What follows belongs to an exercise in optimizing a design on an open flow for small area and a short achievable clock period; a production flow would make more cautious choices. The RTL was checked by simulation tests, not by an equivalence proof against the original design. The series may have gaps, and a smaller design here may also do less where the tests do not look. Power is estimated from default activity; no workload was simulated.

Figure 1. Clock distribution (run 1).
Bar = 50 um.
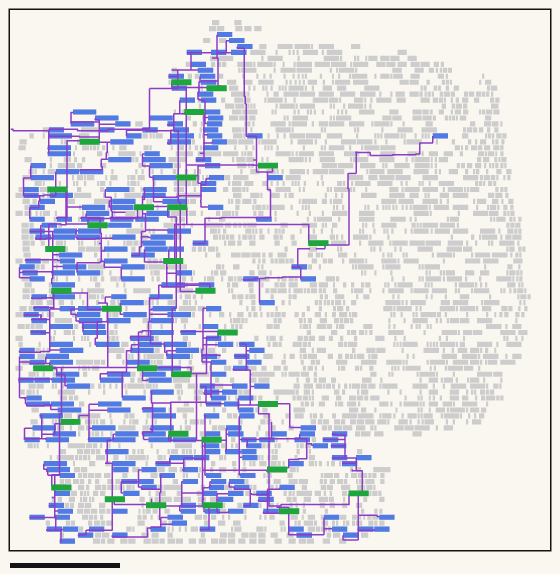
Figure 2. Cells by drive strength (run 1).
Bar = 50 um.
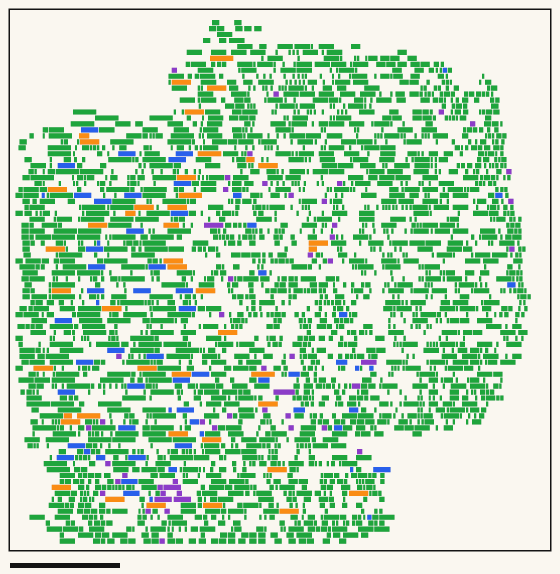
Figure 3. Where the registers sit (run 1).
Bar = 50 um. Other sequential cells in the stronger grey, the rest of the logic in the fainter grey.
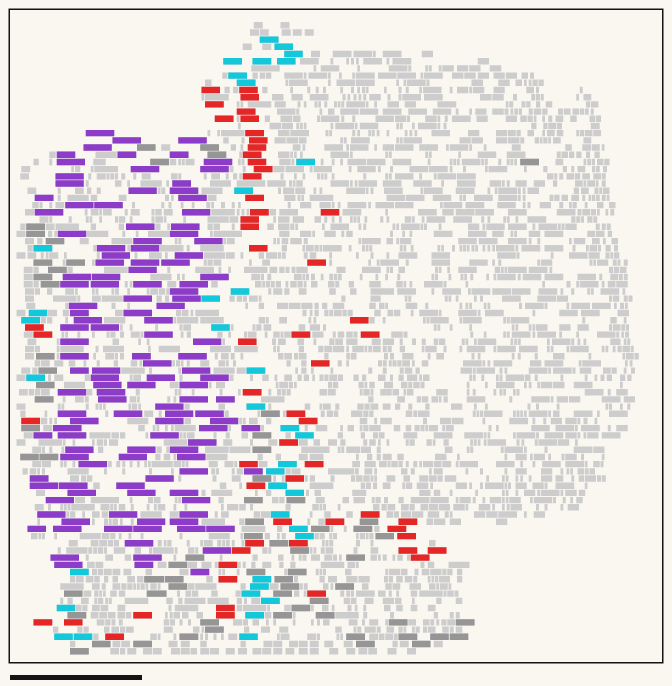
===== design/flow/constraint.sdc =====
create_clock -name core_clock -period 8.0 [get_ports {clock}]
set_input_delay 1.6000 -clock core_clock [delete_from_list [all_inputs] [get_ports {clock}]]
set_output_delay 1.6000 -clock core_clock [all_outputs]
set_load 0.01 [all_outputs]

===== design/flow/design.v =====
module MUX2#(parameter SIZE = 4)(input SLCT,input[SIZE - 1:0] IN1, IN0, output[SIZE - 1:0] OT);
  assign OT = (SLCT)?IN1:IN0;  
endmodule
module MUX4#(parameter SIZE = 8)(input[1:0] SLCT, input [SIZE - 1:0] IN3, IN2, IN1, IN0, output [SIZE - 1 : 0] OT);
  assign OT = (SLCT[1] == 1'b1)? { (SLCT[0] == 1'b1)?IN3 : IN2 } :  {(SLCT[0] == 1'b1)?IN1 : IN0} ;
endmodule
module Add(input [7 : 0] a, b, output[7 : 0] out);
  assign out = a + b;
endmodule
module SixToEightExtend(input [5:0] In, output [7:0] Out);
  assign Out = { In[5], In[5], In};
endmodule
module SixToSixteen(input [5:0] In, output [15:0] Out);
  assign Out = { 10'b0, In};
endmodule
module PC(
  input clock,
  input reset,
  input PCEn,
  input [7:0] in, 
  output [7:0] out
);
  reg [7:0] Data;
  always@(posedge clock) begin
    if(reset)
      Data <= 8'b0;
    else if(PCEn)
      Data <= in;
  end
  assign out = Data;
endmodule  
module IF_STAGE(
  input         clk,
  input         rst,
  input         instr_fetch_enable,
  input [5:0]   imm_branch_offset,
  input         branch_enable,
  input         jump,
  input [15:0]  imem_data,
  output [7:0]  pc,
  output [15:0] instr
);
  wire[7:0] PCI;
  wire[7:0] PCO;
  wire[7:0] PCAdd1O;
  wire[7:0] PC1AddBr8;
  wire[7:0] Br8;
  wire[1:0] Mux4Select;
  assign Mux4Select = {jump, branch_enable};
  SixToEightExtend mySixToEight(
      .In(imm_branch_offset),
      .Out(Br8)
  );
  PC myPC(
      .clock(clk), 
      .reset(rst), 
      .PCEn(instr_fetch_enable),
      .in(PCI), 
      .out(PCO)
  );
  Add myPCByOne( 
    .a(PCO),
    .b(8'b00000001),
    .out(PCAdd1O)
  );
  Add myPC1ByBz( 
    .a(Br8),
    .b(PCAdd1O),
    .out(PC1AddBr8)
  );
  MUX4#(8) myIfMux4(
  .SLCT(Mux4Select), 
  .IN3(8'b0), 
  .IN2(Br8), 
  .IN1(PC1AddBr8), 
  .IN0(PCAdd1O), 
  .OT(PCI)
  );
  assign instr = imem_data;
  assign pc = PCO;
endmodule
module IF_ID(
  input clock,
  input reset,
  input [15:0] In,
  input InEnable,
  output [15:0] Out
);
  reg [15:0]myRegIFToID;
  always@(posedge clock) begin
    if(reset)
      myRegIFToID <= 0;
    else if(InEnable) myRegIFToID <= In; 
  end
  assign Out = myRegIFToID;
  endmodule
module  RegisterFile  (
  input         clk,
  input         rst,
  input         rg_wrt_enable,
  input [2:0]   rg_wrt_dest,
  input[15:0]   rg_wrt_data,
  input [2:0]   rg_rd_addr1,
  output [15:0] rg_rd_data1,
  input [2:0]   rg_rd_addr2,
  output [15:0] rg_rd_data2
);
reg [15:0] DataRegister [7:1];
  always@(posedge clk)begin
    if(rst)begin
       DataRegister[7][15:0] <= 16'b0;
       DataRegister[6][15:0] <= 16'b0;
       DataRegister[5][15:0] <= 16'b0;
       DataRegister[4][15:0] <= 16'b0;
       DataRegister[3][15:0] <= 16'b0;
       DataRegister[2][15:0] <= 16'b0;
       DataRegister[1][15:0] <= 16'b0;
    end
    else if(rg_wrt_enable && rg_wrt_dest != 0)
      DataRegister[rg_wrt_dest] <= rg_wrt_data;
    end
  assign rg_rd_data1 = (rg_rd_addr1 == 0) ? 16'b0 : DataRegister[rg_rd_addr1];
  assign rg_rd_data2 = (rg_rd_addr2 == 0) ? 16'b0 : DataRegister[rg_rd_addr2];
endmodule
module CONTROLLER(
  input             clock,
  input             reset,
  input             enable,
  input [15:0]      In,
  input             Zero,
  output reg [3:0]  alu_cmd,
  output reg        rf_write_back_en,
  output reg        write_back_result_mux,
  output reg        mem_write_en,
  output reg        rf_write_dest_mux,
  output reg        add_2_mux,
  output reg        data_2_mux,
  output reg        mem_write_mux,
  output reg        branchEn,
  output reg        jump
);
  wire [3:0] OP;
  assign OP = In[15:12];
  always@(posedge clock) begin
    if(reset) begin
    alu_cmd <= 0; rf_write_back_en <= 0; write_back_result_mux <= 0; mem_write_en <= 0; rf_write_dest_mux <= 0; add_2_mux <= 0; data_2_mux <= 0; mem_write_mux <= 0; branchEn <= 0; jump <= 0;
    end
    else if(enable) begin
    alu_cmd <= 0; rf_write_back_en <= 0; write_back_result_mux <= 0; mem_write_en <= 0; rf_write_dest_mux <= 0; add_2_mux <= 0; data_2_mux <= 0; mem_write_mux <= 0; branchEn <= 0; jump <= 0;
    case(OP) 
      0: begin if(OP == 0) begin alu_cmd <= 0; end end
      1: begin if(OP == 1) begin alu_cmd <= 1;  rf_write_back_en <= 1; rf_write_dest_mux <= 1; end end
      2: begin if(OP == 2) begin alu_cmd <= 2; rf_write_back_en <= 1; rf_write_dest_mux <= 1; end end
      3: begin if(OP == 3) begin alu_cmd <= 3; rf_write_back_en <= 1; rf_write_dest_mux <= 1; end end
      4: begin if(OP == 4) begin alu_cmd <= 4; rf_write_back_en <= 1; rf_write_dest_mux <= 1; end end
      5: begin if(OP == 5) begin alu_cmd <= 5; rf_write_back_en <= 1; rf_write_dest_mux <= 1; end end
      6: begin if(OP == 6) begin alu_cmd <= 6; rf_write_back_en <= 1; rf_write_dest_mux <= 1; end end
      7: begin if(OP == 7) begin alu_cmd <= 7; rf_write_back_en <= 1; rf_write_dest_mux <= 1; end end
      8: begin if(OP == 8) begin alu_cmd <= 8; rf_write_back_en <= 1; rf_write_dest_mux <= 1; end end
      9: begin if(OP == 9) begin alu_cmd <= 9; rf_write_back_en <= 1; rf_write_dest_mux <= 1; end end
      10: begin if(OP == 10) begin alu_cmd <= 1; rf_write_back_en <= 1;  data_2_mux <= 1; rf_write_dest_mux <= 1; end end
      11: begin if(OP == 11) begin alu_cmd <= 1; rf_write_back_en <= 1;  data_2_mux <= 1; rf_write_dest_mux <= 1; write_back_result_mux <= 1; end end
      12: begin if(OP == 12) begin alu_cmd <= 1; data_2_mux <= 1; add_2_mux <= 1; mem_write_mux <= 1; mem_write_en <= 1; end end
      13: begin if(OP == 13) begin branchEn <=(Zero)?1:0; end end
      14: begin if(OP == 14) begin jump <= 1; end end
    endcase
    end
  end
endmodule
module ID_STAGE (
input         clk,
input         rst,
input         ID_Enable,
input         ID_Zero,
input         ID_RegWriteEn,
input [2:0]   ID_RegWriteDest,
input [15:0]  ID_RegWriteData,
input [15:0]  ID_In,
input [15:0]  ID_Controller,
output [15:0] ID_AluSrc1,
output [15:0] ID_AluSrc2,
output [15:0] ID_MemWriteData,
output [2:0]  ID_RFWriteBackDest,
output        ID_MemWriteEn,
output        ID_WriteBackResultMux,
output        ID_RFWriteBackEn,
output [3:0]  ID_ALUCmd,
output        ID_jump,
output        ID_branch,
output  [2:0] ID_op1,
output  [2:0] ID_op2
);
wire [15:0] sixteenExtended;
wire RFWriteDestMux;
wire Add2Mux;
wire Data2Mux;
wire MemWriteDataMux;
wire [2:0] Add2MuxAddress;
wire [15:0] RegisterFileData2;
SixToSixteen mySixToSixteen(
 .In(ID_In[5:0]),
 .Out(sixteenExtended)
);
MUX2 #(16) myData2Mux2( 
  .SLCT(Data2Mux),
  .IN1(sixteenExtended),
  .IN0(RegisterFileData2), 
  .OT(ID_AluSrc2)
);
MUX2 #(3) myAdd2Mux2( 
  .SLCT(Add2Mux),
  .IN1(ID_In[11:9]),
  .IN0(ID_In[5:3]), 
  .OT(Add2MuxAddress)
);
assign ID_op1 = ID_In[8:6];
assign ID_op2 = Add2MuxAddress;
RegisterFile myRegisterFile(
  .clk(clk),
  .rst(rst),
  .rg_wrt_enable(ID_RegWriteEn),
  .rg_wrt_dest(ID_RegWriteDest),
  .rg_wrt_data(ID_RegWriteData),
  .rg_rd_addr1(ID_In[8:6]),
  .rg_rd_data1(ID_AluSrc1),
  .rg_rd_addr2(Add2MuxAddress),
  .rg_rd_data2(RegisterFileData2)
);
MUX2 #(16) myMemWriteDataMux2( 
  .SLCT(MemWriteDataMux),
  .IN1(RegisterFileData2),
  .IN0(16'b0), 
  .OT(ID_MemWriteData)
);
MUX2 #(3) myWriteDestMux2( 
  .SLCT(RFWriteDestMux),
  .IN1(ID_In[11:9]), 
  .IN0(3'b0),
  .OT(ID_RFWriteBackDest)
);
CONTROLLER  myController(
  .clock(clk),
  .reset(rst),
  .enable(ID_Enable),
  .In(ID_Controller),
  .Zero(ID_Zero),
  .alu_cmd(ID_ALUCmd),
  .rf_write_back_en(ID_RFWriteBackEn),
  .write_back_result_mux(ID_WriteBackResultMux),
  .mem_write_en(ID_MemWriteEn),
  .rf_write_dest_mux(RFWriteDestMux),
  .add_2_mux(Add2Mux),
  .data_2_mux(Data2Mux),
  .mem_write_mux(MemWriteDataMux),
  .branchEn(ID_branch),
  .jump(ID_jump)
);
endmodule
module ID_EX(
  input clock,
  input reset,
  input[3:0] ex_alu_cmd,
  input [15:0] ex_alu_src1,
  input[15:0] ex_alu_src2,
  input mem_write_en,
  input [15:0] mem_write_data,
  input write_back_en,
  input [2:0] write_back_dest,
  input write_back_result_mux,
  input stall,
  output [57:0] RegIDToExOut
);
  reg [57:0]myRegIDToEx;
  always@(posedge clock) begin
    if(reset)
      myRegIDToEx <= 0;
    else if(stall) begin 
      myRegIDToEx[57:54] <= ex_alu_cmd; 
      myRegIDToEx[53:38] <= ex_alu_src1;
      myRegIDToEx[37:22] <= ex_alu_src2;
      myRegIDToEx[21:21] <= mem_write_en;
      myRegIDToEx[20:5] <= mem_write_data;
      myRegIDToEx[4:4] <= write_back_en;
      myRegIDToEx[3:1] <= write_back_dest;
      myRegIDToEx[0:0] <= write_back_result_mux;
    end
    else
      myRegIDToEx <= 0;
   end
  assign RegIDToExOut = myRegIDToEx;
endmodule
module ALU (
  input      [15:0] a,
  input      [15:0] b,
  input      [3:0]  cmd,
  output reg [15:0] rLeft,
  output reg [15:0] rRight,
  output zero
);
  always@(a, b, cmd) begin
    rRight = 0;
    rLeft = 0;
    case(cmd) 
      1: rRight = a + b;
      2: rRight = a - b;
      3: rRight = a & b;
      4: rRight = a | b;
      5: rRight = a ^ b;
      6: begin rRight[15:1] = a[14:0]; rRight[0]=  a[0]; end
      7: begin rRight[14:0] = a[15:1]; rRight[15] = a[15]; end
      8: rRight = {1'b0, a[15:1] };
      9: begin {rLeft, rRight} = a * b; end
    endcase    
  end   
  assign zero = (rLeft == 0 && rRight == 0)?1:0;
endmodule
module EX_STAGE(
  input [3:0]       EX_AluCmd,
  input [15:0]      EX_AluSrc1,
  input [15:0]      EX_AluSrc2,
  output            zeroFlag,
  output  [15:0]    EX_LowResult
);
  ALU myAlu(
   .a(EX_AluSrc1),
   .b(EX_AluSrc2),
   .cmd(EX_AluCmd),
   .rLeft(),
   .rRight(EX_LowResult),
   .zero(zeroFlag)
  );
endmodule                
module EX_MEM(
  input clock,
  input reset,
  input [15:0] ex_alu_result,
  input mem_write_en,
  input[15:0] mem_write_data,
  input write_back_en,
  input [2:0] write_back_dest,
  input write_back_result_mux,
  output [37:0] RegExToMemOut
);
  reg [37:0]myRegExToMem;
  always@(posedge clock) begin
    if(reset) begin
      myRegExToMem <= 0;
    end
    else begin
      myRegExToMem[37:22] <= ex_alu_result; 
      myRegExToMem[21:21] <= mem_write_en;
      myRegExToMem[20:5] <= mem_write_data;
      myRegExToMem[4:4] <= write_back_en;
      myRegExToMem[3:1] <= write_back_dest;
      myRegExToMem[0:0] <= write_back_result_mux;
    end
  end
  assign RegExToMemOut = myRegExToMem;
endmodule
module MEM_WB(
  input clock,
  input reset,
  input [15:0] ex_alu_result,
  input [15:0] mem_read_data,
  input write_back_en,
  input [2:0] write_back_dest,
  input write_back_result_mux,
  output [36:0] RegMemToWBOut
);
  reg [36:0] RegMemToWB;
  always@(posedge clock) begin
    if(reset) begin
      RegMemToWB <= 0;
    end
    else begin
      RegMemToWB[36:21] <= ex_alu_result; 
      RegMemToWB[20:5] <= mem_read_data;
      RegMemToWB[4:4] <= write_back_en;
      RegMemToWB[3:1] <= write_back_dest;
      RegMemToWB[0:0] <= write_back_result_mux;
    end
  end
  assign RegMemToWBOut = RegMemToWB;
endmodule
module WB_STAGE(
  input [36:0]  pipeline_reg_in,
  output        Reg_write_en,
  output [2:0]  Reg_write_dest,
  output [15:0] Reg_write_data
);    
  MUX2 #(16) myWBRstMux2( 
    .SLCT(pipeline_reg_in[0:0]),
    .IN1(pipeline_reg_in[20:5]),
    .IN0(pipeline_reg_in[36:21]),
    .OT(Reg_write_data)
  );
  assign Reg_write_dest = pipeline_reg_in[3:1];
  assign Reg_write_en = pipeline_reg_in[4];
endmodule
module HAZARD
(
  input       clk,
  input       rst,
  input      [2:0] decoding_op_src1,
  input      [2:0] decoding_op_src2,
  input      [2:0] decoding_op_dest,
  input      [2:0] ex_op_dest,
  input      [2:0] mem_op_dest,
  input      [2:0] wb_op_dest,
  output reg   pipeline_stall_n
);
  always@(*) begin
      pipeline_stall_n = 1;
    if(rst) begin
      pipeline_stall_n = 0;
    end
    else if((decoding_op_src1 == wb_op_dest || decoding_op_src1 == mem_op_dest || decoding_op_src1 == ex_op_dest) && (decoding_op_src1 != 0) )
      pipeline_stall_n = 0;
    else if((decoding_op_src2 == wb_op_dest || decoding_op_src2 == mem_op_dest || decoding_op_src2 == ex_op_dest) && (decoding_op_src2 != 0) )
      pipeline_stall_n = 0;
    else if((decoding_op_dest == wb_op_dest || decoding_op_dest == mem_op_dest || decoding_op_dest == ex_op_dest) && (decoding_op_dest != 0) )
      pipeline_stall_n = 0;
  end
endmodule 
module Project(
      input clock,
      input reset,
      output [7:0]  imem_addr,
      input  [15:0] imem_data,
      output [15:0] dmem_addr,
      output [15:0] dmem_wdata,
      output        dmem_we,
      input  [15:0] dmem_rdata,
      output        wb_en,
      output [2:0]  wb_dest,
      output [15:0] wb_data
  );
  wire  [15:0] IF_Output;
  wire  [7:0]   PC_Out;
  wire  [15:0] ID_Input;
  wire  [15:0] ID_Alusrc1;
  wire  [15:0] ID_Alusrc2;
  wire  [15:0] ID_Memwritedata;
  wire  [3:0] ID_Alucmd;
  wire  [2:0] ID_Rfwritebackdest;
  wire IDJump;
  wire IDBranch;
  wire IDMemwriteenable;   
  wire IDWritebackenable;
  wire IDWritebackresultmux;  
  wire  [57:0]  EX_Input;
  wire  [37:0]  MEM_Input;  
  wire  [15:0]  EX_Lowresult;
  wire  [36:0]  WB_Input;
  wire  [15:0]  MEM_Memoryout;  
  wire  WBWriteenable;
  wire  [2:0] WBWritedest;
  wire  [15:0] WBWritedata;
  wire  stall;
  wire  [2:0] IDop1;
  wire  [2:0] IDop2;
  wire  zero;
  IF_STAGE Inst_Fetch(
    .clk(clock),
    .rst(reset),
    .instr_fetch_enable(stall),
    .imm_branch_offset(ID_Input[5:0]),
    .branch_enable(IDBranch),
    .jump(IDJump),
    .imem_data(imem_data),
    .pc(PC_Out),
    .instr(IF_Output)
    );
  IF_ID IF_ID_Register(
    .clock(clock),
    .reset(reset),
    .In(IF_Output),
    .InEnable(stall),
    .Out(ID_Input)
      );
  ID_STAGE Inst_Decode(
    .clk(clock),
    .rst(reset),
    .ID_Enable(stall),
    .ID_Zero(zero),
    .ID_RegWriteEn(WBWriteenable),
    .ID_RegWriteDest(WBWritedest),
    .ID_RegWriteData(WBWritedata),
    .ID_In(ID_Input),
    .ID_Controller(IF_Output),
    .ID_AluSrc1(ID_Alusrc1),
    .ID_AluSrc2(ID_Alusrc2),
    .ID_MemWriteData(ID_Memwritedata),
    .ID_RFWriteBackDest(ID_Rfwritebackdest),
    .ID_MemWriteEn(IDMemwriteenable),
    .ID_WriteBackResultMux(IDWritebackresultmux),
    .ID_RFWriteBackEn(IDWritebackenable),
    .ID_ALUCmd(ID_Alucmd),
    .ID_jump(IDJump),
    .ID_branch(IDBranch),
    .ID_op1(IDop1),
    .ID_op2(IDop2)
  );
  ID_EX   ID_EX_Register(
    .clock(clock),
    .reset(reset),
    .ex_alu_cmd(ID_Alucmd),
    .ex_alu_src1(ID_Alusrc1),
    .ex_alu_src2(ID_Alusrc2),
    .mem_write_en(IDMemwriteenable),
    .mem_write_data(ID_Memwritedata),
    .write_back_en(IDWritebackenable),
    .write_back_dest(ID_Rfwritebackdest),
    .write_back_result_mux(IDWritebackresultmux),
    .stall(stall),
    .RegIDToExOut(EX_Input)
  );
  EX_STAGE  Inst_Execute(
    .EX_AluCmd(EX_Input[57:54]),
    .EX_AluSrc1(EX_Input[53:38]),
    .EX_AluSrc2(EX_Input[37:22]),
    .zeroFlag(zero),
    .EX_LowResult(EX_Lowresult)
  );
  EX_MEM  EX_MEM_Register(
    .clock(clock),
    .reset(reset),
    .ex_alu_result(EX_Lowresult),
    .mem_write_en(EX_Input[21:21]),
    .mem_write_data(EX_Input[20:5]),
    .write_back_en(EX_Input[4:4]),
    .write_back_dest(EX_Input[3:1]),
    .write_back_result_mux(EX_Input[0:0]),
    .RegExToMemOut(MEM_Input)
  );
  assign dmem_addr = MEM_Input[37:22];
  assign dmem_wdata = MEM_Input[20:5];
  assign dmem_we = MEM_Input[21];
  assign MEM_Memoryout = dmem_rdata;
  MEM_WB MEM_WB_Register(
    .clock(clock),
    .reset(reset),
    .ex_alu_result(MEM_Input[37:22]),
    .mem_read_data(MEM_Memoryout),
    .write_back_en(MEM_Input[4:4]),
    .write_back_dest(MEM_Input[3:1]),
    .write_back_result_mux(MEM_Input[0:0]),
    .RegMemToWBOut(WB_Input)
  );
  WB_STAGE Inst_WriteBack(
    .pipeline_reg_in(WB_Input),
    .Reg_write_en(WBWriteenable),
    .Reg_write_dest(WBWritedest),
    .Reg_write_data(WBWritedata)
  );
  HAZARD myHazard(
  .clk(clock),
  .rst(reset),
  .decoding_op_src1(IDop1),
  .decoding_op_src2(IDop2),
  .decoding_op_dest(ID_Input[11:9]),
  .ex_op_dest(EX_Input[3:1]),
  .mem_op_dest(MEM_Input[3:1]),
  .wb_op_dest(WBWritedest),
  .pipeline_stall_n(stall)
);
  assign imem_addr = PC_Out;
  assign wb_en = WBWriteenable;
  assign wb_dest = WBWritedest;
  assign wb_data = WBWritedata;
endmodule

===== design/flow/run.sh =====
#!/bin/bash
# synth_recipe.tcl (not shown) runs the flow's synth.tcl, then flattens the netlist and writes it again
# the make line also repeats each setting of config.mk as NAME=value (left out here)
make -C /OpenROAD-flow-scripts/flow DESIGN_CONFIG=/design/flow/config.mk WORK_HOME=/design/flow/orfs CLKGATE_MAP_FILE= SYNTH_SCRIPT=/design/flow/synth_recipe.tcl finish

===== design/flow/config.mk =====
export PLATFORM = sky130hd
export DESIGN_NAME = Project
export DESIGN_NICKNAME = Project
export VERILOG_FILES = /design/flow/design.v
export SDC_FILE = /design/flow/constraint.sdc
export NUM_CORES = 4
export LEC_CHECK = 0
export CAP_MARGIN = 20
export CORE_MARGIN = 2
export CORE_UTILIZATION = 40
export SLEW_MARGIN = 20

==> flow_summary.yaml, run 1 <==
worst_setup_path:
  critPathCapture: "Inst_Decode.myController.branchEn"
  critPathTopFamily: "adder cells"
  worstSetupStartpoint: "ID_EX_Register.myRegIDToEx[26]"
  path_class: "register to register"
status:
  status: "timing/DRC/antenna clean"
grt:
  grt_pass1_vias: 19011
  grt_use_met2: 0.398
  gr-total-overflow: 0
detailed_routing:
  wl_um: 72800
  firstDrtPassIters: 5
cells_and_area:
  layout.nonclk_buf_frac: 0.0478
  post_route_cells_drive_above_1_share: 0.0596
  final.clkbuf_count: 38
  final_cell_count_without_fillers: 3383
pwr:
  switching_share: 0.334
  comb_pwr_uw: 1180
sta:
  final_min_period_over_clock_period: 0.964
  fmax_ghz: 0.130
  timing.final.max_slew_violations: 0
logic_synthesis:
  xor_xnor_fraction_of_synth_area: 0.0235
  postSynthCellCount: 2586
  synth-main-ff-cell: "dfxtp_1"
  synthMostInstantiatedCell: "nor2_1"
floorplanning:
  die-width_um: 246
  fp-row-count: 88
Back to the opening pictures, Figure 1:
[flip-flops] blue | count: 291
[cells driving clock nets] green | count: 31
[clock wires] purple | length: 3880 um
routed clock nets	32

Back to the opening pictures, Figure 2:
size	colour	cells	share
drive 6 and up	orange	43	1.6%
drive 1 or less	green	2462	94%
drive 2	blue	62	2.4%
drive 3 to 4	purple	51	1.9%

Back to the opening pictures, Figure 3:
netlist name	colour	placed flops
`ID_EX_Register.myRegIDToEx`	red	58
`EX_MEM_Register.myRegExToMem`	cyan	38
`Inst_Decode.myRegisterFile.DataRegister`	purple	128

Figure 4. Cells coloured by class (run 1).
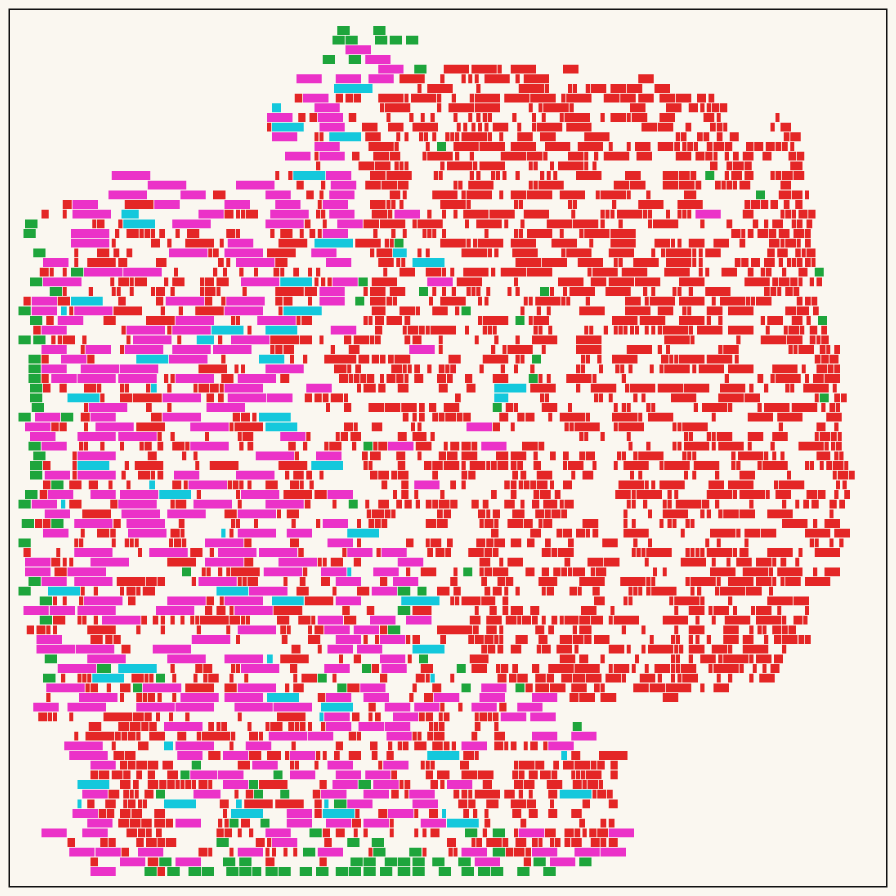

## Run 2: files that changed since run 1, shown whole
==> design/flow/design.v <==
module MULROWS(input [15:0] a, input [15:0] b, output [15:0] r0, output [15:0] r1, output [15:0] r2);
  wire one0 = b[0] ^ 1'b0;
  wire two0 = (b[1] & ~b[0] & ~1'b0) | (~b[1] & b[0] & 1'b0);
  wire neg0 = b[1];
  wire pp0_0 = (one0 & a[0]) ^ neg0;
  wire pp0_1 = ((one0 & a[1]) | (two0 & a[0])) ^ neg0;
  wire pp0_2 = ((one0 & a[2]) | (two0 & a[1])) ^ neg0;
  wire pp0_3 = ((one0 & a[3]) | (two0 & a[2])) ^ neg0;
  wire pp0_4 = ((one0 & a[4]) | (two0 & a[3])) ^ neg0;
  wire pp0_5 = ((one0 & a[5]) | (two0 & a[4])) ^ neg0;
  wire pp0_6 = ((one0 & a[6]) | (two0 & a[5])) ^ neg0;
  wire pp0_7 = ((one0 & a[7]) | (two0 & a[6])) ^ neg0;
  wire pp0_8 = ((one0 & a[8]) | (two0 & a[7])) ^ neg0;
  wire pp0_9 = ((one0 & a[9]) | (two0 & a[8])) ^ neg0;
  wire pp0_10 = ((one0 & a[10]) | (two0 & a[9])) ^ neg0;
  wire pp0_11 = ((one0 & a[11]) | (two0 & a[10])) ^ neg0;
  wire pp0_12 = ((one0 & a[12]) | (two0 & a[11])) ^ neg0;
  wire pp0_13 = ((one0 & a[13]) | (two0 & a[12])) ^ neg0;
  wire pp0_14 = ((one0 & a[14]) | (two0 & a[13])) ^ neg0;
  wire pp0_15 = ((one0 & a[15]) | (two0 & a[14])) ^ neg0;
  wire one1 = b[2] ^ b[1];
  wire two1 = (b[3] & ~b[2] & ~b[1]) | (~b[3] & b[2] & b[1]);
  wire neg1 = b[3];
  wire pp1_0 = (one1 & a[0]) ^ neg1;
  wire pp1_1 = ((one1 & a[1]) | (two1 & a[0])) ^ neg1;
  wire pp1_2 = ((one1 & a[2]) | (two1 & a[1])) ^ neg1;
  wire pp1_3 = ((one1 & a[3]) | (two1 & a[2])) ^ neg1;
  wire pp1_4 = ((one1 & a[4]) | (two1 & a[3])) ^ neg1;
  wire pp1_5 = ((one1 & a[5]) | (two1 & a[4])) ^ neg1;
  wire pp1_6 = ((one1 & a[6]) | (two1 & a[5])) ^ neg1;
  wire pp1_7 = ((one1 & a[7]) | (two1 & a[6])) ^ neg1;
  wire pp1_8 = ((one1 & a[8]) | (two1 & a[7])) ^ neg1;
  wire pp1_9 = ((one1 & a[9]) | (two1 & a[8])) ^ neg1;
  wire pp1_10 = ((one1 & a[10]) | (two1 & a[9])) ^ neg1;
  wire pp1_11 = ((one1 & a[11]) | (two1 & a[10])) ^ neg1;
  wire pp1_12 = ((one1 & a[12]) | (two1 & a[11])) ^ neg1;
  wire pp1_13 = ((one1 & a[13]) | (two1 & a[12])) ^ neg1;
  wire one2 = b[4] ^ b[3];
  wire two2 = (b[5] & ~b[4] & ~b[3]) | (~b[5] & b[4] & b[3]);
  wire neg2 = b[5];
  wire pp2_0 = (one2 & a[0]) ^ neg2;
  wire pp2_1 = ((one2 & a[1]) | (two2 & a[0])) ^ neg2;
  wire pp2_2 = ((one2 & a[2]) | (two2 & a[1])) ^ neg2;
  wire pp2_3 = ((one2 & a[3]) | (two2 & a[2])) ^ neg2;
  wire pp2_4 = ((one2 & a[4]) | (two2 & a[3])) ^ neg2;
  wire pp2_5 = ((one2 & a[5]) | (two2 & a[4])) ^ neg2;
  wire pp2_6 = ((one2 & a[6]) | (two2 & a[5])) ^ neg2;
  wire pp2_7 = ((one2 & a[7]) | (two2 & a[6])) ^ neg2;
  wire pp2_8 = ((one2 & a[8]) | (two2 & a[7])) ^ neg2;
  wire pp2_9 = ((one2 & a[9]) | (two2 & a[8])) ^ neg2;
  wire pp2_10 = ((one2 & a[10]) | (two2 & a[9])) ^ neg2;
  wire pp2_11 = ((one2 & a[11]) | (two2 & a[10])) ^ neg2;
  wire one3 = b[6] ^ b[5];
  wire two3 = (b[7] & ~b[6] & ~b[5]) | (~b[7] & b[6] & b[5]);
  wire neg3 = b[7];
  wire pp3_0 = (one3 & a[0]) ^ neg3;
  wire pp3_1 = ((one3 & a[1]) | (two3 & a[0])) ^ neg3;
  wire pp3_2 = ((one3 & a[2]) | (two3 & a[1])) ^ neg3;
  wire pp3_3 = ((one3 & a[3]) | (two3 & a[2])) ^ neg3;
  wire pp3_4 = ((one3 & a[4]) | (two3 & a[3])) ^ neg3;
  wire pp3_5 = ((one3 & a[5]) | (two3 & a[4])) ^ neg3;
  wire pp3_6 = ((one3 & a[6]) | (two3 & a[5])) ^ neg3;
  wire pp3_7 = ((one3 & a[7]) | (two3 & a[6])) ^ neg3;
  wire pp3_8 = ((one3 & a[8]) | (two3 & a[7])) ^ neg3;
  wire pp3_9 = ((one3 & a[9]) | (two3 & a[8])) ^ neg3;
  wire one4 = b[8] ^ b[7];
  wire two4 = (b[9] & ~b[8] & ~b[7]) | (~b[9] & b[8] & b[7]);
  wire neg4 = b[9];
  wire pp4_0 = (one4 & a[0]) ^ neg4;
  wire pp4_1 = ((one4 & a[1]) | (two4 & a[0])) ^ neg4;
  wire pp4_2 = ((one4 & a[2]) | (two4 & a[1])) ^ neg4;
  wire pp4_3 = ((one4 & a[3]) | (two4 & a[2])) ^ neg4;
  wire pp4_4 = ((one4 & a[4]) | (two4 & a[3])) ^ neg4;
  wire pp4_5 = ((one4 & a[5]) | (two4 & a[4])) ^ neg4;
  wire pp4_6 = ((one4 & a[6]) | (two4 & a[5])) ^ neg4;
  wire pp4_7 = ((one4 & a[7]) | (two4 & a[6])) ^ neg4;
  wire one5 = b[10] ^ b[9];
  wire two5 = (b[11] & ~b[10] & ~b[9]) | (~b[11] & b[10] & b[9]);
  wire neg5 = b[11];
  wire pp5_0 = (one5 & a[0]) ^ neg5;
  wire pp5_1 = ((one5 & a[1]) | (two5 & a[0])) ^ neg5;
  wire pp5_2 = ((one5 & a[2]) | (two5 & a[1])) ^ neg5;
  wire pp5_3 = ((one5 & a[3]) | (two5 & a[2])) ^ neg5;
  wire pp5_4 = ((one5 & a[4]) | (two5 & a[3])) ^ neg5;
  wire pp5_5 = ((one5 & a[5]) | (two5 & a[4])) ^ neg5;
  wire one6 = b[12] ^ b[11];
  wire two6 = (b[13] & ~b[12] & ~b[11]) | (~b[13] & b[12] & b[11]);
  wire neg6 = b[13];
  wire pp6_0 = (one6 & a[0]) ^ neg6;
  wire pp6_1 = ((one6 & a[1]) | (two6 & a[0])) ^ neg6;
  wire pp6_2 = ((one6 & a[2]) | (two6 & a[1])) ^ neg6;
  wire pp6_3 = ((one6 & a[3]) | (two6 & a[2])) ^ neg6;
  wire one7 = b[14] ^ b[13];
  wire two7 = (b[15] & ~b[14] & ~b[13]) | (~b[15] & b[14] & b[13]);
  wire neg7 = b[15];
  wire pp7_0 = (one7 & a[0]) ^ neg7;
  wire pp7_1 = ((one7 & a[1]) | (two7 & a[0])) ^ neg7;
  wire hs1 = neg2 ^ pp0_4;
  wire hc1 = neg2 & pp0_4;
  wire hs2 = pp0_5 ^ pp1_3;
  wire hc2 = pp0_5 & pp1_3;
  wire fs3 = neg3 ^ pp0_6 ^ pp1_4;
  wire fc3 = (neg3 & pp0_6) | (neg3 & pp1_4) | (pp0_6 & pp1_4);
  wire hs4 = pp2_2 ^ pp3_0;
  wire hc4 = pp2_2 & pp3_0;
  wire fs5 = pp0_7 ^ pp1_5 ^ pp2_3;
  wire fc5 = (pp0_7 & pp1_5) | (pp0_7 & pp2_3) | (pp1_5 & pp2_3);
  wire hs6 = pp3_1 ^ hc4;
  wire hc6 = pp3_1 & hc4;
  wire fs7 = neg4 ^ pp0_8 ^ pp1_6;
  wire fc7 = (neg4 & pp0_8) | (neg4 & pp1_6) | (pp0_8 & pp1_6);
  wire fs8 = pp2_4 ^ pp3_2 ^ pp4_0;
  wire fc8 = (pp2_4 & pp3_2) | (pp2_4 & pp4_0) | (pp3_2 & pp4_0);
  wire hs9 = fc5 ^ fs7;
  wire hc9 = fc5 & fs7;
  wire fs10 = pp0_9 ^ pp1_7 ^ pp2_5;
  wire fc10 = (pp0_9 & pp1_7) | (pp0_9 & pp2_5) | (pp1_7 & pp2_5);
  wire fs11 = pp3_3 ^ pp4_1 ^ fc7;
  wire fc11 = (pp3_3 & pp4_1) | (pp3_3 & fc7) | (pp4_1 & fc7);
  wire hs12 = fc8 ^ fs10;
  wire hc12 = fc8 & fs10;
  wire fs13 = neg5 ^ pp0_10 ^ pp1_8;
  wire fc13 = (neg5 & pp0_10) | (neg5 & pp1_8) | (pp0_10 & pp1_8);
  wire fs14 = pp2_6 ^ pp3_4 ^ pp4_2;
  wire fc14 = (pp2_6 & pp3_4) | (pp2_6 & pp4_2) | (pp3_4 & pp4_2);
  wire fs15 = pp5_0 ^ fc10 ^ fs13;
  wire fc15 = (pp5_0 & fc10) | (pp5_0 & fs13) | (fc10 & fs13);
  wire hs16 = fs14 ^ hc12;
  wire hc16 = fs14 & hc12;
  wire fs17 = pp0_11 ^ pp1_9 ^ pp2_7;
  wire fc17 = (pp0_11 & pp1_9) | (pp0_11 & pp2_7) | (pp1_9 & pp2_7);
  wire fs18 = pp3_5 ^ pp4_3 ^ pp5_1;
  wire fc18 = (pp3_5 & pp4_3) | (pp3_5 & pp5_1) | (pp4_3 & pp5_1);
  wire fs19 = fc13 ^ fc14 ^ fs17;
  wire fc19 = (fc13 & fc14) | (fc13 & fs17) | (fc14 & fs17);
  wire hs20 = fs18 ^ fc15;
  wire hc20 = fs18 & fc15;
  wire fs21 = neg6 ^ pp0_12 ^ pp1_10;
  wire fc21 = (neg6 & pp0_12) | (neg6 & pp1_10) | (pp0_12 & pp1_10);
  wire fs22 = pp2_8 ^ pp3_6 ^ pp4_4;
  wire fc22 = (pp2_8 & pp3_6) | (pp2_8 & pp4_4) | (pp3_6 & pp4_4);
  wire fs23 = pp5_2 ^ pp6_0 ^ fc17;
  wire fc23 = (pp5_2 & pp6_0) | (pp5_2 & fc17) | (pp6_0 & fc17);
  wire fs24 = fc18 ^ fs21 ^ fs22;
  wire fc24 = (fc18 & fs21) | (fc18 & fs22) | (fs21 & fs22);
  wire hs25 = fc19 ^ fs23;
  wire hc25 = fc19 & fs23;
  wire fs26 = pp0_13 ^ pp1_11 ^ pp2_9;
  wire fc26 = (pp0_13 & pp1_11) | (pp0_13 & pp2_9) | (pp1_11 & pp2_9);
  wire fs27 = pp3_7 ^ pp4_5 ^ pp5_3;
  wire fc27 = (pp3_7 & pp4_5) | (pp3_7 & pp5_3) | (pp4_5 & pp5_3);
  wire fs28 = pp6_1 ^ fc21 ^ fc22;
  wire fc28 = (pp6_1 & fc21) | (pp6_1 & fc22) | (fc21 & fc22);
  wire fs29 = fs26 ^ fs27 ^ fc23;
  wire fc29 = (fs26 & fs27) | (fs26 & fc23) | (fs27 & fc23);
  wire hs30 = fc24 ^ fs28;
  wire hc30 = fc24 & fs28;
  wire fs31 = neg7 ^ pp0_14 ^ pp1_12;
  wire fc31 = (neg7 & pp0_14) | (neg7 & pp1_12) | (pp0_14 & pp1_12);
  wire fs32 = pp2_10 ^ pp3_8 ^ pp4_6;
  wire fc32 = (pp2_10 & pp3_8) | (pp2_10 & pp4_6) | (pp3_8 & pp4_6);
  wire fs33 = pp5_4 ^ pp6_2 ^ pp7_0;
  wire fc33 = (pp5_4 & pp6_2) | (pp5_4 & pp7_0) | (pp6_2 & pp7_0);
  wire fs34 = fc26 ^ fc27 ^ fs31;
  wire fc34 = (fc26 & fc27) | (fc26 & fs31) | (fc27 & fs31);
  wire fs35 = fs32 ^ fs33 ^ fc28;
  wire fc35 = (fs32 & fs33) | (fs32 & fc28) | (fs33 & fc28);
  wire hs36 = fs34 ^ hc30;
  wire hc36 = fs34 & hc30;
  wire fs37 = pp0_15 ^ pp1_13 ^ pp2_11;
  wire fs38 = pp3_9 ^ pp4_7 ^ pp5_5;
  wire fs39 = pp6_3 ^ pp7_1 ^ fc31;
  wire fs40 = fc32 ^ fc33 ^ fs37;
  wire fs41 = fs38 ^ fc34 ^ fs39;
  wire hs42 = fs40 ^ fc35;
  assign r0 = {fs41, fc29, hc25, fs24, fs19, fc11, hc9, fs8, fc3, hc2, pp2_1, pp1_2, pp0_3, pp0_2, pp0_1, pp0_0};
  assign r1 = {hc36, fs35, fs29, hc20, hc16, fs15, fs11, hc6, fs5, fs3, hc1, pp2_0, pp1_1, pp1_0, 1'b0, neg0};
  assign r2 = {hs42, hs36, hs30, hs25, hs20, hs16, hs12, hs9, hs6, hs4, hs2, hs1, 1'b0, neg1, 1'b0, 1'b0};
endmodule
module Project(
      input clock,
      input reset,
      output [7:0]  imem_addr,
      input  [15:0] imem_data,
      output [15:0] dmem_addr,
      output [15:0] dmem_wdata,
      output        dmem_we,
      input  [15:0] dmem_rdata,
      output        wb_en,
      output [2:0]  wb_dest,
      output [15:0] wb_data
  );
  wire stall_n;
  wire zero;
  reg  [7:0]  pc;
  reg  [15:0] ir;         
  reg         id_jmp;     
  reg         id_st;      
  reg         id_br;      
  wire [3:0]  if_op = imem_data[15:12];
  wire [7:0]  br8 = {{2{ir[5]}}, ir[5:0]};
  wire [7:0]  pc_inc = pc + 8'd1;
  wire [7:0]  pc_next = id_jmp ? br8 : id_br ? pc_inc + br8 : pc_inc;
  always @(posedge clock) begin
    if (reset) begin
      pc <= 8'd0;
      ir[15:3] <= 13'd0;
      id_jmp <= 1'b0;
      id_st <= 1'b0;
      id_br <= 1'b0;
    end else if (stall_n) begin
      pc <= pc_next;
      ir[15:3] <= imem_data[15:3];
      id_jmp <= if_op == 4'd14;
      id_st <= if_op == 4'd12;
      id_br <= (if_op == 4'd13) & zero;
    end
  end
  always @(posedge clock)
    if (stall_n) ir[2:0] <= imem_data[2:0];
  wire [3:0] op = ir[15:12];
  wire [2:0] rd = ir[11:9];
  wire [2:0] rs = ir[8:6];
  wire [2:0] src2 = id_st ? rd : ir[5:3];
  reg        ex_wb, mem_wb, wb_wb;
  reg [2:0]  ex_rd, mem_rd, wb_rd;
  function hit(input [2:0] r, input e1, input [2:0] d1, input e2, input [2:0] d2, input e3, input [2:0] d3);
    hit = (r != 3'd0) & ((e1 & (r == d1)) | (e2 & (r == d2)) | (e3 & (r == d3)));
  endfunction
  assign stall_n = ~(hit(rs, ex_wb, ex_rd, mem_wb, mem_rd, wb_wb, wb_rd) |
                     hit(src2, ex_wb, ex_rd, mem_wb, mem_rd, wb_wb, wb_rd) |
                     hit(rd, ex_wb, ex_rd, mem_wb, mem_rd, wb_wb, wb_rd));
  reg [15:0] regs [1:7];
  reg [7:1]  valid;
  reg [15:0] wb_val;
  always @(posedge clock) begin
    if (reset)
      valid <= 7'd0;
    else if (wb_wb && wb_rd != 3'd0)
      valid[wb_rd] <= 1'b1;
  end
  always @(posedge clock)
    if (wb_wb && wb_rd != 3'd0)
      regs[wb_rd] <= wb_val;
  function [15:0] rdreg(input [2:0] r);
    integer k;
    begin
      rdreg = 16'd0;
      for (k = 1; k < 8; k = k + 1)
        rdreg = rdreg | ({16{r == k && valid[k]}} & regs[k]);
    end
  endfunction
  wire [15:0] rdata1 = rdreg(rs);
  wire [15:0] rdata2 = rdreg(src2);
  wire d_wb   = (op != 4'd0) & (op <= 4'd11);
  wire d_imm  = (op == 4'd10) | (op == 4'd11) | (op == 4'd12);
  wire d_ld   = op == 4'd11;
  wire d_st   = op == 4'd12;
  wire [3:0] d_cmd = (op <= 4'd9) ? op : (op <= 4'd12) ? 4'd1 : 4'd0;
  reg  [15:0] ex_a, ex_b;
  reg  [5:0]  ex_imm;
  reg         ex_useimm, ex_ld, ex_st;
  reg  [3:0]  ex_cmd;
  always @(posedge clock) begin
    ex_a <= rdata1;
    ex_b <= rdata2;
    ex_imm <= ir[5:0];
    ex_useimm <= d_imm;
    ex_ld <= d_ld;
    ex_rd <= rd;
    if (reset || !stall_n) begin
      ex_cmd <= 4'd0;
      ex_wb <= 1'b0;
      ex_st <= 1'b0;
    end else begin
      ex_cmd <= d_cmd;
      ex_wb <= d_wb;
      ex_st <= d_st;
    end
  end
  wire is_add = ex_cmd == 4'd1;
  wire is_sub = ex_cmd == 4'd2;
  wire is_mul = ex_cmd == 4'd9;
  wire [15:0] a = ex_a;
  wire [15:0] b = ex_b;
  wire [15:0] bsel = ex_useimm ? {10'd0, ex_imm} : b;
  wire [15:0] badd = bsel ^ {16{is_sub}};
  wire [16:0] sum17 = {a, 1'b1} + {badd, is_sub};
  wire [15:0] sum = sum17[16:1];
  wire [15:0] m0, m1, m2;
  MULROWS mul_rows(.a(a), .b(b), .r0(m0), .r1(m1), .r2(m2));
  reg [15:0] res;
  always @(*) begin
    case (ex_cmd)
      4'd3: res = a & b;
      4'd4: res = a | b;
      4'd5: res = a ^ b;
      4'd6: res = {a[14:0], a[0]};
      4'd7: res = {a[15], a[15:1]};
      4'd8: res = {1'b0, a[15:1]};
      4'd9: res = m0;
      default: res = sum;
    endcase
  end
  wire [15:0] ax = a ^ badd;
  wire [15:0] ao = a | badd;
  wire z_addsub = ~|(ax ^ {ao[14:0], is_sub});    
  wire z_a = ~|a;
  wire z_b = ~|b;
  reg zf;
  always @(*) begin
    case (ex_cmd)
      4'd1, 4'd2: zf = z_addsub;
      4'd3: zf = ~|(a & b);
      4'd4: zf = z_a & z_b;
      4'd5: zf = a == b;
      4'd6: zf = ~|a[14:0];
      4'd7: zf = z_a;
      4'd8: zf = ~|a[15:1];
      4'd9: zf = z_a | z_b;
      default: zf = 1'b1;
    endcase
  end
  assign zero = zf;
  reg  [15:0] mem_s, mem_c, mem_t;
  reg         mem_we, mem_ld, mem_mul;
  always @(posedge clock) begin
    mem_s <= res;
    mem_c <= is_mul ? m1 : b;
    mem_t <= m2;
    mem_ld <= ex_ld;
    mem_mul <= is_mul;
    mem_rd <= ex_rd;
    if (reset) begin
      mem_we <= 1'b0;
      mem_wb <= 1'b0;
    end else begin
      mem_we <= ex_st;
      mem_wb <= ex_wb;
    end
  end
  assign dmem_addr = mem_s;
  assign dmem_wdata = mem_c;
  assign dmem_we = mem_we;
  wire [15:0] fa_s = mem_s ^ mem_c ^ mem_t;
  wire [15:0] fa_c = (mem_s & mem_c) | (mem_s & mem_t) | (mem_c & mem_t);
  wire [15:0] product = fa_s + {fa_c[14:0], 1'b0};
  wire [15:0] mem_val = mem_ld ? dmem_rdata : mem_mul ? product : mem_s;
  always @(posedge clock) begin
    wb_val <= mem_val;
    wb_rd <= mem_rd;
    if (reset) wb_wb <= 1'b0;
    else wb_wb <= mem_wb;
  end
  assign imem_addr = pc;
  assign wb_en = wb_wb;
  assign wb_dest = wb_rd;
  assign wb_data = wb_val;
endmodule
Figure 5. Cells coloured by class (run 2).
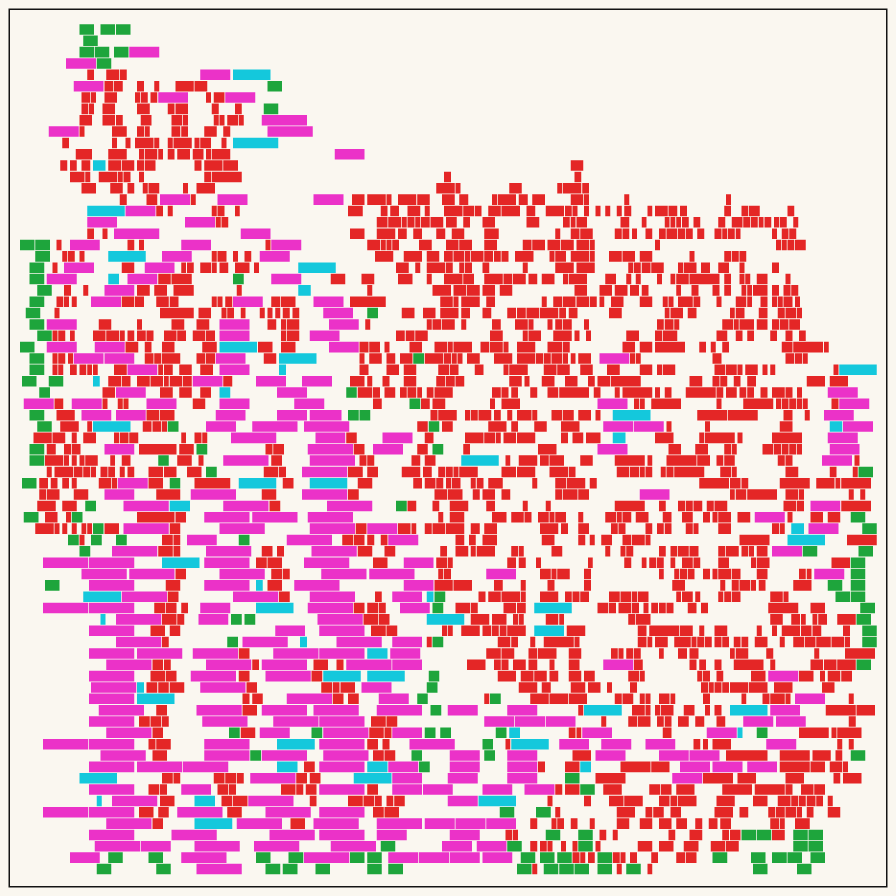
class	colour	cells	share of their area
all other logic	red	1413	53%
other buffers and delay cells	green	140	6.9%
clock drivers and dummy loads	cyan	54	5.1%
flops	magenta	267	35%

Figure 6. Clock distribution (run 2).
Bar = 50 um.
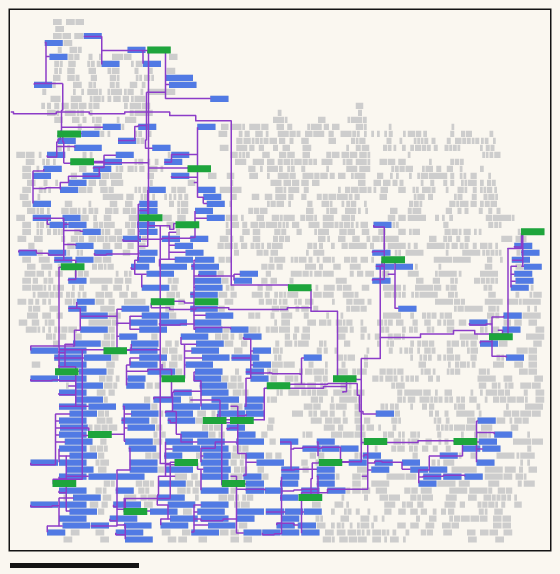
final setup skew: 0.0121 ns
clock insertion delay at the later pin of the skew report: 0.58 ns
Clk. pwr: 1330 uW
relative contribution of the clock network to total power: 0.300

Figure 7. Where the registers sit (run 2).
Bar = 50 um. Other sequential cells in the stronger grey, the rest of the logic in the fainter grey.
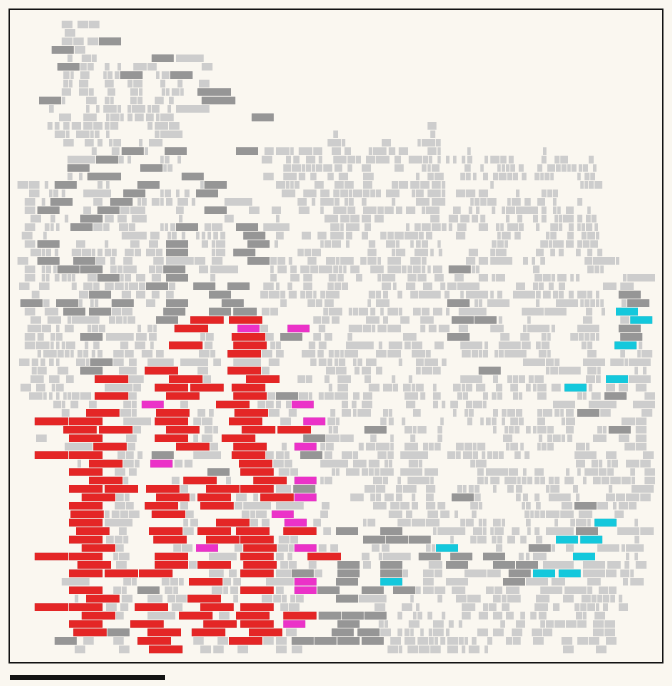
Sequential Power: 1900 uW
area taken by flip-flops and latches: 6500 um2
share of the core filled with cells: 0.463

==> run 2 against run 1 <==
Clock skew decreased by 0.017 ns. Still clean. Critical path type unchanged. Via count down 20%. Hold slack got worse by 0.10 ns. Non-clock buffer count is 5 higher.
==> flow_summary.yaml, run 2 <==
status:
  status: "timing/DRC/antenna clean"
cells_and_area:
  n_sequential_cell: 267
  layout.nonclk_buf_frac: 0.0662
  final.clkbuf_count: 38
  final_cell_count_without_fillers: 2413
  fillCellCount: 4011
  post_route_cells_drive_above_1_share: 0.0656
floorplanning:
  die-width_um: 210
  dieArea_um2: 44100
  design.portCount: 95
  fp-row-count: 75
worst_setup_path:
  critPathCapture: "mem_t[15]"
  path_class: "register to register"
  worstSetupStartpoint: "ex_b[2]"
  critPathMostFrequentCell: "xnor2_1"
  critPathTopFamily: "adder cells"
detailed_routing:
  dr_wl_met2_um: 26600
  maxUsedRoutingLayer: "met4"
  firstDrtPassIters: 7
  wl_um: 59100
clock_tree:
  cts_setup_buffers: 0
logic_synthesis:
  postSynthCellCount: 1823
  synth-main-ff-cell: "dfxtp_1"
  synthMostInstantiatedCell: "a21oi_1"
  async_flop_share: 0
  xor_xnor_fraction_of_synth_area: 0.0717
  synth_mux_area_frac: 0.0197
sta:
  timing.final.max_slew_violations: 0
  final_min_period_over_clock_period: 0.557
  fmax_ghz: 0.225
grt:
  gr-total-overflow: 0
  gr-max-usage-layer: "met2"
  grt_pass1_vias: 14256
  grt_use_met2: 0.419
pwr:
  comb_pwr_uw: 1210
Figure 8. Cells by drive strength (run 2).
Bar = 50 um.
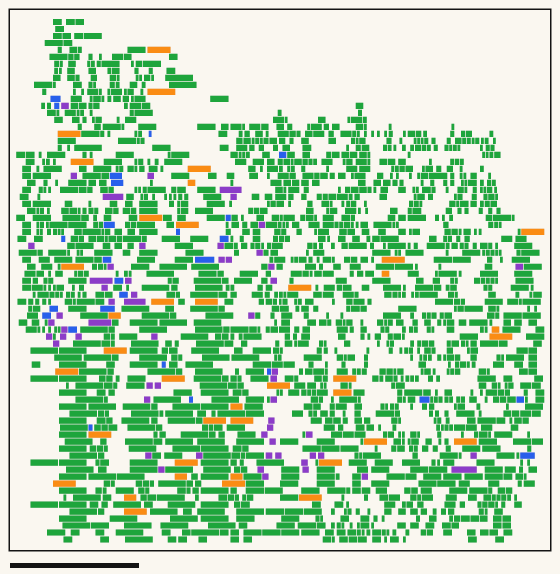

--- run 3 (changed files replaced; the others as in run 2) ---
==> design/flow/design.v <==
module KSADD16(input [15:0] x, input [15:0] y, input cin, output [15:0] s);
  wire [15:0] p = x ^ y;
  wire [15:0] g0 = (x & y) | {15'd0, p[0] & cin};
  wire [15:0] g1, p1, g2, p2, g3, p3, g4;
  genvar i;
  generate
    for (i = 0; i < 16; i = i + 1) begin : lvl
      if (i >= 1) begin
        assign g1[i] = g0[i] | (p[i] & g0[i-1]);
        assign p1[i] = p[i] & p[i-1];
      end else begin
        assign g1[i] = g0[i];
        assign p1[i] = p[i];
      end
      if (i >= 2) begin
        assign g2[i] = g1[i] | (p1[i] & g1[i-2]);
        assign p2[i] = p1[i] & p1[i-2];
      end else begin
        assign g2[i] = g1[i];
        assign p2[i] = p1[i];
      end
      if (i >= 4) begin
        assign g3[i] = g2[i] | (p2[i] & g2[i-4]);
        assign p3[i] = p2[i] & p2[i-4];
      end else begin
        assign g3[i] = g2[i];
        assign p3[i] = p2[i];
      end
      if (i >= 8)
        assign g4[i] = g3[i] | (p3[i] & g3[i-8]);
      else
        assign g4[i] = g3[i];
    end
  endgenerate
  assign s = p ^ {g4[14:0], cin};
endmodule
module MULROWS(input [15:0] a, input [15:0] b, input [7:0] one, input [7:0] two, output [15:0] r0, output [15:0] r1, output [15:0] r2);
  wire neg0 = b[1];
  wire pp0_0 = (one[0] & a[0]) ^ neg0;
  wire pp0_1 = ((one[0] & a[1]) | (two[0] & a[0])) ^ neg0;
  wire pp0_2 = ((one[0] & a[2]) | (two[0] & a[1])) ^ neg0;
  wire pp0_3 = ((one[0] & a[3]) | (two[0] & a[2])) ^ neg0;
  wire pp0_4 = ((one[0] & a[4]) | (two[0] & a[3])) ^ neg0;
  wire pp0_5 = ((one[0] & a[5]) | (two[0] & a[4])) ^ neg0;
  wire pp0_6 = ((one[0] & a[6]) | (two[0] & a[5])) ^ neg0;
  wire pp0_7 = ((one[0] & a[7]) | (two[0] & a[6])) ^ neg0;
  wire pp0_8 = ((one[0] & a[8]) | (two[0] & a[7])) ^ neg0;
  wire pp0_9 = ((one[0] & a[9]) | (two[0] & a[8])) ^ neg0;
  wire pp0_10 = ((one[0] & a[10]) | (two[0] & a[9])) ^ neg0;
  wire pp0_11 = ((one[0] & a[11]) | (two[0] & a[10])) ^ neg0;
  wire pp0_12 = ((one[0] & a[12]) | (two[0] & a[11])) ^ neg0;
  wire pp0_13 = ((one[0] & a[13]) | (two[0] & a[12])) ^ neg0;
  wire pp0_14 = ((one[0] & a[14]) | (two[0] & a[13])) ^ neg0;
  wire pp0_15 = ((one[0] & a[15]) | (two[0] & a[14])) ^ neg0;
  wire neg1 = b[3];
  wire pp1_0 = (one[1] & a[0]) ^ neg1;
  wire pp1_1 = ((one[1] & a[1]) | (two[1] & a[0])) ^ neg1;
  wire pp1_2 = ((one[1] & a[2]) | (two[1] & a[1])) ^ neg1;
  wire pp1_3 = ((one[1] & a[3]) | (two[1] & a[2])) ^ neg1;
  wire pp1_4 = ((one[1] & a[4]) | (two[1] & a[3])) ^ neg1;
  wire pp1_5 = ((one[1] & a[5]) | (two[1] & a[4])) ^ neg1;
  wire pp1_6 = ((one[1] & a[6]) | (two[1] & a[5])) ^ neg1;
  wire pp1_7 = ((one[1] & a[7]) | (two[1] & a[6])) ^ neg1;
  wire pp1_8 = ((one[1] & a[8]) | (two[1] & a[7])) ^ neg1;
  wire pp1_9 = ((one[1] & a[9]) | (two[1] & a[8])) ^ neg1;
  wire pp1_10 = ((one[1] & a[10]) | (two[1] & a[9])) ^ neg1;
  wire pp1_11 = ((one[1] & a[11]) | (two[1] & a[10])) ^ neg1;
  wire pp1_12 = ((one[1] & a[12]) | (two[1] & a[11])) ^ neg1;
  wire pp1_13 = ((one[1] & a[13]) | (two[1] & a[12])) ^ neg1;
  wire neg2 = b[5];
  wire pp2_0 = (one[2] & a[0]) ^ neg2;
  wire pp2_1 = ((one[2] & a[1]) | (two[2] & a[0])) ^ neg2;
  wire pp2_2 = ((one[2] & a[2]) | (two[2] & a[1])) ^ neg2;
  wire pp2_3 = ((one[2] & a[3]) | (two[2] & a[2])) ^ neg2;
  wire pp2_4 = ((one[2] & a[4]) | (two[2] & a[3])) ^ neg2;
  wire pp2_5 = ((one[2] & a[5]) | (two[2] & a[4])) ^ neg2;
  wire pp2_6 = ((one[2] & a[6]) | (two[2] & a[5])) ^ neg2;
  wire pp2_7 = ((one[2] & a[7]) | (two[2] & a[6])) ^ neg2;
  wire pp2_8 = ((one[2] & a[8]) | (two[2] & a[7])) ^ neg2;
  wire pp2_9 = ((one[2] & a[9]) | (two[2] & a[8])) ^ neg2;
  wire pp2_10 = ((one[2] & a[10]) | (two[2] & a[9])) ^ neg2;
  wire pp2_11 = ((one[2] & a[11]) | (two[2] & a[10])) ^ neg2;
  wire neg3 = b[7];
  wire pp3_0 = (one[3] & a[0]) ^ neg3;
  wire pp3_1 = ((one[3] & a[1]) | (two[3] & a[0])) ^ neg3;
  wire pp3_2 = ((one[3] & a[2]) | (two[3] & a[1])) ^ neg3;
  wire pp3_3 = ((one[3] & a[3]) | (two[3] & a[2])) ^ neg3;
  wire pp3_4 = ((one[3] & a[4]) | (two[3] & a[3])) ^ neg3;
  wire pp3_5 = ((one[3] & a[5]) | (two[3] & a[4])) ^ neg3;
  wire pp3_6 = ((one[3] & a[6]) | (two[3] & a[5])) ^ neg3;
  wire pp3_7 = ((one[3] & a[7]) | (two[3] & a[6])) ^ neg3;
  wire pp3_8 = ((one[3] & a[8]) | (two[3] & a[7])) ^ neg3;
  wire pp3_9 = ((one[3] & a[9]) | (two[3] & a[8])) ^ neg3;
  wire neg4 = b[9];
  wire pp4_0 = (one[4] & a[0]) ^ neg4;
  wire pp4_1 = ((one[4] & a[1]) | (two[4] & a[0])) ^ neg4;
  wire pp4_2 = ((one[4] & a[2]) | (two[4] & a[1])) ^ neg4;
  wire pp4_3 = ((one[4] & a[3]) | (two[4] & a[2])) ^ neg4;
  wire pp4_4 = ((one[4] & a[4]) | (two[4] & a[3])) ^ neg4;
  wire pp4_5 = ((one[4] & a[5]) | (two[4] & a[4])) ^ neg4;
  wire pp4_6 = ((one[4] & a[6]) | (two[4] & a[5])) ^ neg4;
  wire pp4_7 = ((one[4] & a[7]) | (two[4] & a[6])) ^ neg4;
  wire neg5 = b[11];
  wire pp5_0 = (one[5] & a[0]) ^ neg5;
  wire pp5_1 = ((one[5] & a[1]) | (two[5] & a[0])) ^ neg5;
  wire pp5_2 = ((one[5] & a[2]) | (two[5] & a[1])) ^ neg5;
  wire pp5_3 = ((one[5] & a[3]) | (two[5] & a[2])) ^ neg5;
  wire pp5_4 = ((one[5] & a[4]) | (two[5] & a[3])) ^ neg5;
  wire pp5_5 = ((one[5] & a[5]) | (two[5] & a[4])) ^ neg5;
  wire neg6 = b[13];
  wire pp6_0 = (one[6] & a[0]) ^ neg6;
  wire pp6_1 = ((one[6] & a[1]) | (two[6] & a[0])) ^ neg6;
  wire pp6_2 = ((one[6] & a[2]) | (two[6] & a[1])) ^ neg6;
  wire pp6_3 = ((one[6] & a[3]) | (two[6] & a[2])) ^ neg6;
  wire neg7 = b[15];
  wire pp7_0 = (one[7] & a[0]) ^ neg7;
  wire pp7_1 = ((one[7] & a[1]) | (two[7] & a[0])) ^ neg7;
  wire hs1 = neg2 ^ pp0_4;
  wire hc1 = neg2 & pp0_4;
  wire hs2 = pp0_5 ^ pp1_3;
  wire hc2 = pp0_5 & pp1_3;
  wire fs3 = neg3 ^ pp0_6 ^ pp1_4;
  wire fc3 = (neg3 & pp0_6) | (neg3 & pp1_4) | (pp0_6 & pp1_4);
  wire hs4 = pp2_2 ^ pp3_0;
  wire hc4 = pp2_2 & pp3_0;
  wire fs5 = pp0_7 ^ pp1_5 ^ pp2_3;
  wire fc5 = (pp0_7 & pp1_5) | (pp0_7 & pp2_3) | (pp1_5 & pp2_3);
  wire hs6 = pp3_1 ^ hc4;
  wire hc6 = pp3_1 & hc4;
  wire fs7 = neg4 ^ pp0_8 ^ pp1_6;
  wire fc7 = (neg4 & pp0_8) | (neg4 & pp1_6) | (pp0_8 & pp1_6);
  wire fs8 = pp2_4 ^ pp3_2 ^ pp4_0;
  wire fc8 = (pp2_4 & pp3_2) | (pp2_4 & pp4_0) | (pp3_2 & pp4_0);
  wire hs9 = fc5 ^ fs7;
  wire hc9 = fc5 & fs7;
  wire fs10 = pp0_9 ^ pp1_7 ^ pp2_5;
  wire fc10 = (pp0_9 & pp1_7) | (pp0_9 & pp2_5) | (pp1_7 & pp2_5);
  wire fs11 = pp3_3 ^ pp4_1 ^ fc7;
  wire fc11 = (pp3_3 & pp4_1) | (pp3_3 & fc7) | (pp4_1 & fc7);
  wire hs12 = fc8 ^ fs10;
  wire hc12 = fc8 & fs10;
  wire fs13 = neg5 ^ pp0_10 ^ pp1_8;
  wire fc13 = (neg5 & pp0_10) | (neg5 & pp1_8) | (pp0_10 & pp1_8);
  wire fs14 = pp2_6 ^ pp3_4 ^ pp4_2;
  wire fc14 = (pp2_6 & pp3_4) | (pp2_6 & pp4_2) | (pp3_4 & pp4_2);
  wire fs15 = pp5_0 ^ fc10 ^ fs13;
  wire fc15 = (pp5_0 & fc10) | (pp5_0 & fs13) | (fc10 & fs13);
  wire hs16 = fs14 ^ hc12;
  wire hc16 = fs14 & hc12;
  wire fs17 = pp0_11 ^ pp1_9 ^ pp2_7;
  wire fc17 = (pp0_11 & pp1_9) | (pp0_11 & pp2_7) | (pp1_9 & pp2_7);
  wire fs18 = pp3_5 ^ pp4_3 ^ pp5_1;
  wire fc18 = (pp3_5 & pp4_3) | (pp3_5 & pp5_1) | (pp4_3 & pp5_1);
  wire fs19 = fc13 ^ fc14 ^ fs17;
  wire fc19 = (fc13 & fc14) | (fc13 & fs17) | (fc14 & fs17);
  wire hs20 = fs18 ^ fc15;
  wire hc20 = fs18 & fc15;
  wire fs21 = neg6 ^ pp0_12 ^ pp1_10;
  wire fc21 = (neg6 & pp0_12) | (neg6 & pp1_10) | (pp0_12 & pp1_10);
  wire fs22 = pp2_8 ^ pp3_6 ^ pp4_4;
  wire fc22 = (pp2_8 & pp3_6) | (pp2_8 & pp4_4) | (pp3_6 & pp4_4);
  wire fs23 = pp5_2 ^ pp6_0 ^ fc17;
  wire fc23 = (pp5_2 & pp6_0) | (pp5_2 & fc17) | (pp6_0 & fc17);
  wire fs24 = fc18 ^ fs21 ^ fs22;
  wire fc24 = (fc18 & fs21) | (fc18 & fs22) | (fs21 & fs22);
  wire hs25 = fc19 ^ fs23;
  wire hc25 = fc19 & fs23;
  wire fs26 = pp0_13 ^ pp1_11 ^ pp2_9;
  wire fc26 = (pp0_13 & pp1_11) | (pp0_13 & pp2_9) | (pp1_11 & pp2_9);
  wire fs27 = pp3_7 ^ pp4_5 ^ pp5_3;
  wire fc27 = (pp3_7 & pp4_5) | (pp3_7 & pp5_3) | (pp4_5 & pp5_3);
  wire fs28 = pp6_1 ^ fc21 ^ fc22;
  wire fc28 = (pp6_1 & fc21) | (pp6_1 & fc22) | (fc21 & fc22);
  wire fs29 = fs26 ^ fs27 ^ fc23;
  wire fc29 = (fs26 & fs27) | (fs26 & fc23) | (fs27 & fc23);
  wire hs30 = fc24 ^ fs28;
  wire hc30 = fc24 & fs28;
  wire fs31 = neg7 ^ pp0_14 ^ pp1_12;
  wire fc31 = (neg7 & pp0_14) | (neg7 & pp1_12) | (pp0_14 & pp1_12);
  wire fs32 = pp2_10 ^ pp3_8 ^ pp4_6;
  wire fc32 = (pp2_10 & pp3_8) | (pp2_10 & pp4_6) | (pp3_8 & pp4_6);
  wire fs33 = pp5_4 ^ pp6_2 ^ pp7_0;
  wire fc33 = (pp5_4 & pp6_2) | (pp5_4 & pp7_0) | (pp6_2 & pp7_0);
  wire fs34 = fc26 ^ fc27 ^ fs31;
  wire fc34 = (fc26 & fc27) | (fc26 & fs31) | (fc27 & fs31);
  wire fs35 = fs32 ^ fs33 ^ fc28;
  wire fc35 = (fs32 & fs33) | (fs32 & fc28) | (fs33 & fc28);
  wire hs36 = fs34 ^ hc30;
  wire hc36 = fs34 & hc30;
  wire fs37 = pp0_15 ^ pp1_13 ^ pp2_11;
  wire fs38 = pp3_9 ^ pp4_7 ^ pp5_5;
  wire fs39 = pp6_3 ^ pp7_1 ^ fc31;
  wire fs40 = fc32 ^ fc33 ^ fs37;
  wire fs41 = fs38 ^ fc34 ^ fs39;
  wire hs42 = fs40 ^ fc35;
  assign r0 = {fs41, fc29, hc25, fs24, fs19, fc11, hc9, fs8, fc3, hc2, pp2_1, pp1_2, pp0_3, pp0_2, pp0_1, pp0_0};
  assign r1 = {hc36, fs35, fs29, hc20, hc16, fs15, fs11, hc6, fs5, fs3, hc1, pp2_0, pp1_1, pp1_0, 1'b0, neg0};
  assign r2 = {hs42, hs36, hs30, hs25, hs20, hs16, hs12, hs9, hs6, hs4, hs2, hs1, 1'b0, neg1, 1'b0, 1'b0};
endmodule
module Project(
      input clock,
      input reset,
      output [7:0]  imem_addr,
      input  [15:0] imem_data,
      output [15:0] dmem_addr,
      output [15:0] dmem_wdata,
      output        dmem_we,
      input  [15:0] dmem_rdata,
      output        wb_en,
      output [2:0]  wb_dest,
      output [15:0] wb_data
  );
  wire stall_n;
  wire zero;
  reg  [7:0]  pc;
  reg  [15:0] ir;         
  reg         id_jmp;     
  reg         id_st;      
  reg         id_br;      
  wire [3:0]  if_op = imem_data[15:12];
  wire [7:0]  br8 = {{2{ir[5]}}, ir[5:0]};
  wire [7:0]  pc_inc = pc + 8'd1;
  wire [7:0]  pc_next = id_jmp ? br8 : id_br ? pc_inc + br8 : pc_inc;
  always @(posedge clock) begin
    if (reset) begin
      pc <= 8'd0;
      ir[15:3] <= 13'd0;
      id_jmp <= 1'b0;
      id_st <= 1'b0;
      id_br <= 1'b0;
    end else if (stall_n) begin
      pc <= pc_next;
      ir[15:3] <= imem_data[15:3];
      id_jmp <= if_op == 4'd14;
      id_st <= if_op == 4'd12;
      id_br <= (if_op == 4'd13) & zero;
    end
  end
  always @(posedge clock)
    if (stall_n) ir[2:0] <= imem_data[2:0];
  wire [3:0] op = ir[15:12];
  wire [2:0] rd = ir[11:9];
  wire [2:0] rs = ir[8:6];
  wire [2:0] src2 = id_st ? rd : ir[5:3];
  reg        ex_wb, mem_wb, wb_wb;
  reg [2:0]  ex_rd, mem_rd, wb_rd;
  function hit(input [2:0] r, input e1, input [2:0] d1, input e2, input [2:0] d2, input e3, input [2:0] d3);
    hit = (r != 3'd0) & ((e1 & (r == d1)) | (e2 & (r == d2)) | (e3 & (r == d3)));
  endfunction
  assign stall_n = ~(hit(rs, ex_wb, ex_rd, mem_wb, mem_rd, wb_wb, wb_rd) |
                     hit(src2, ex_wb, ex_rd, mem_wb, mem_rd, wb_wb, wb_rd) |
                     hit(rd, ex_wb, ex_rd, mem_wb, mem_rd, wb_wb, wb_rd));
  reg [15:0] regs [1:7];
  reg [7:1]  valid;
  reg [15:0] wb_val;
  always @(posedge clock) begin
    if (reset)
      valid <= 7'd0;
    else if (wb_wb && wb_rd != 3'd0)
      valid[wb_rd] <= 1'b1;
  end
  always @(posedge clock)
    if (wb_wb && wb_rd != 3'd0)
      regs[wb_rd] <= wb_val;
  function [15:0] rdreg(input [2:0] r);
    integer k;
    begin
      rdreg = 16'd0;
      for (k = 1; k < 8; k = k + 1)
        rdreg = rdreg | ({16{r == k && valid[k]}} & regs[k]);
    end
  endfunction
  wire [15:0] rdata1 = rdreg(rs);
  wire [15:0] rdata2 = rdreg(src2);
  wire d_wb   = (op != 4'd0) & (op <= 4'd11);
  wire d_imm  = (op == 4'd10) | (op == 4'd11) | (op == 4'd12);
  wire d_ld   = op == 4'd11;
  wire d_st   = op == 4'd12;
  wire d_sub  = op == 4'd2;
  wire d_mul  = op == 4'd9;
  wire [3:0] d_cmd = (op <= 4'd9) ? op : (op <= 4'd12) ? 4'd1 : 4'd0;
  wire [15:0] d_bb = d_imm ? {10'd0, ir[5:0]} : d_sub ? ~rdata2 : rdata2;
  wire [7:0] b_one, b_two;
  genvar j;
  generate
    for (j = 0; j < 8; j = j + 1) begin : booth
      wire hi = rdata2[2*j+1];
      wire md = rdata2[2*j];
      wire lo = (j == 0) ? 1'b0 : rdata2[(j == 0 ? 0 : 2*j-1)];
      assign b_one[j] = md ^ lo;
      assign b_two[j] = (hi & ~md & ~lo) | (~hi & md & lo);
    end
  endgenerate
  wire [15:0] d_x = d_mul ? {b_two, b_one} : rdata2;
  reg  [15:0] ex_a, ex_bb, ex_x;
  reg         ex_cin, ex_ld, ex_st;
  reg  [3:0]  ex_cmd;
  always @(posedge clock) begin
    ex_a <= rdata1;
    ex_bb <= d_bb;
    ex_x <= d_x;
    ex_cin <= d_sub;
    ex_ld <= d_ld;
    ex_rd <= rd;
    if (reset || !stall_n) begin
      ex_cmd <= 4'd0;
      ex_wb <= 1'b0;
      ex_st <= 1'b0;
    end else begin
      ex_cmd <= d_cmd;
      ex_wb <= d_wb;
      ex_st <= d_st;
    end
  end
  wire is_mul = ex_cmd == 4'd9;
  wire [15:0] a = ex_a;
  wire [15:0] bb = ex_bb;
  wire [15:0] sum;
  KSADD16 alu_add(.x(a), .y(bb), .cin(ex_cin), .s(sum));
  wire [15:0] m0, m1, m2;
  MULROWS mul_rows(.a(a), .b(bb), .one(ex_x[7:0]), .two(ex_x[15:8]), .r0(m0), .r1(m1), .r2(m2));
  reg [15:0] res_o;
  always @(*) begin
    case (ex_cmd)
      4'd3: res_o = a & bb;
      4'd4: res_o = a | bb;
      4'd5: res_o = a ^ bb;
      4'd6: res_o = {a[14:0], a[0]};
      4'd7: res_o = {a[15], a[15:1]};
      4'd8: res_o = {1'b0, a[15:1]};
      default: res_o = m0;
    endcase
  end
  wire use_sum = (ex_cmd < 4'd3) | (ex_cmd > 4'd9);
  wire [15:0] res = use_sum ? sum : res_o;
  wire [15:0] ax = a ^ bb;
  wire [15:0] ao = a | bb;
  wire z_addsub = ~|(ax ^ {ao[14:0], ex_cin});    
  wire z_a = ~|a;
  wire z_b = ~|bb;
  reg zf;
  always @(*) begin
    case (ex_cmd)
      4'd1, 4'd2: zf = z_addsub;
      4'd3: zf = ~|(a & bb);
      4'd4: zf = z_a & z_b;
      4'd5: zf = ~|ax;
      4'd6: zf = ~|a[14:0];
      4'd7: zf = z_a;
      4'd8: zf = ~|a[15:1];
      4'd9: zf = z_a | z_b;
      default: zf = 1'b1;
    endcase
  end
  assign zero = zf;
  reg  [15:0] mem_s, mem_c, mem_t;
  reg         mem_we, mem_ld, mem_mul;
  always @(posedge clock) begin
    mem_s <= res;
    mem_c <= is_mul ? m1 : ex_x;
    mem_t <= m2;
    mem_ld <= ex_ld;
    mem_mul <= is_mul;
    mem_rd <= ex_rd;
    if (reset) begin
      mem_we <= 1'b0;
      mem_wb <= 1'b0;
    end else begin
      mem_we <= ex_st;
      mem_wb <= ex_wb;
    end
  end
  assign dmem_addr = mem_s;
  assign dmem_wdata = mem_c;
  assign dmem_we = mem_we;
  wire [15:0] fa_s = mem_s ^ mem_c ^ mem_t;
  wire [15:0] fa_c = (mem_s & mem_c) | (mem_s & mem_t) | (mem_c & mem_t);
  wire [15:0] product;
  KSADD16 mul_add(.x(fa_s), .y({fa_c[14:0], 1'b0}), .cin(1'b0), .s(product));
  wire [15:0] mem_val = mem_mul ? product : mem_ld ? dmem_rdata : mem_s;
  always @(posedge clock) begin
    wb_val <= mem_val;
    wb_rd <= mem_rd;
    if (reset) wb_wb <= 1'b0;
    else wb_wb <= mem_wb;
  end
  assign imem_addr = pc;
  assign wb_en = wb_wb;
  assign wb_dest = wb_rd;
  assign wb_data = wb_val;
endmodule
==> design/flow/config.mk <==
export PLATFORM = sky130hd
export DESIGN_NAME = Project
export DESIGN_NICKNAME = Project
export VERILOG_FILES = /design/flow/design.v
export SDC_FILE = /design/flow/constraint.sdc
export NUM_CORES = 4
export LEC_CHECK = 0
export CAP_MARGIN = 20
export CORE_MARGIN = 2
export CORE_UTILIZATION = 50
export SETUP_SLACK_MARGIN = 5
export SLEW_MARGIN = 20
Figure 9. Cells by drive strength (run 3).
Bar = 50 um.
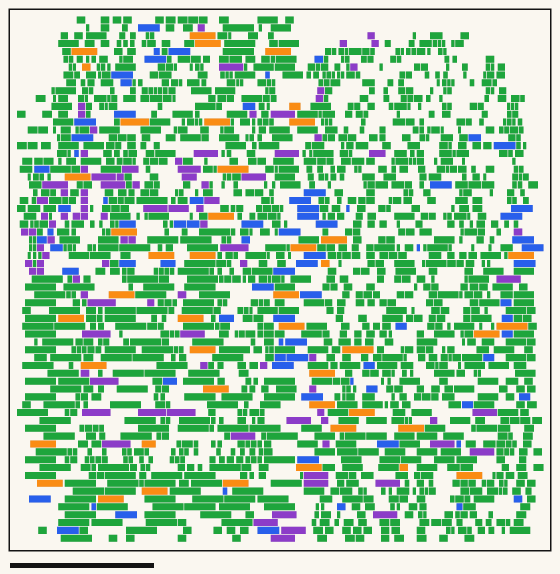
size	colour	cells	share
drive 2	blue	80	4.6%
drive 1 or less	green	1526	87%
drive 6 and up	orange	44	2.5%
drive 3 to 4	purple	96	5.5%

Figure 10. Cells coloured by class (run 3).
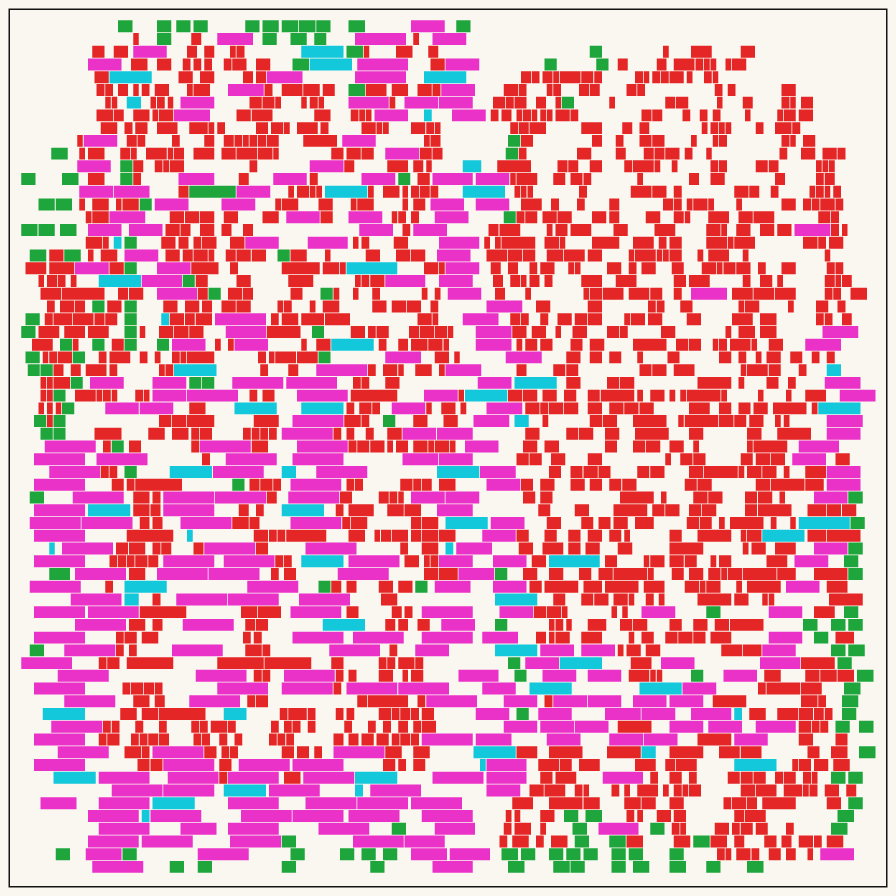
class	colour	cells	share of their area
other buffers and delay cells	green	147	6.8%
flops	magenta	277	36%
all other logic	red	1266	51%
clock drivers and dummy loads	cyan	56	5.8%

Figure 11. Clock distribution (run 3).
Bar = 50 um.
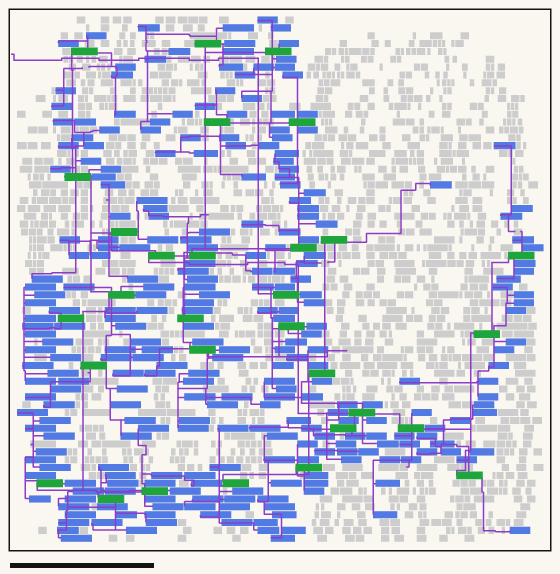
[flip-flops] blue | count: 277
[clock wires] purple | length: 3510 um
[cells driving clock nets] green | count: 30
routed clock nets	31
flops lie	widely spread

==> run 3 against run 2 <==
Count of clock-buffer cells in the layout is 1 higher. Hold slack better by 0.0080 ns. Synthesized cell count is 8.1% lower. Global-route usage up 4.0 points. Largest cell class unchanged.
==> flow_summary.yaml, run 3 <==
grt:
  grt_pass1_vias: 13465
  gr-max-usage-layer: "met2"
  use_met3: 0.0497
  grt_use_met2: 0.494
logic_synthesis:
  synthMostInstantiatedCell: "dfxtp_1"
  xor_xnor_fraction_of_synth_area: 0.0946
  postSynthCellCount: 1676
  async_flop_share: 0
  synth_compound_gate_area_share: 0.182
  synth_seq_cells: 277
  synthesized_area_fraction_occupied_by_and_or_nand_nor_cells: 0.128
  largest_family_of_logic_cells_by_synthesized_area: "compound AO/OA/AOI/OAI gates"
  synth-main-ff-cell: "dfxtp_1"
  synth_mux_area_frac: 0.0386
floorplanning:
  die-width_um: 187
  design.portCount: 95
  dieArea_um2: 35000
  fp-row-count: 67
detailed_routing:
  dr_wl_met3_um: 4240
  wl_um: 54100
  firstDrtPassIters: 6
  maxUsedRoutingLayer: "met4"
  dr_wl_met2_um: 25300
cells_and_area:
  post_route_cells_drive_above_1_share: 0.126
  final_cell_count_without_fillers: 2194
  n_sequential_cell: 277
  post-route-util: 0.583
  sequential_cell_area_um2: 6820
  fillCellCount: 2958
  final.clkbuf_count: 39
pwr:
  power_top_consumer: "combinational logic"
  power_clock_uw: 1490
  comb_pwr_uw: 2210
  p_clk_frac: 0.253
  power_uw: 5870
  switching_share: 0.382
  pg_seq_uw: 2170
sta:
  worst-slew-pin-transition_ns: 1.08
  final_hold_viol_count: 0
  setup_viols_final: 0
  timing.final.max_slew_violations: 0
  setup_total_negative_slack_ns: 0
  final_min_period_over_clock_period: 0.374
  fmax_ghz: 0.334
  fin_ws_ns: 5.01
  worst_clock_skew_ns: 0.0342
worst_setup_path:
  critPathCapture: "wb_dest[0]"
  critPathCaptureType: "output port"
  required_time_at_the_worst_slack_endpoint_ns: 6.40
  path_class: "register to output port"
  critPathTopFamily: "buffers and inverters"
clock_tree:
  clkLatencyLatePin_ns: 0.60
  cts_setup_buffers: 1
  cts_repair_resize_count: 124
status:
  status: "timing/DRC/antenna clean"
place:
  placed_instance_area_um2: 18000
  place.detailed.instances: 2114
Figure 12. Where the registers sit (run 3).
Bar = 50 um. Other sequential cells in the stronger grey, the rest of the logic in the fainter grey.
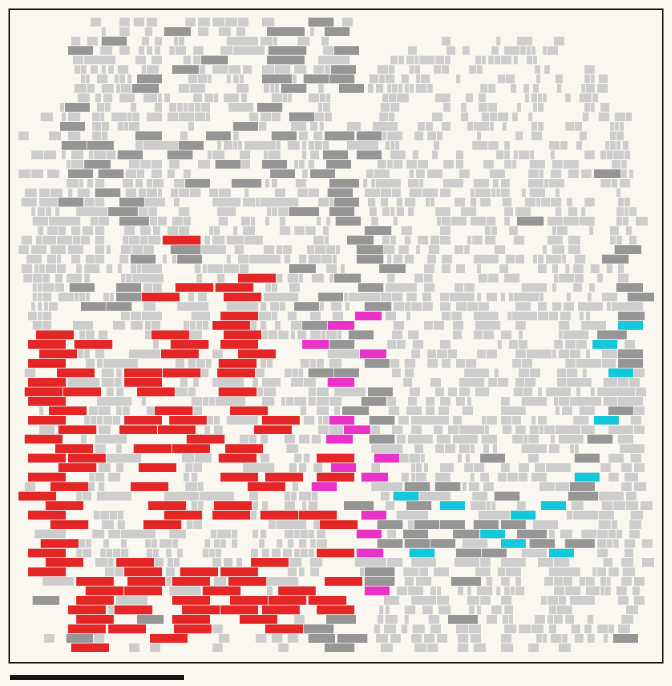

==> run 4: changes to the inputs <==
==> design/flow/flow/run.sh (new file) <==
#!/bin/bash
set -euo pipefail
export SETUP_SLACK_MARGIN=5.6
export BUFFER_PORTS_ARGS="-buffer_cell sky130_fd_sc_hd__buf_2"
bash standard.sh > standard.log 2>&1
==> design/flow/standard.sh (new file) <==
#!/bin/bash
# synth_recipe.tcl (not shown) runs the flow's synth.tcl, then flattens the netlist and writes it again
# the make line also repeats each setting of config.mk as NAME=value (left out here)
make -C /OpenROAD-flow-scripts/flow DESIGN_CONFIG=/design/flow/config.mk WORK_HOME=/design/flow/orfs CLKGATE_MAP_FILE= SYNTH_SCRIPT=/design/flow/synth_recipe.tcl "${@:-finish}"
--- a/design/flow/config.mk
+++ b/design/flow/config.mk
@@ -10,3 +10,2 @@
 export CORE_UTILIZATION = 50
-export SETUP_SLACK_MARGIN = 5
 export SLEW_MARGIN = 20
removed: design/flow/run.sh
Figure 13. Where the registers sit (run 4).
Bar = 50 um. Other sequential cells in the stronger grey, the rest of the logic in the fainter grey.
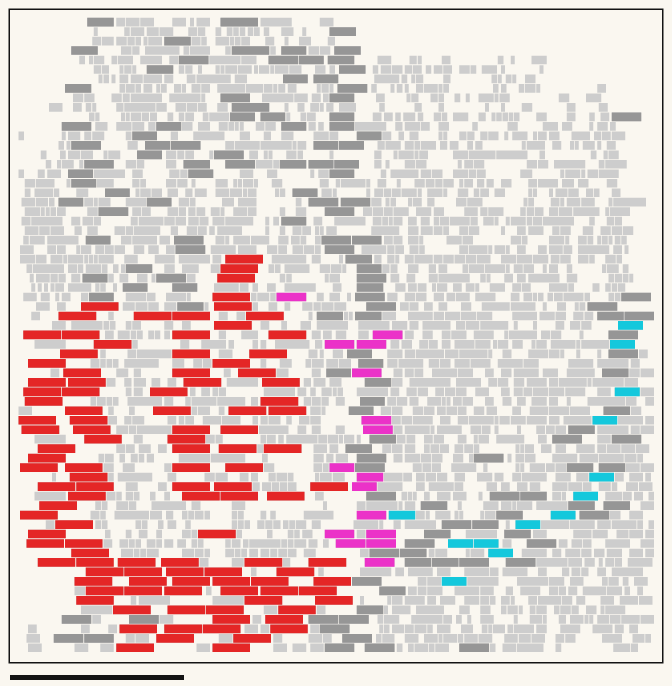
netlist name	colour	placed flops
`regs`	red	112
`ex_a`	magenta	16
`mem_t`	cyan	13
not coloured	136

Figure 14. Cells coloured by class (run 4).
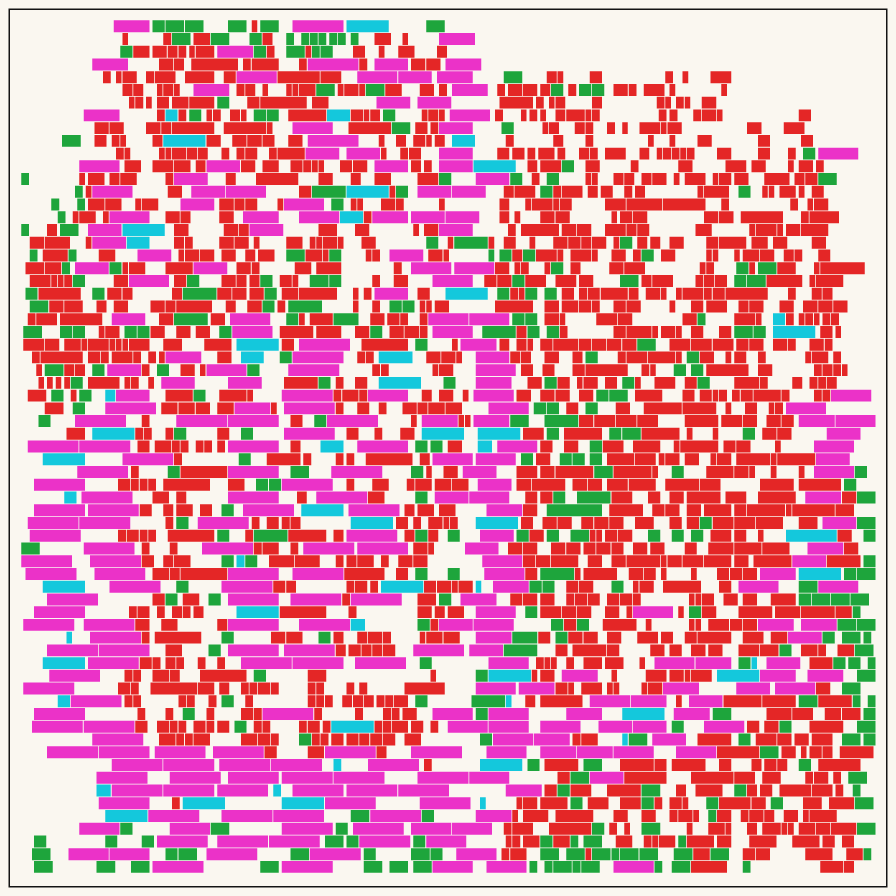
class	colour	cells	share of their area
other buffers and delay cells	green	315	13%
all other logic	red	1269	50%
flops	magenta	277	33%
clock drivers and dummy loads	cyan	54	4.5%

Figure 15. Cells by drive strength (run 4).
Bar = 50 um.
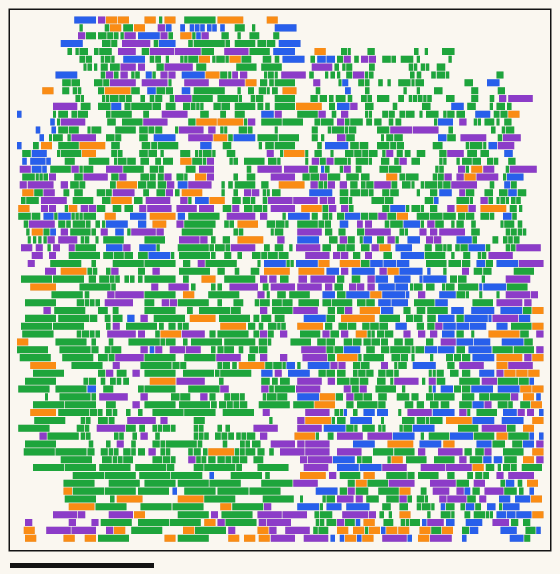
size	colour	cells	share
drive 3 to 4	purple	341	18%
drive 2	blue	209	11%
drive 6 and up	orange	138	7.2%
drive 1 or less	green	1227	64%

==> run 4 against run 3 <==
Still clean. Power up 9.7%. Hold slack lost 0.0063 ns. Combinational power increased by 36%. Critical path depth shrank 1. Synthesized cell count unchanged.
==> flow_summary.yaml, run 4 <==
detailed_routing:
  dr_wl_met2_um: 27100
  wl_um: 59100
  dr_wl_met3_um: 5330
  firstDrtPassIters: 10
  maxUsedRoutingLayer: "met5"
pwr:
  power_uw: 6430
  power_top_consumer: "combinational logic"
  comb_pwr_uw: 3000
  pg_seq_uw: 2090
worst_setup_path:
  critPathCaptureType: "output port"
  critPathCapture: "wb_data[10]"
  worstSetupStartpoint: "wb_val[10]"
  critPathTopFamily: "flip-flops"
  required_time_at_the_worst_slack_endpoint_ns: 6.40
status:
  status: "timing/DRC/antenna clean"
cells_and_area:
  post-route-util: 0.663
  final_cell_count_without_fillers: 2364
  n_sequential_cell: 277
  layout.nonclk_buf_frac: 0.126
  post_route_cells_drive_above_1_share: 0.359
  fillCellCount: 2563
grt:
  grt_pass1_vias: 14444
  gr-total-overflow: 0
  gr-max-usage-layer: "met2"
  use_met3: 0.0578
sta:
  final_min_period_over_clock_period: 0.338
  max-slew-margin-rel: 0.395
  setup_viols_final: 0
  worst_clock_skew_ns: 0.0218
  fin_ws_ns: 5.29
  setup_total_negative_slack_ns: 0
  worst-slew-pin-transition_ns: 0.907
logic_synthesis:
  synth-main-ff-cell: "dfxtp_1"
  synth_seq_cells: 277
  synthesized_area_fraction_occupied_by_and_or_nand_nor_cells: 0.128
  synthMostInstantiatedCell: "dfxtp_1"
  async_flop_share: 0
  largest_family_of_logic_cells_by_synthesized_area: "compound AO/OA/AOI/OAI gates"
  xor_xnor_fraction_of_synth_area: 0.0946
  synth_compound_gate_area_share: 0.182
floorplanning:
  dieArea_um2: 35000
  design.portCount: 95
clock_tree:
  cts_repair_resize_count: 338
  clkLatencyLatePin_ns: 0.58
place:
  place.detailed.instances: 2111
  placed_instance_area_um2: 17600
Figure 16. Congestion heat map (run 4).
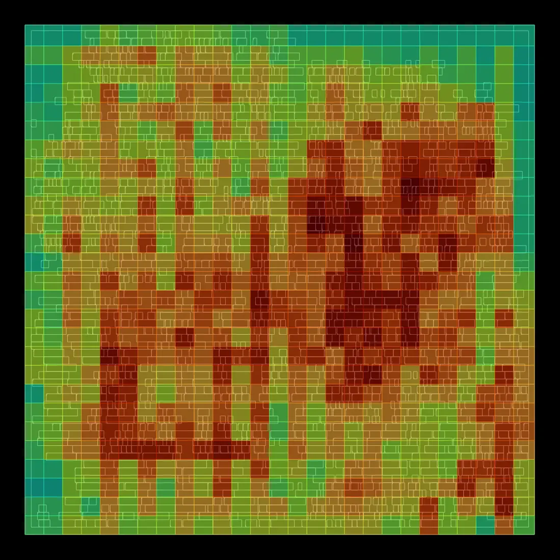

==> run 5: changes to the inputs <==
==> design/flow/flow/run.sh (replaced) <==
#!/bin/bash
set -euo pipefail
export SETUP_SLACK_MARGIN=5.0
export BUFFER_PORTS_ARGS="-buffer_cell sky130_fd_sc_hd__buf_1"
bash standard.sh > standard.log 2>&1
--- a/design/flow/config.mk
+++ b/design/flow/config.mk
@@ -9,3 +9,3 @@
 export CORE_MARGIN = 2
-export CORE_UTILIZATION = 50
+export CORE_UTILIZATION = 60
 export SLEW_MARGIN = 20
Figure 17. Congestion heat map (run 5).
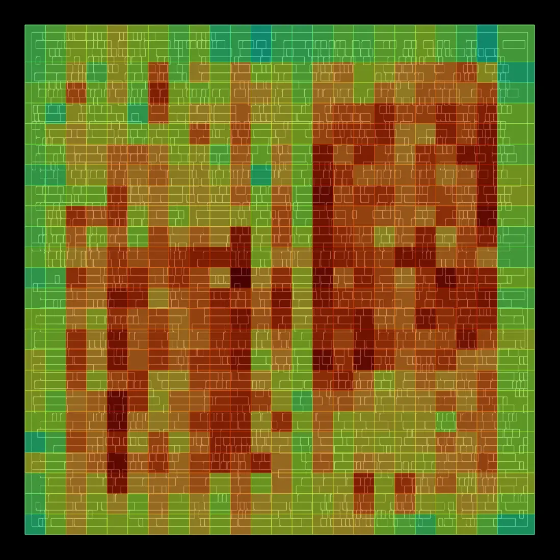
GR Util All Layers: 0.354
share of the core filled with cells: 0.675
met2 routing resource usage after global routing: 0.561
global routing usage on met3: 0.0622
met1 routing resource usage after global routing: 0.465

Figure 18. Cells by drive strength (run 5).
Bar = 50 um.
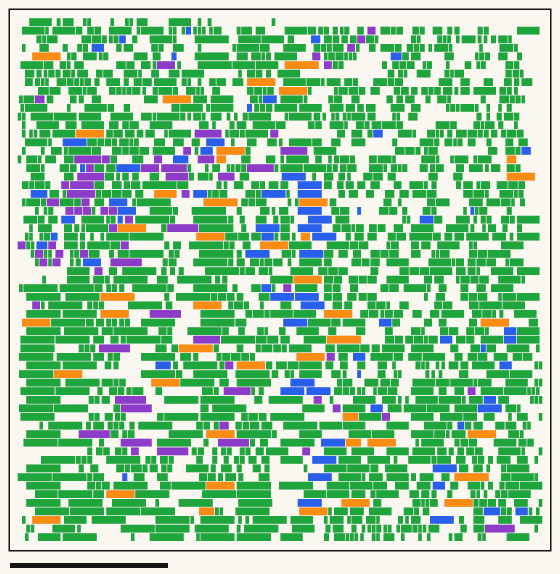
size	colour	cells	share
drive 3 to 4	purple	68	3.9%
drive 2	blue	71	4.1%
drive 1 or less	green	1548	89%
drive 6 and up	orange	43	2.5%

Figure 19. Cells coloured by class (run 5).
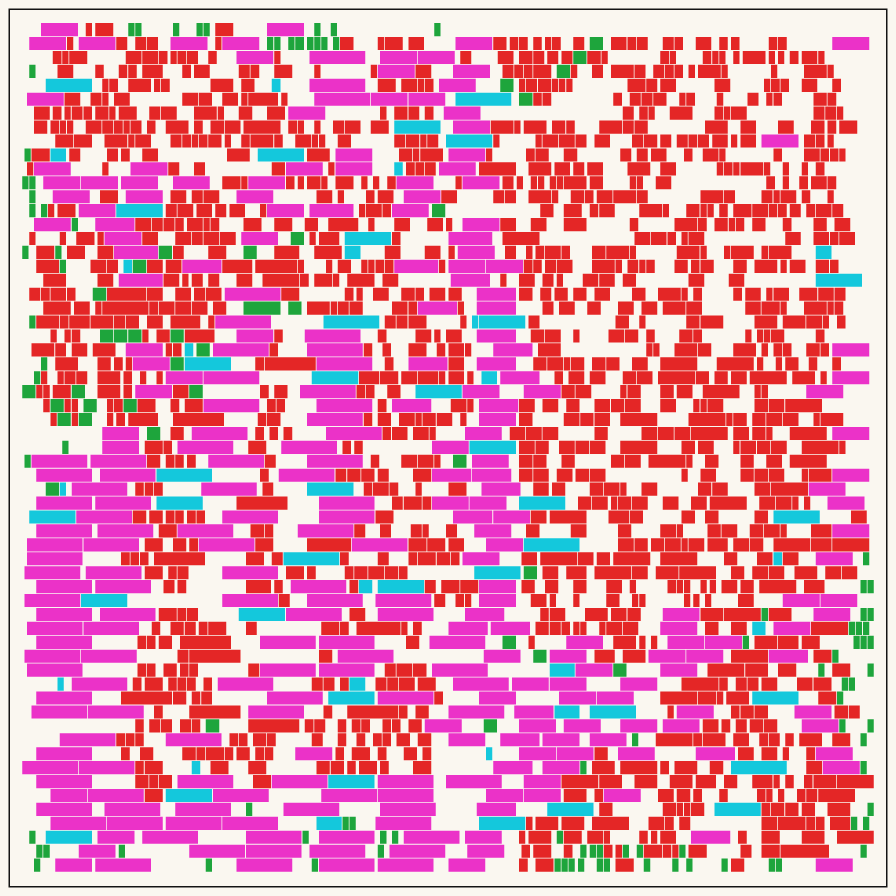
class	colour	cells	share of their area
other buffers and delay cells	green	130	3.5%
all other logic	red	1267	53%
flops	magenta	277	37%
clock drivers and dummy loads	cyan	56	5.9%

==> run 5 against run 4 <==
Sequential cell count unchanged. Setup slack got worse by 0.26 ns. Via count down 6.9%. Cell count fell by 11%. Critical path type is now register to register. Combinational power down 29%. Sequential share of layout area up 4.5 points. Synthesized cell count is the same. Power is 11% lower. Critical path depth is 7 higher.
==> flow_summary.yaml, run 5 <==
status:
  status: "timing/DRC/antenna clean"
logic_synthesis:
  synthMostInstantiatedCell: "dfxtp_1"
  synth-main-ff-cell: "dfxtp_1"
  largest_family_of_logic_cells_by_synthesized_area: "compound AO/OA/AOI/OAI gates"
  postSynthCellCount: 1676
  synth_compound_gate_area_share: 0.182
  synth_seq_cells: 277
  synthesized_area_fraction_occupied_by_and_or_nand_nor_cells: 0.128
  xor_xnor_fraction_of_synth_area: 0.0946
  async_flop_share: 0
worst_setup_path:
  critPathTopFamily: "simple AND/OR/NAND/NOR gates"
  worstSetupStartpoint: "ex_bb[11]"
  critPathCapture: "id_br"
  critPathMostFrequentCell: "nor4_1"
clock_tree:
  cts_repair_resize_count: 24
  cts_setup_buffers: 2
  clkLatencyLatePin_ns: 0.59
grt:
  gr-total-overflow: 0
  gr-max-usage-layer: "met2"
  grt_pass1_vias: 12874
cells_and_area:
  final.clkbuf_count: 37
  layout.nonclk_buf_frac: 0.0342
  sequential_cell_area_um2: 6750
  post_route_cells_drive_above_1_share: 0.105
  fillCellCount: 2250
  final_cell_count_without_fillers: 2108
pwr:
  comb_pwr_uw: 2130
  power_clock_uw: 1480
  switching_share: 0.388
  pg_seq_uw: 2150
sta:
  fmax_ghz: 0.337
  worst_clock_skew_ns: 0.0286
  final_min_period_over_clock_period: 0.371
  timing.final.max_slew_violations: 0
  fin_ws_ns: 5.03
  setup_total_negative_slack_ns: 0
  max-slew-margin-rel: 0.282
  final_hold_viol_count: 0
place:
  placed_instance_area_um2: 17200
  place.detailed.instances: 2037
detailed_routing:
  maxUsedRoutingLayer: "met4"
  firstDrtPassIters: 6
  wl_um: 52700
floorplanning:
  dieArea_um2: 29300
  design.portCount: 95
  die-width_um: 171
Figure 20. Clock distribution (run 5).
Bar = 50 um.
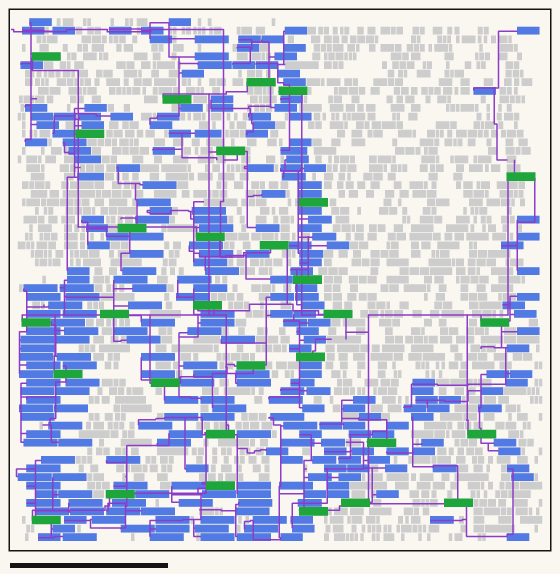

==> run 6: changes to the inputs <==
==> design/flow/flow/run.sh (replaced) <==
#!/bin/bash
set -euo pipefail
export SETUP_SLACK_MARGIN=5.3
export BUFFER_PORTS_ARGS="-buffer_cell sky130_fd_sc_hd__buf_1"
bash standard.sh > standard.log 2>&1
Figure 21. Clock distribution (run 6).
Bar = 50 um.
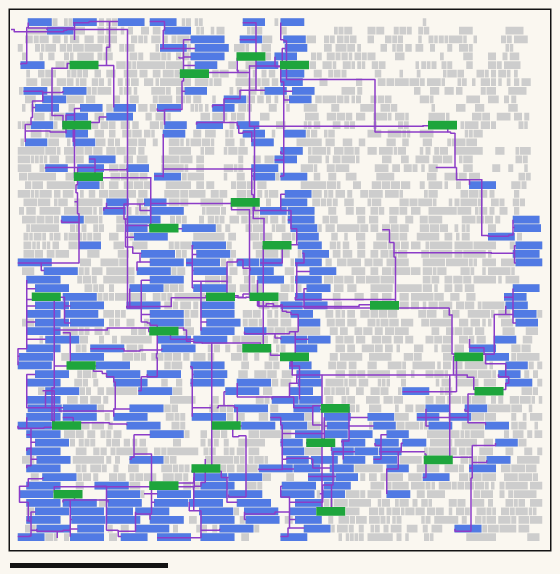
[clock wires] purple | length: 3380 um
[cells driving clock nets] green | count: 29
[flip-flops] blue | count: 277
routed clock nets	30

Figure 22. Cells coloured by class (run 6).
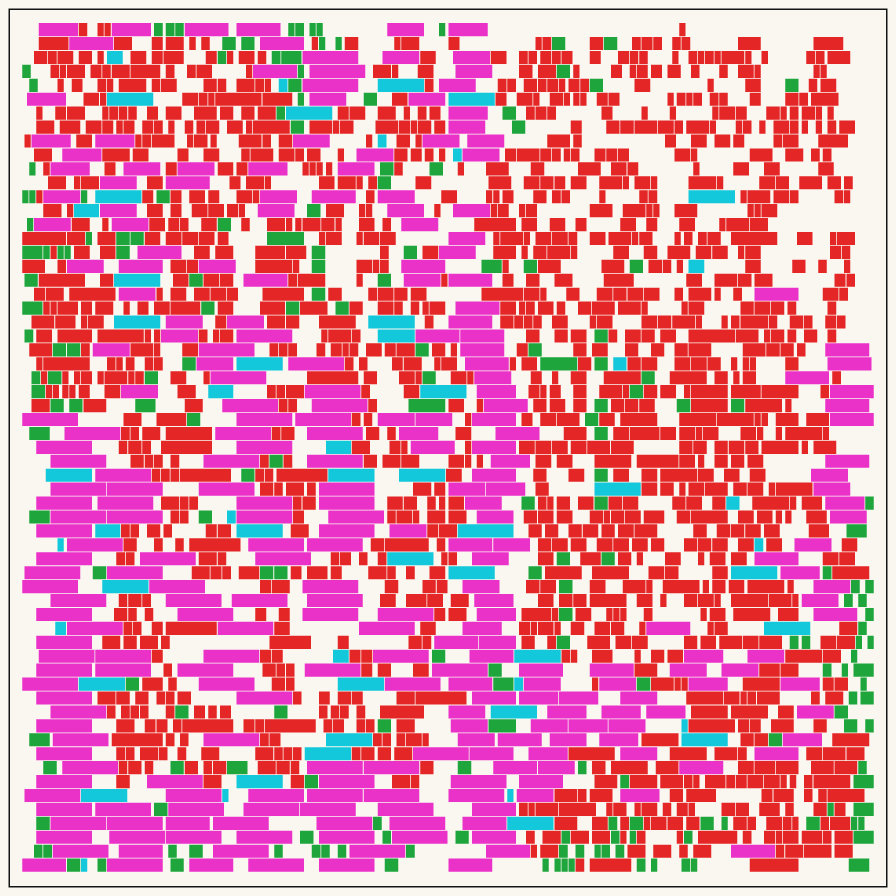
class	colour	cells	share of their area
other buffers and delay cells	green	197	6.9%
all other logic	red	1269	52%
clock drivers and dummy loads	cyan	54	5.0%
flops	magenta	277	36%

==> run 6 against run 5 <==
Count of clock-buffer cells in the layout rose by 2. Cell count rose by 3.3%. First-iteration DRC count rose by 18%. Largest cell class unchanged. Combinational power rose by about 20%. Power rose by 4.9%. Fmax rose by 7.5%. Still clean on timing, DRC and antenna. Non-clock buffer count rose by 67. Global-route usage rose by 1.9 points. Via count rose by 4.7%. Sequential cell count did not move. Critical endpoint is now wb_dest[0]. Clock power fell by 7%. Synthesized cell count did not move.
==> flow_summary.yaml, run 6 <==
detailed_routing:
  firstDrtPassIters: 9
  dr_wl_met2_um: 25600
  dr_wl_met3_um: 5690
  wl_um: 55800
  maxUsedRoutingLayer: "met4"
clock_tree:
  cts_repair_resize_count: 197
  cts_setup_buffers: 35
  clkLatencyLatePin_ns: 0.58
sta:
  final_hold_viol_count: 0
  fmax_ghz: 0.362
  timing.final.max_slew_violations: 0
  setup_total_negative_slack_ns: 0
  setup_viols_final: 0
  fin_ws_ns: 5.24
  worst_clock_skew_ns: 0.0305
  final_min_period_over_clock_period: 0.345
logic_synthesis:
  async_flop_share: 0
  xor_xnor_fraction_of_synth_area: 0.0946
  synth_seq_cells: 277
  postSynthCellCount: 1676
  synthesized_area_fraction_occupied_by_and_or_nand_nor_cells: 0.128
  synthMostInstantiatedCell: "dfxtp_1"
  largest_family_of_logic_cells_by_synthesized_area: "compound AO/OA/AOI/OAI gates"
  synth_compound_gate_area_share: 0.182
worst_setup_path:
  critPathCapture: "wb_dest[0]"
  critPathCaptureType: "output port"
  path_class: "register to output port"
  required_time_at_the_worst_slack_endpoint_ns: 6.40
  worstSetupStartpoint: "wb_rd[0]"
grt:
  grt_util_all_layers: 0.373
  grt_pass1_vias: 13833
  use_met3: 0.0703
  grt_use_met2: 0.597
floorplanning:
  die-width_um: 171
  dieArea_um2: 29300
  fp-row-count: 61
pwr:
  p_clk_frac: 0.228
  switching_share: 0.391
  pg_seq_uw: 2110
  power_top_consumer: "combinational logic"
  power_clock_uw: 1380
cells_and_area:
  layout.nonclk_buf_frac: 0.0674
  fillCellCount: 2039
  final.clkbuf_count: 39
  post-route-util: 0.718
  n_sequential_cell: 277
  sequential_cell_area_um2: 6950
status:
  status: "timing/DRC/antenna clean"
place:
  place.detailed.instances: 2045
  placed_instance_area_um2: 17300
Figure 23. Congestion heat map (run 6).
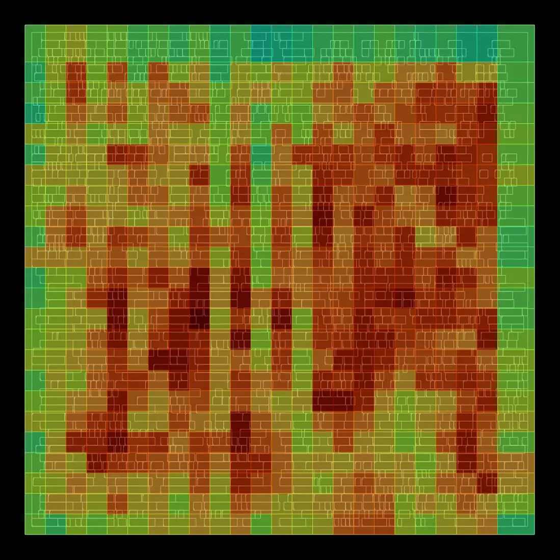
met1 routing resource usage after global routing: 0.484
Avg WL per Cell: 25.6 um

Figure 24. Where the registers sit (run 6).
Bar = 50 um. Other sequential cells in the stronger grey, the rest of the logic in the fainter grey.
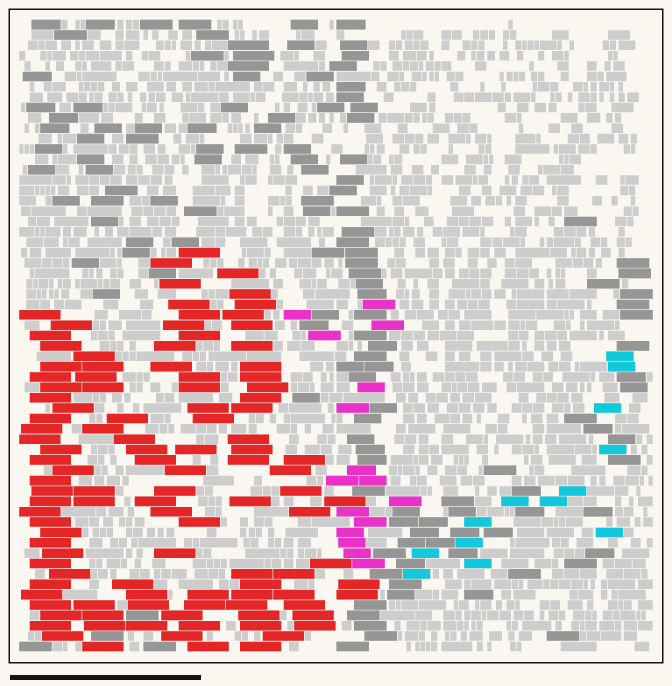

==> run 7: changes to the inputs <==
--- a/design/flow/config.mk
+++ b/design/flow/config.mk
@@ -10,2 +10,4 @@
 export CORE_UTILIZATION = 60
+export CTS_BUF_LIST = sky130_fd_sc_hd__clkbuf_8
+export CTS_CLUSTER_SIZE = 20
 export SLEW_MARGIN = 20
Figure 25. Where the registers sit (run 7).
Bar = 50 um. Other sequential cells in the stronger grey, the rest of the logic in the fainter grey.
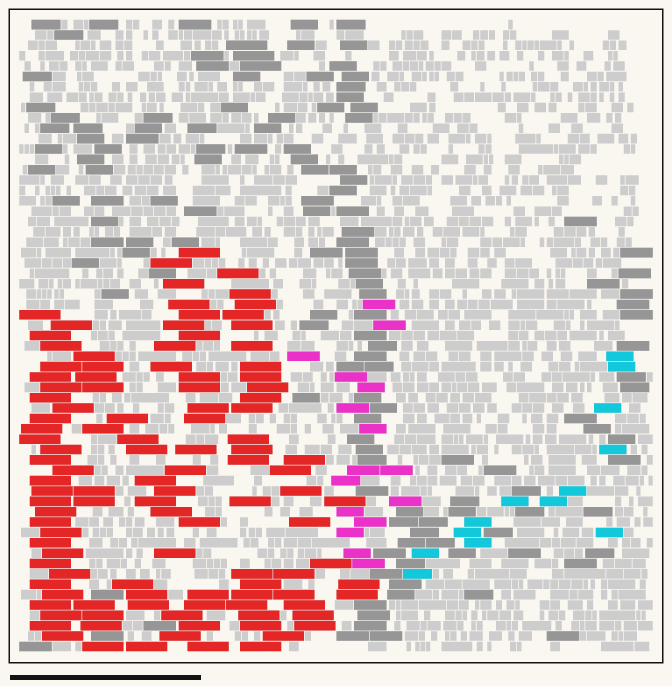
netlist name	colour	placed flops
`mem_t`	cyan	13
`regs`	red	112
`ex_a`	magenta	16
not coloured	136

Figure 26. Clock distribution (run 7).
Bar = 50 um.
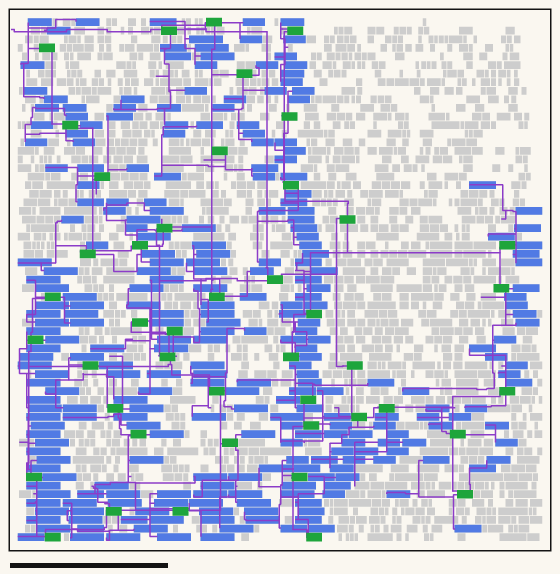
Clk. pwr: 1260 uW
final setup skew: 0.0444 ns

==> run 7 against run 6 <==
Power fell by 2.4%. Sequential cell count did not move. Highest routed layer is now met5. Register-to-register slack improved by 0.02 ns. Largest cell class unchanged. Via count fell by 0.14%. Largest power group unchanged. Still clean on timing, DRC and antenna. Sequential share of layout area rose by 0.074 points.
==> flow_summary.yaml, run 7 <==
sta:
  setup_total_negative_slack_ns: 0
  final_min_period_over_clock_period: 0.336
  final_hold_viol_count: 0
  worst-slew-pin-transition_ns: 0.990
  fmax_ghz: 0.372
logic_synthesis:
  synthMostInstantiatedCell: "dfxtp_1"
  async_flop_share: 0
  xor_xnor_fraction_of_synth_area: 0.0946
  postSynthCellCount: 1676
  synth_mux_area_frac: 0.0386
  synth-main-ff-cell: "dfxtp_1"
  synth_compound_gate_area_share: 0.182
  synth_seq_cells: 277
  largest_family_of_logic_cells_by_synthesized_area: "compound AO/OA/AOI/OAI gates"
pwr:
  switching_share: 0.396
  power_uw: 5890
  p_clk_frac: 0.214
  pg_seq_uw: 2110
  comb_pwr_uw: 2530
cells_and_area:
  sequential_cell_area_um2: 6950
  fillCellCount: 2079
  layout.nonclk_buf_frac: 0.0716
  post_route_cells_drive_above_1_share: 0.236
worst_setup_path:
  critPathTopFamily: "flip-flops"
  path_class: "register to output port"
  critPathCaptureType: "output port"
  worstSetupStartpoint: "wb_rd[0]"
  critPathCapture: "wb_dest[0]"
  required_time_at_the_worst_slack_endpoint_ns: 6.40
detailed_routing:
  wl_um: 55500
  dr_wl_met2_um: 25300
  maxUsedRoutingLayer: "met5"
status:
  status: "timing/DRC/antenna clean"
clock_tree:
  clkLatencyLatePin_ns: 0.59
  cts_setup_buffers: 43
  cts_repair_resize_count: 205
floorplanning:
  die-width_um: 171
  dieArea_um2: 29300
  design.portCount: 95
place:
  placed_instance_area_um2: 17300
  place.detailed.instances: 2045
grt:
  grt_pass1_vias: 13927
Figure 27. Congestion heat map (run 7).
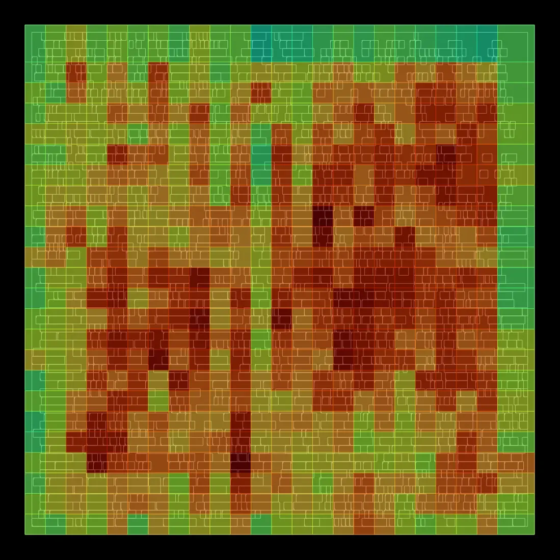
most utilized layer in the global route result: met2
met2 routing resource usage after global routing: 0.597
Avg WL per Cell: 25.1 um
global routing usage on met3: 0.0756
met1 routing resource usage after global routing: 0.482

Figure 28. Cells coloured by class (run 7).
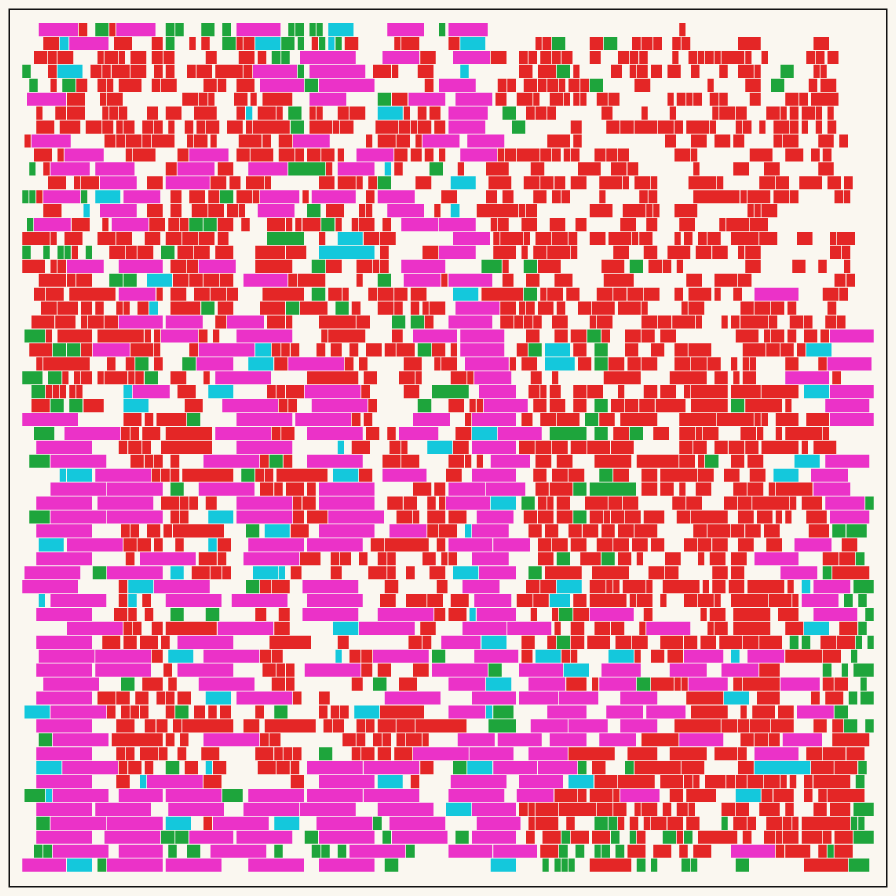

==> run 8: changes to the inputs <==
--- a/design/flow/config.mk
+++ b/design/flow/config.mk
@@ -9,5 +9,6 @@
 export CORE_MARGIN = 2
-export CORE_UTILIZATION = 60
+export CORE_UTILIZATION = 70
 export CTS_BUF_LIST = sky130_fd_sc_hd__clkbuf_8
 export CTS_CLUSTER_SIZE = 20
+export PLACE_DENSITY = 0.75
 export SLEW_MARGIN = 20
Figure 29. Cells coloured by class (run 8).
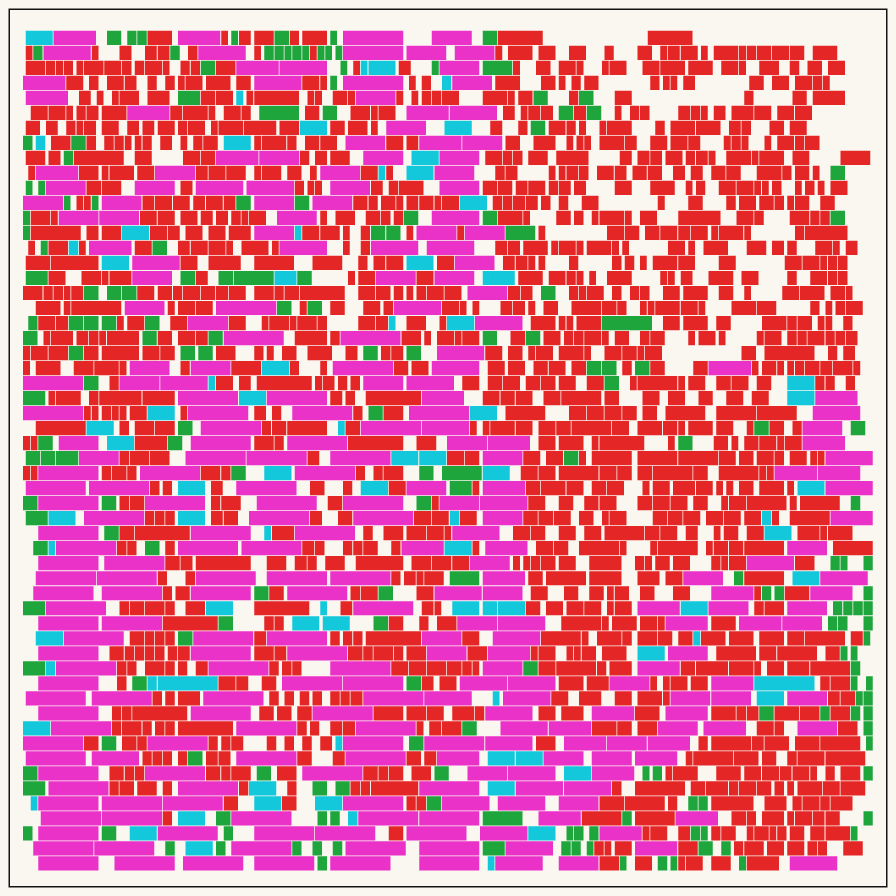
class	colour	cells	share of their area
clock drivers and dummy loads	cyan	81	4.8%
all other logic	red	1267	52%
other buffers and delay cells	green	192	6.9%
flops	magenta	277	36%

Figure 30. Clock distribution (run 8).
Bar = 50 um.
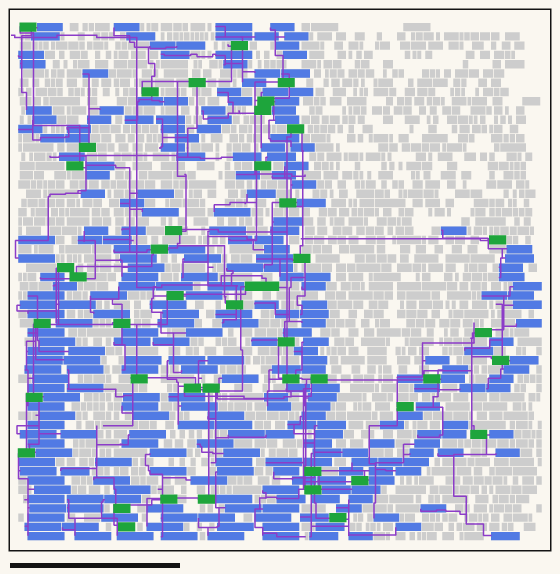
final setup skew: 0.0499 ns
clock insertion delay at the later pin of the skew report: 0.60 ns
relative contribution of the clock network to total power: 0.213

Figure 31. Cells by drive strength (run 8).
Bar = 50 um.
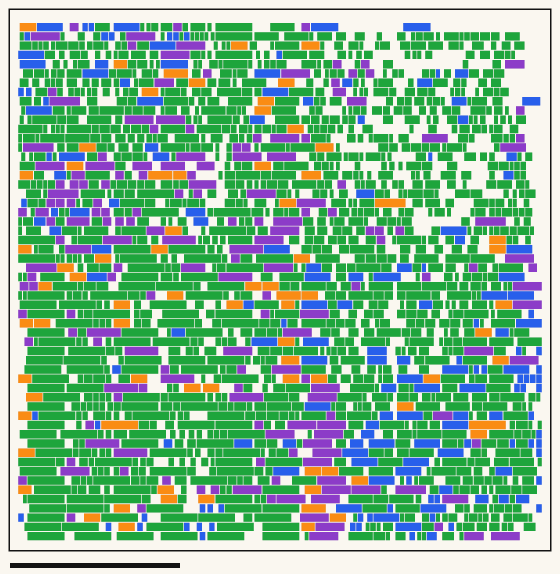
size	colour	cells	share
drive 1 or less	green	1397	77%
drive 3 to 4	purple	176	9.7%
drive 2	blue	169	9.3%
drive 6 and up	orange	75	4.1%

==> run 8 against run 7 <==
Sequential share of layout area increased by 0.27 points. Register-to-register slack got worse by 0.13 ns. Area after synthesis unchanged. Routed wire length increased by 1.2%. Fmax decreased by 4.2%. Critical path type is now register to register. Power increased by 0.59%. First-iteration DRC count increased by 61%. Clock power about the same.
==> flow_summary.yaml, run 8 <==
status:
  status: "timing/DRC/antenna clean"
logic_synthesis:
  async_flop_share: 0
  largest_family_of_logic_cells_by_synthesized_area: "compound AO/OA/AOI/OAI gates"
  synth_mux_area_frac: 0.0386
  synthMostInstantiatedCell: "dfxtp_1"
  synth_compound_gate_area_share: 0.182
worst_setup_path:
  critPathCapture: "valid[5]"
  path_class: "register to register"
  critPathCaptureType: "register"
  critPathMostFrequentCell: "ha_4"
grt:
  gr-total-overflow: 0
  grt_util_all_layers: 0.422
  use_met3: 0.112
  grt_pass1_vias: 14535
  grtUsageMet1: 0.527
detailed_routing:
  routed_wire_length_per_instance_um: 26.3
  firstDrtPassIters: 10
  dr_wl_met2_um: 25100
  wl_um: 56100
cells_and_area:
  post-route-util: 0.833
  fillCellCount: 1334
  n_sequential_cell: 277
  sequential_cell_area_um2: 6920
  final.clkbuf_count: 53
pwr:
  switching_share: 0.403
  comb_pwr_uw: 2580
  pg_seq_uw: 2090
floorplanning:
  dieArea_um2: 25200
  die-width_um: 159
  fp-row-count: 56
sta:
  fin_ws_ns: 5.19
place:
  placed_instance_area_um2: 17200

==> layout pictures side by side <==
Congestion heat map.
Plate I
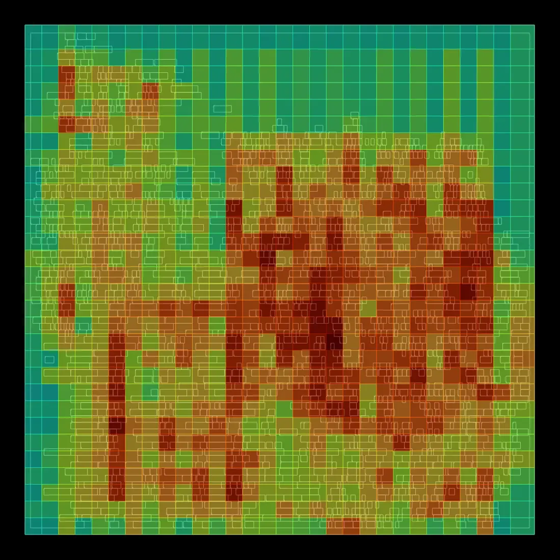
Plate II
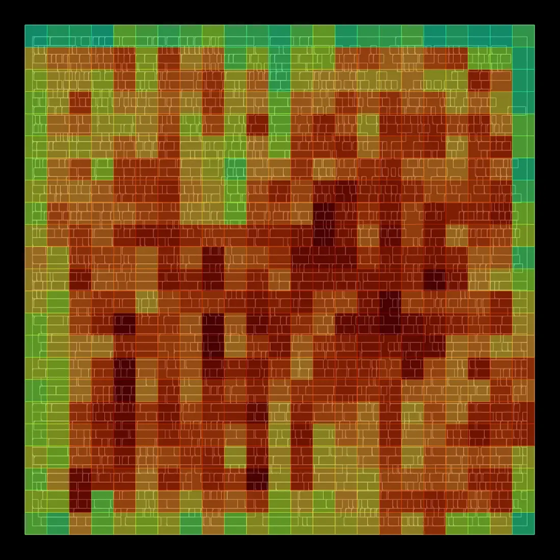
Plate III
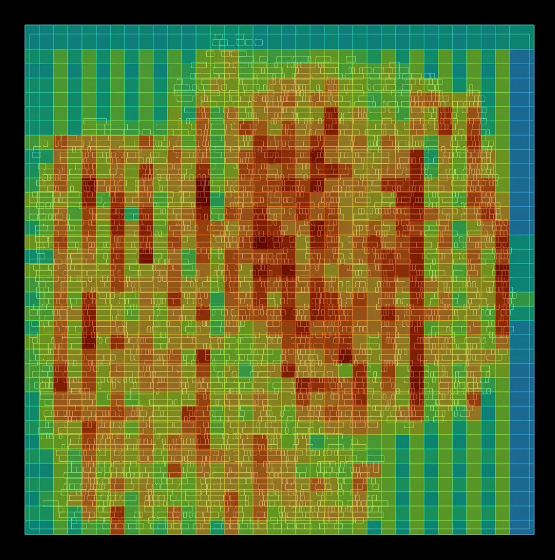
Run 1 is Plate III.
Run 8 is Plate II.
Run 2 is Plate I.
- highest track usage: Plate II

-- separate check: timing with driven ports --
In the flow no input, the clock included, has a driving cell. The finished layouts below were timed again as built, in two steps. Step 1, drivers: a clkbuf_16 drives clock and a buf_2 each remaining input, both assumed. Step 2 also shifts input and output timing later by t, the mid clock arrival at the registers, as if the neighbouring blocks saw the same clock. a / b / c = no drivers / after step 1 / after step 2; a / b = the first two.
run	t, ns	setup slack, ns	latest minus earliest clock arrival (ns)	worst data-port slew with drivers (ns)
run 1	0.628	0.290 / 0.290 / 0.290	0.030 / 0.030	0.05
run 2	0.629	3.547 / 3.547 / 3.547	0.015 / 0.014	0.04
run 3	0.637	5.006 / 4.950 / 5.033	0.036 / 0.036	0.04
run 4	0.625	5.293 / 5.237 / 5.263	0.023 / 0.023	0.03
run 5	0.623	5.032 / 4.991 / 5.032	0.028 / 0.028	0.03
run 6	0.621	5.240 / 5.185 / 5.036	0.031 / 0.032	0.04
run 7	0.621	5.310 / 5.261 / 5.078	0.044 / 0.044	0.04
run 8	0.621	5.193 / 5.143 / 4.971	0.050 / 0.050	0.04
After both steps every run listed still meets setup and hold. The setup slack of run 7, which loses most, moves by -0.049 ns with the drivers and by -0.232 ns with both steps.
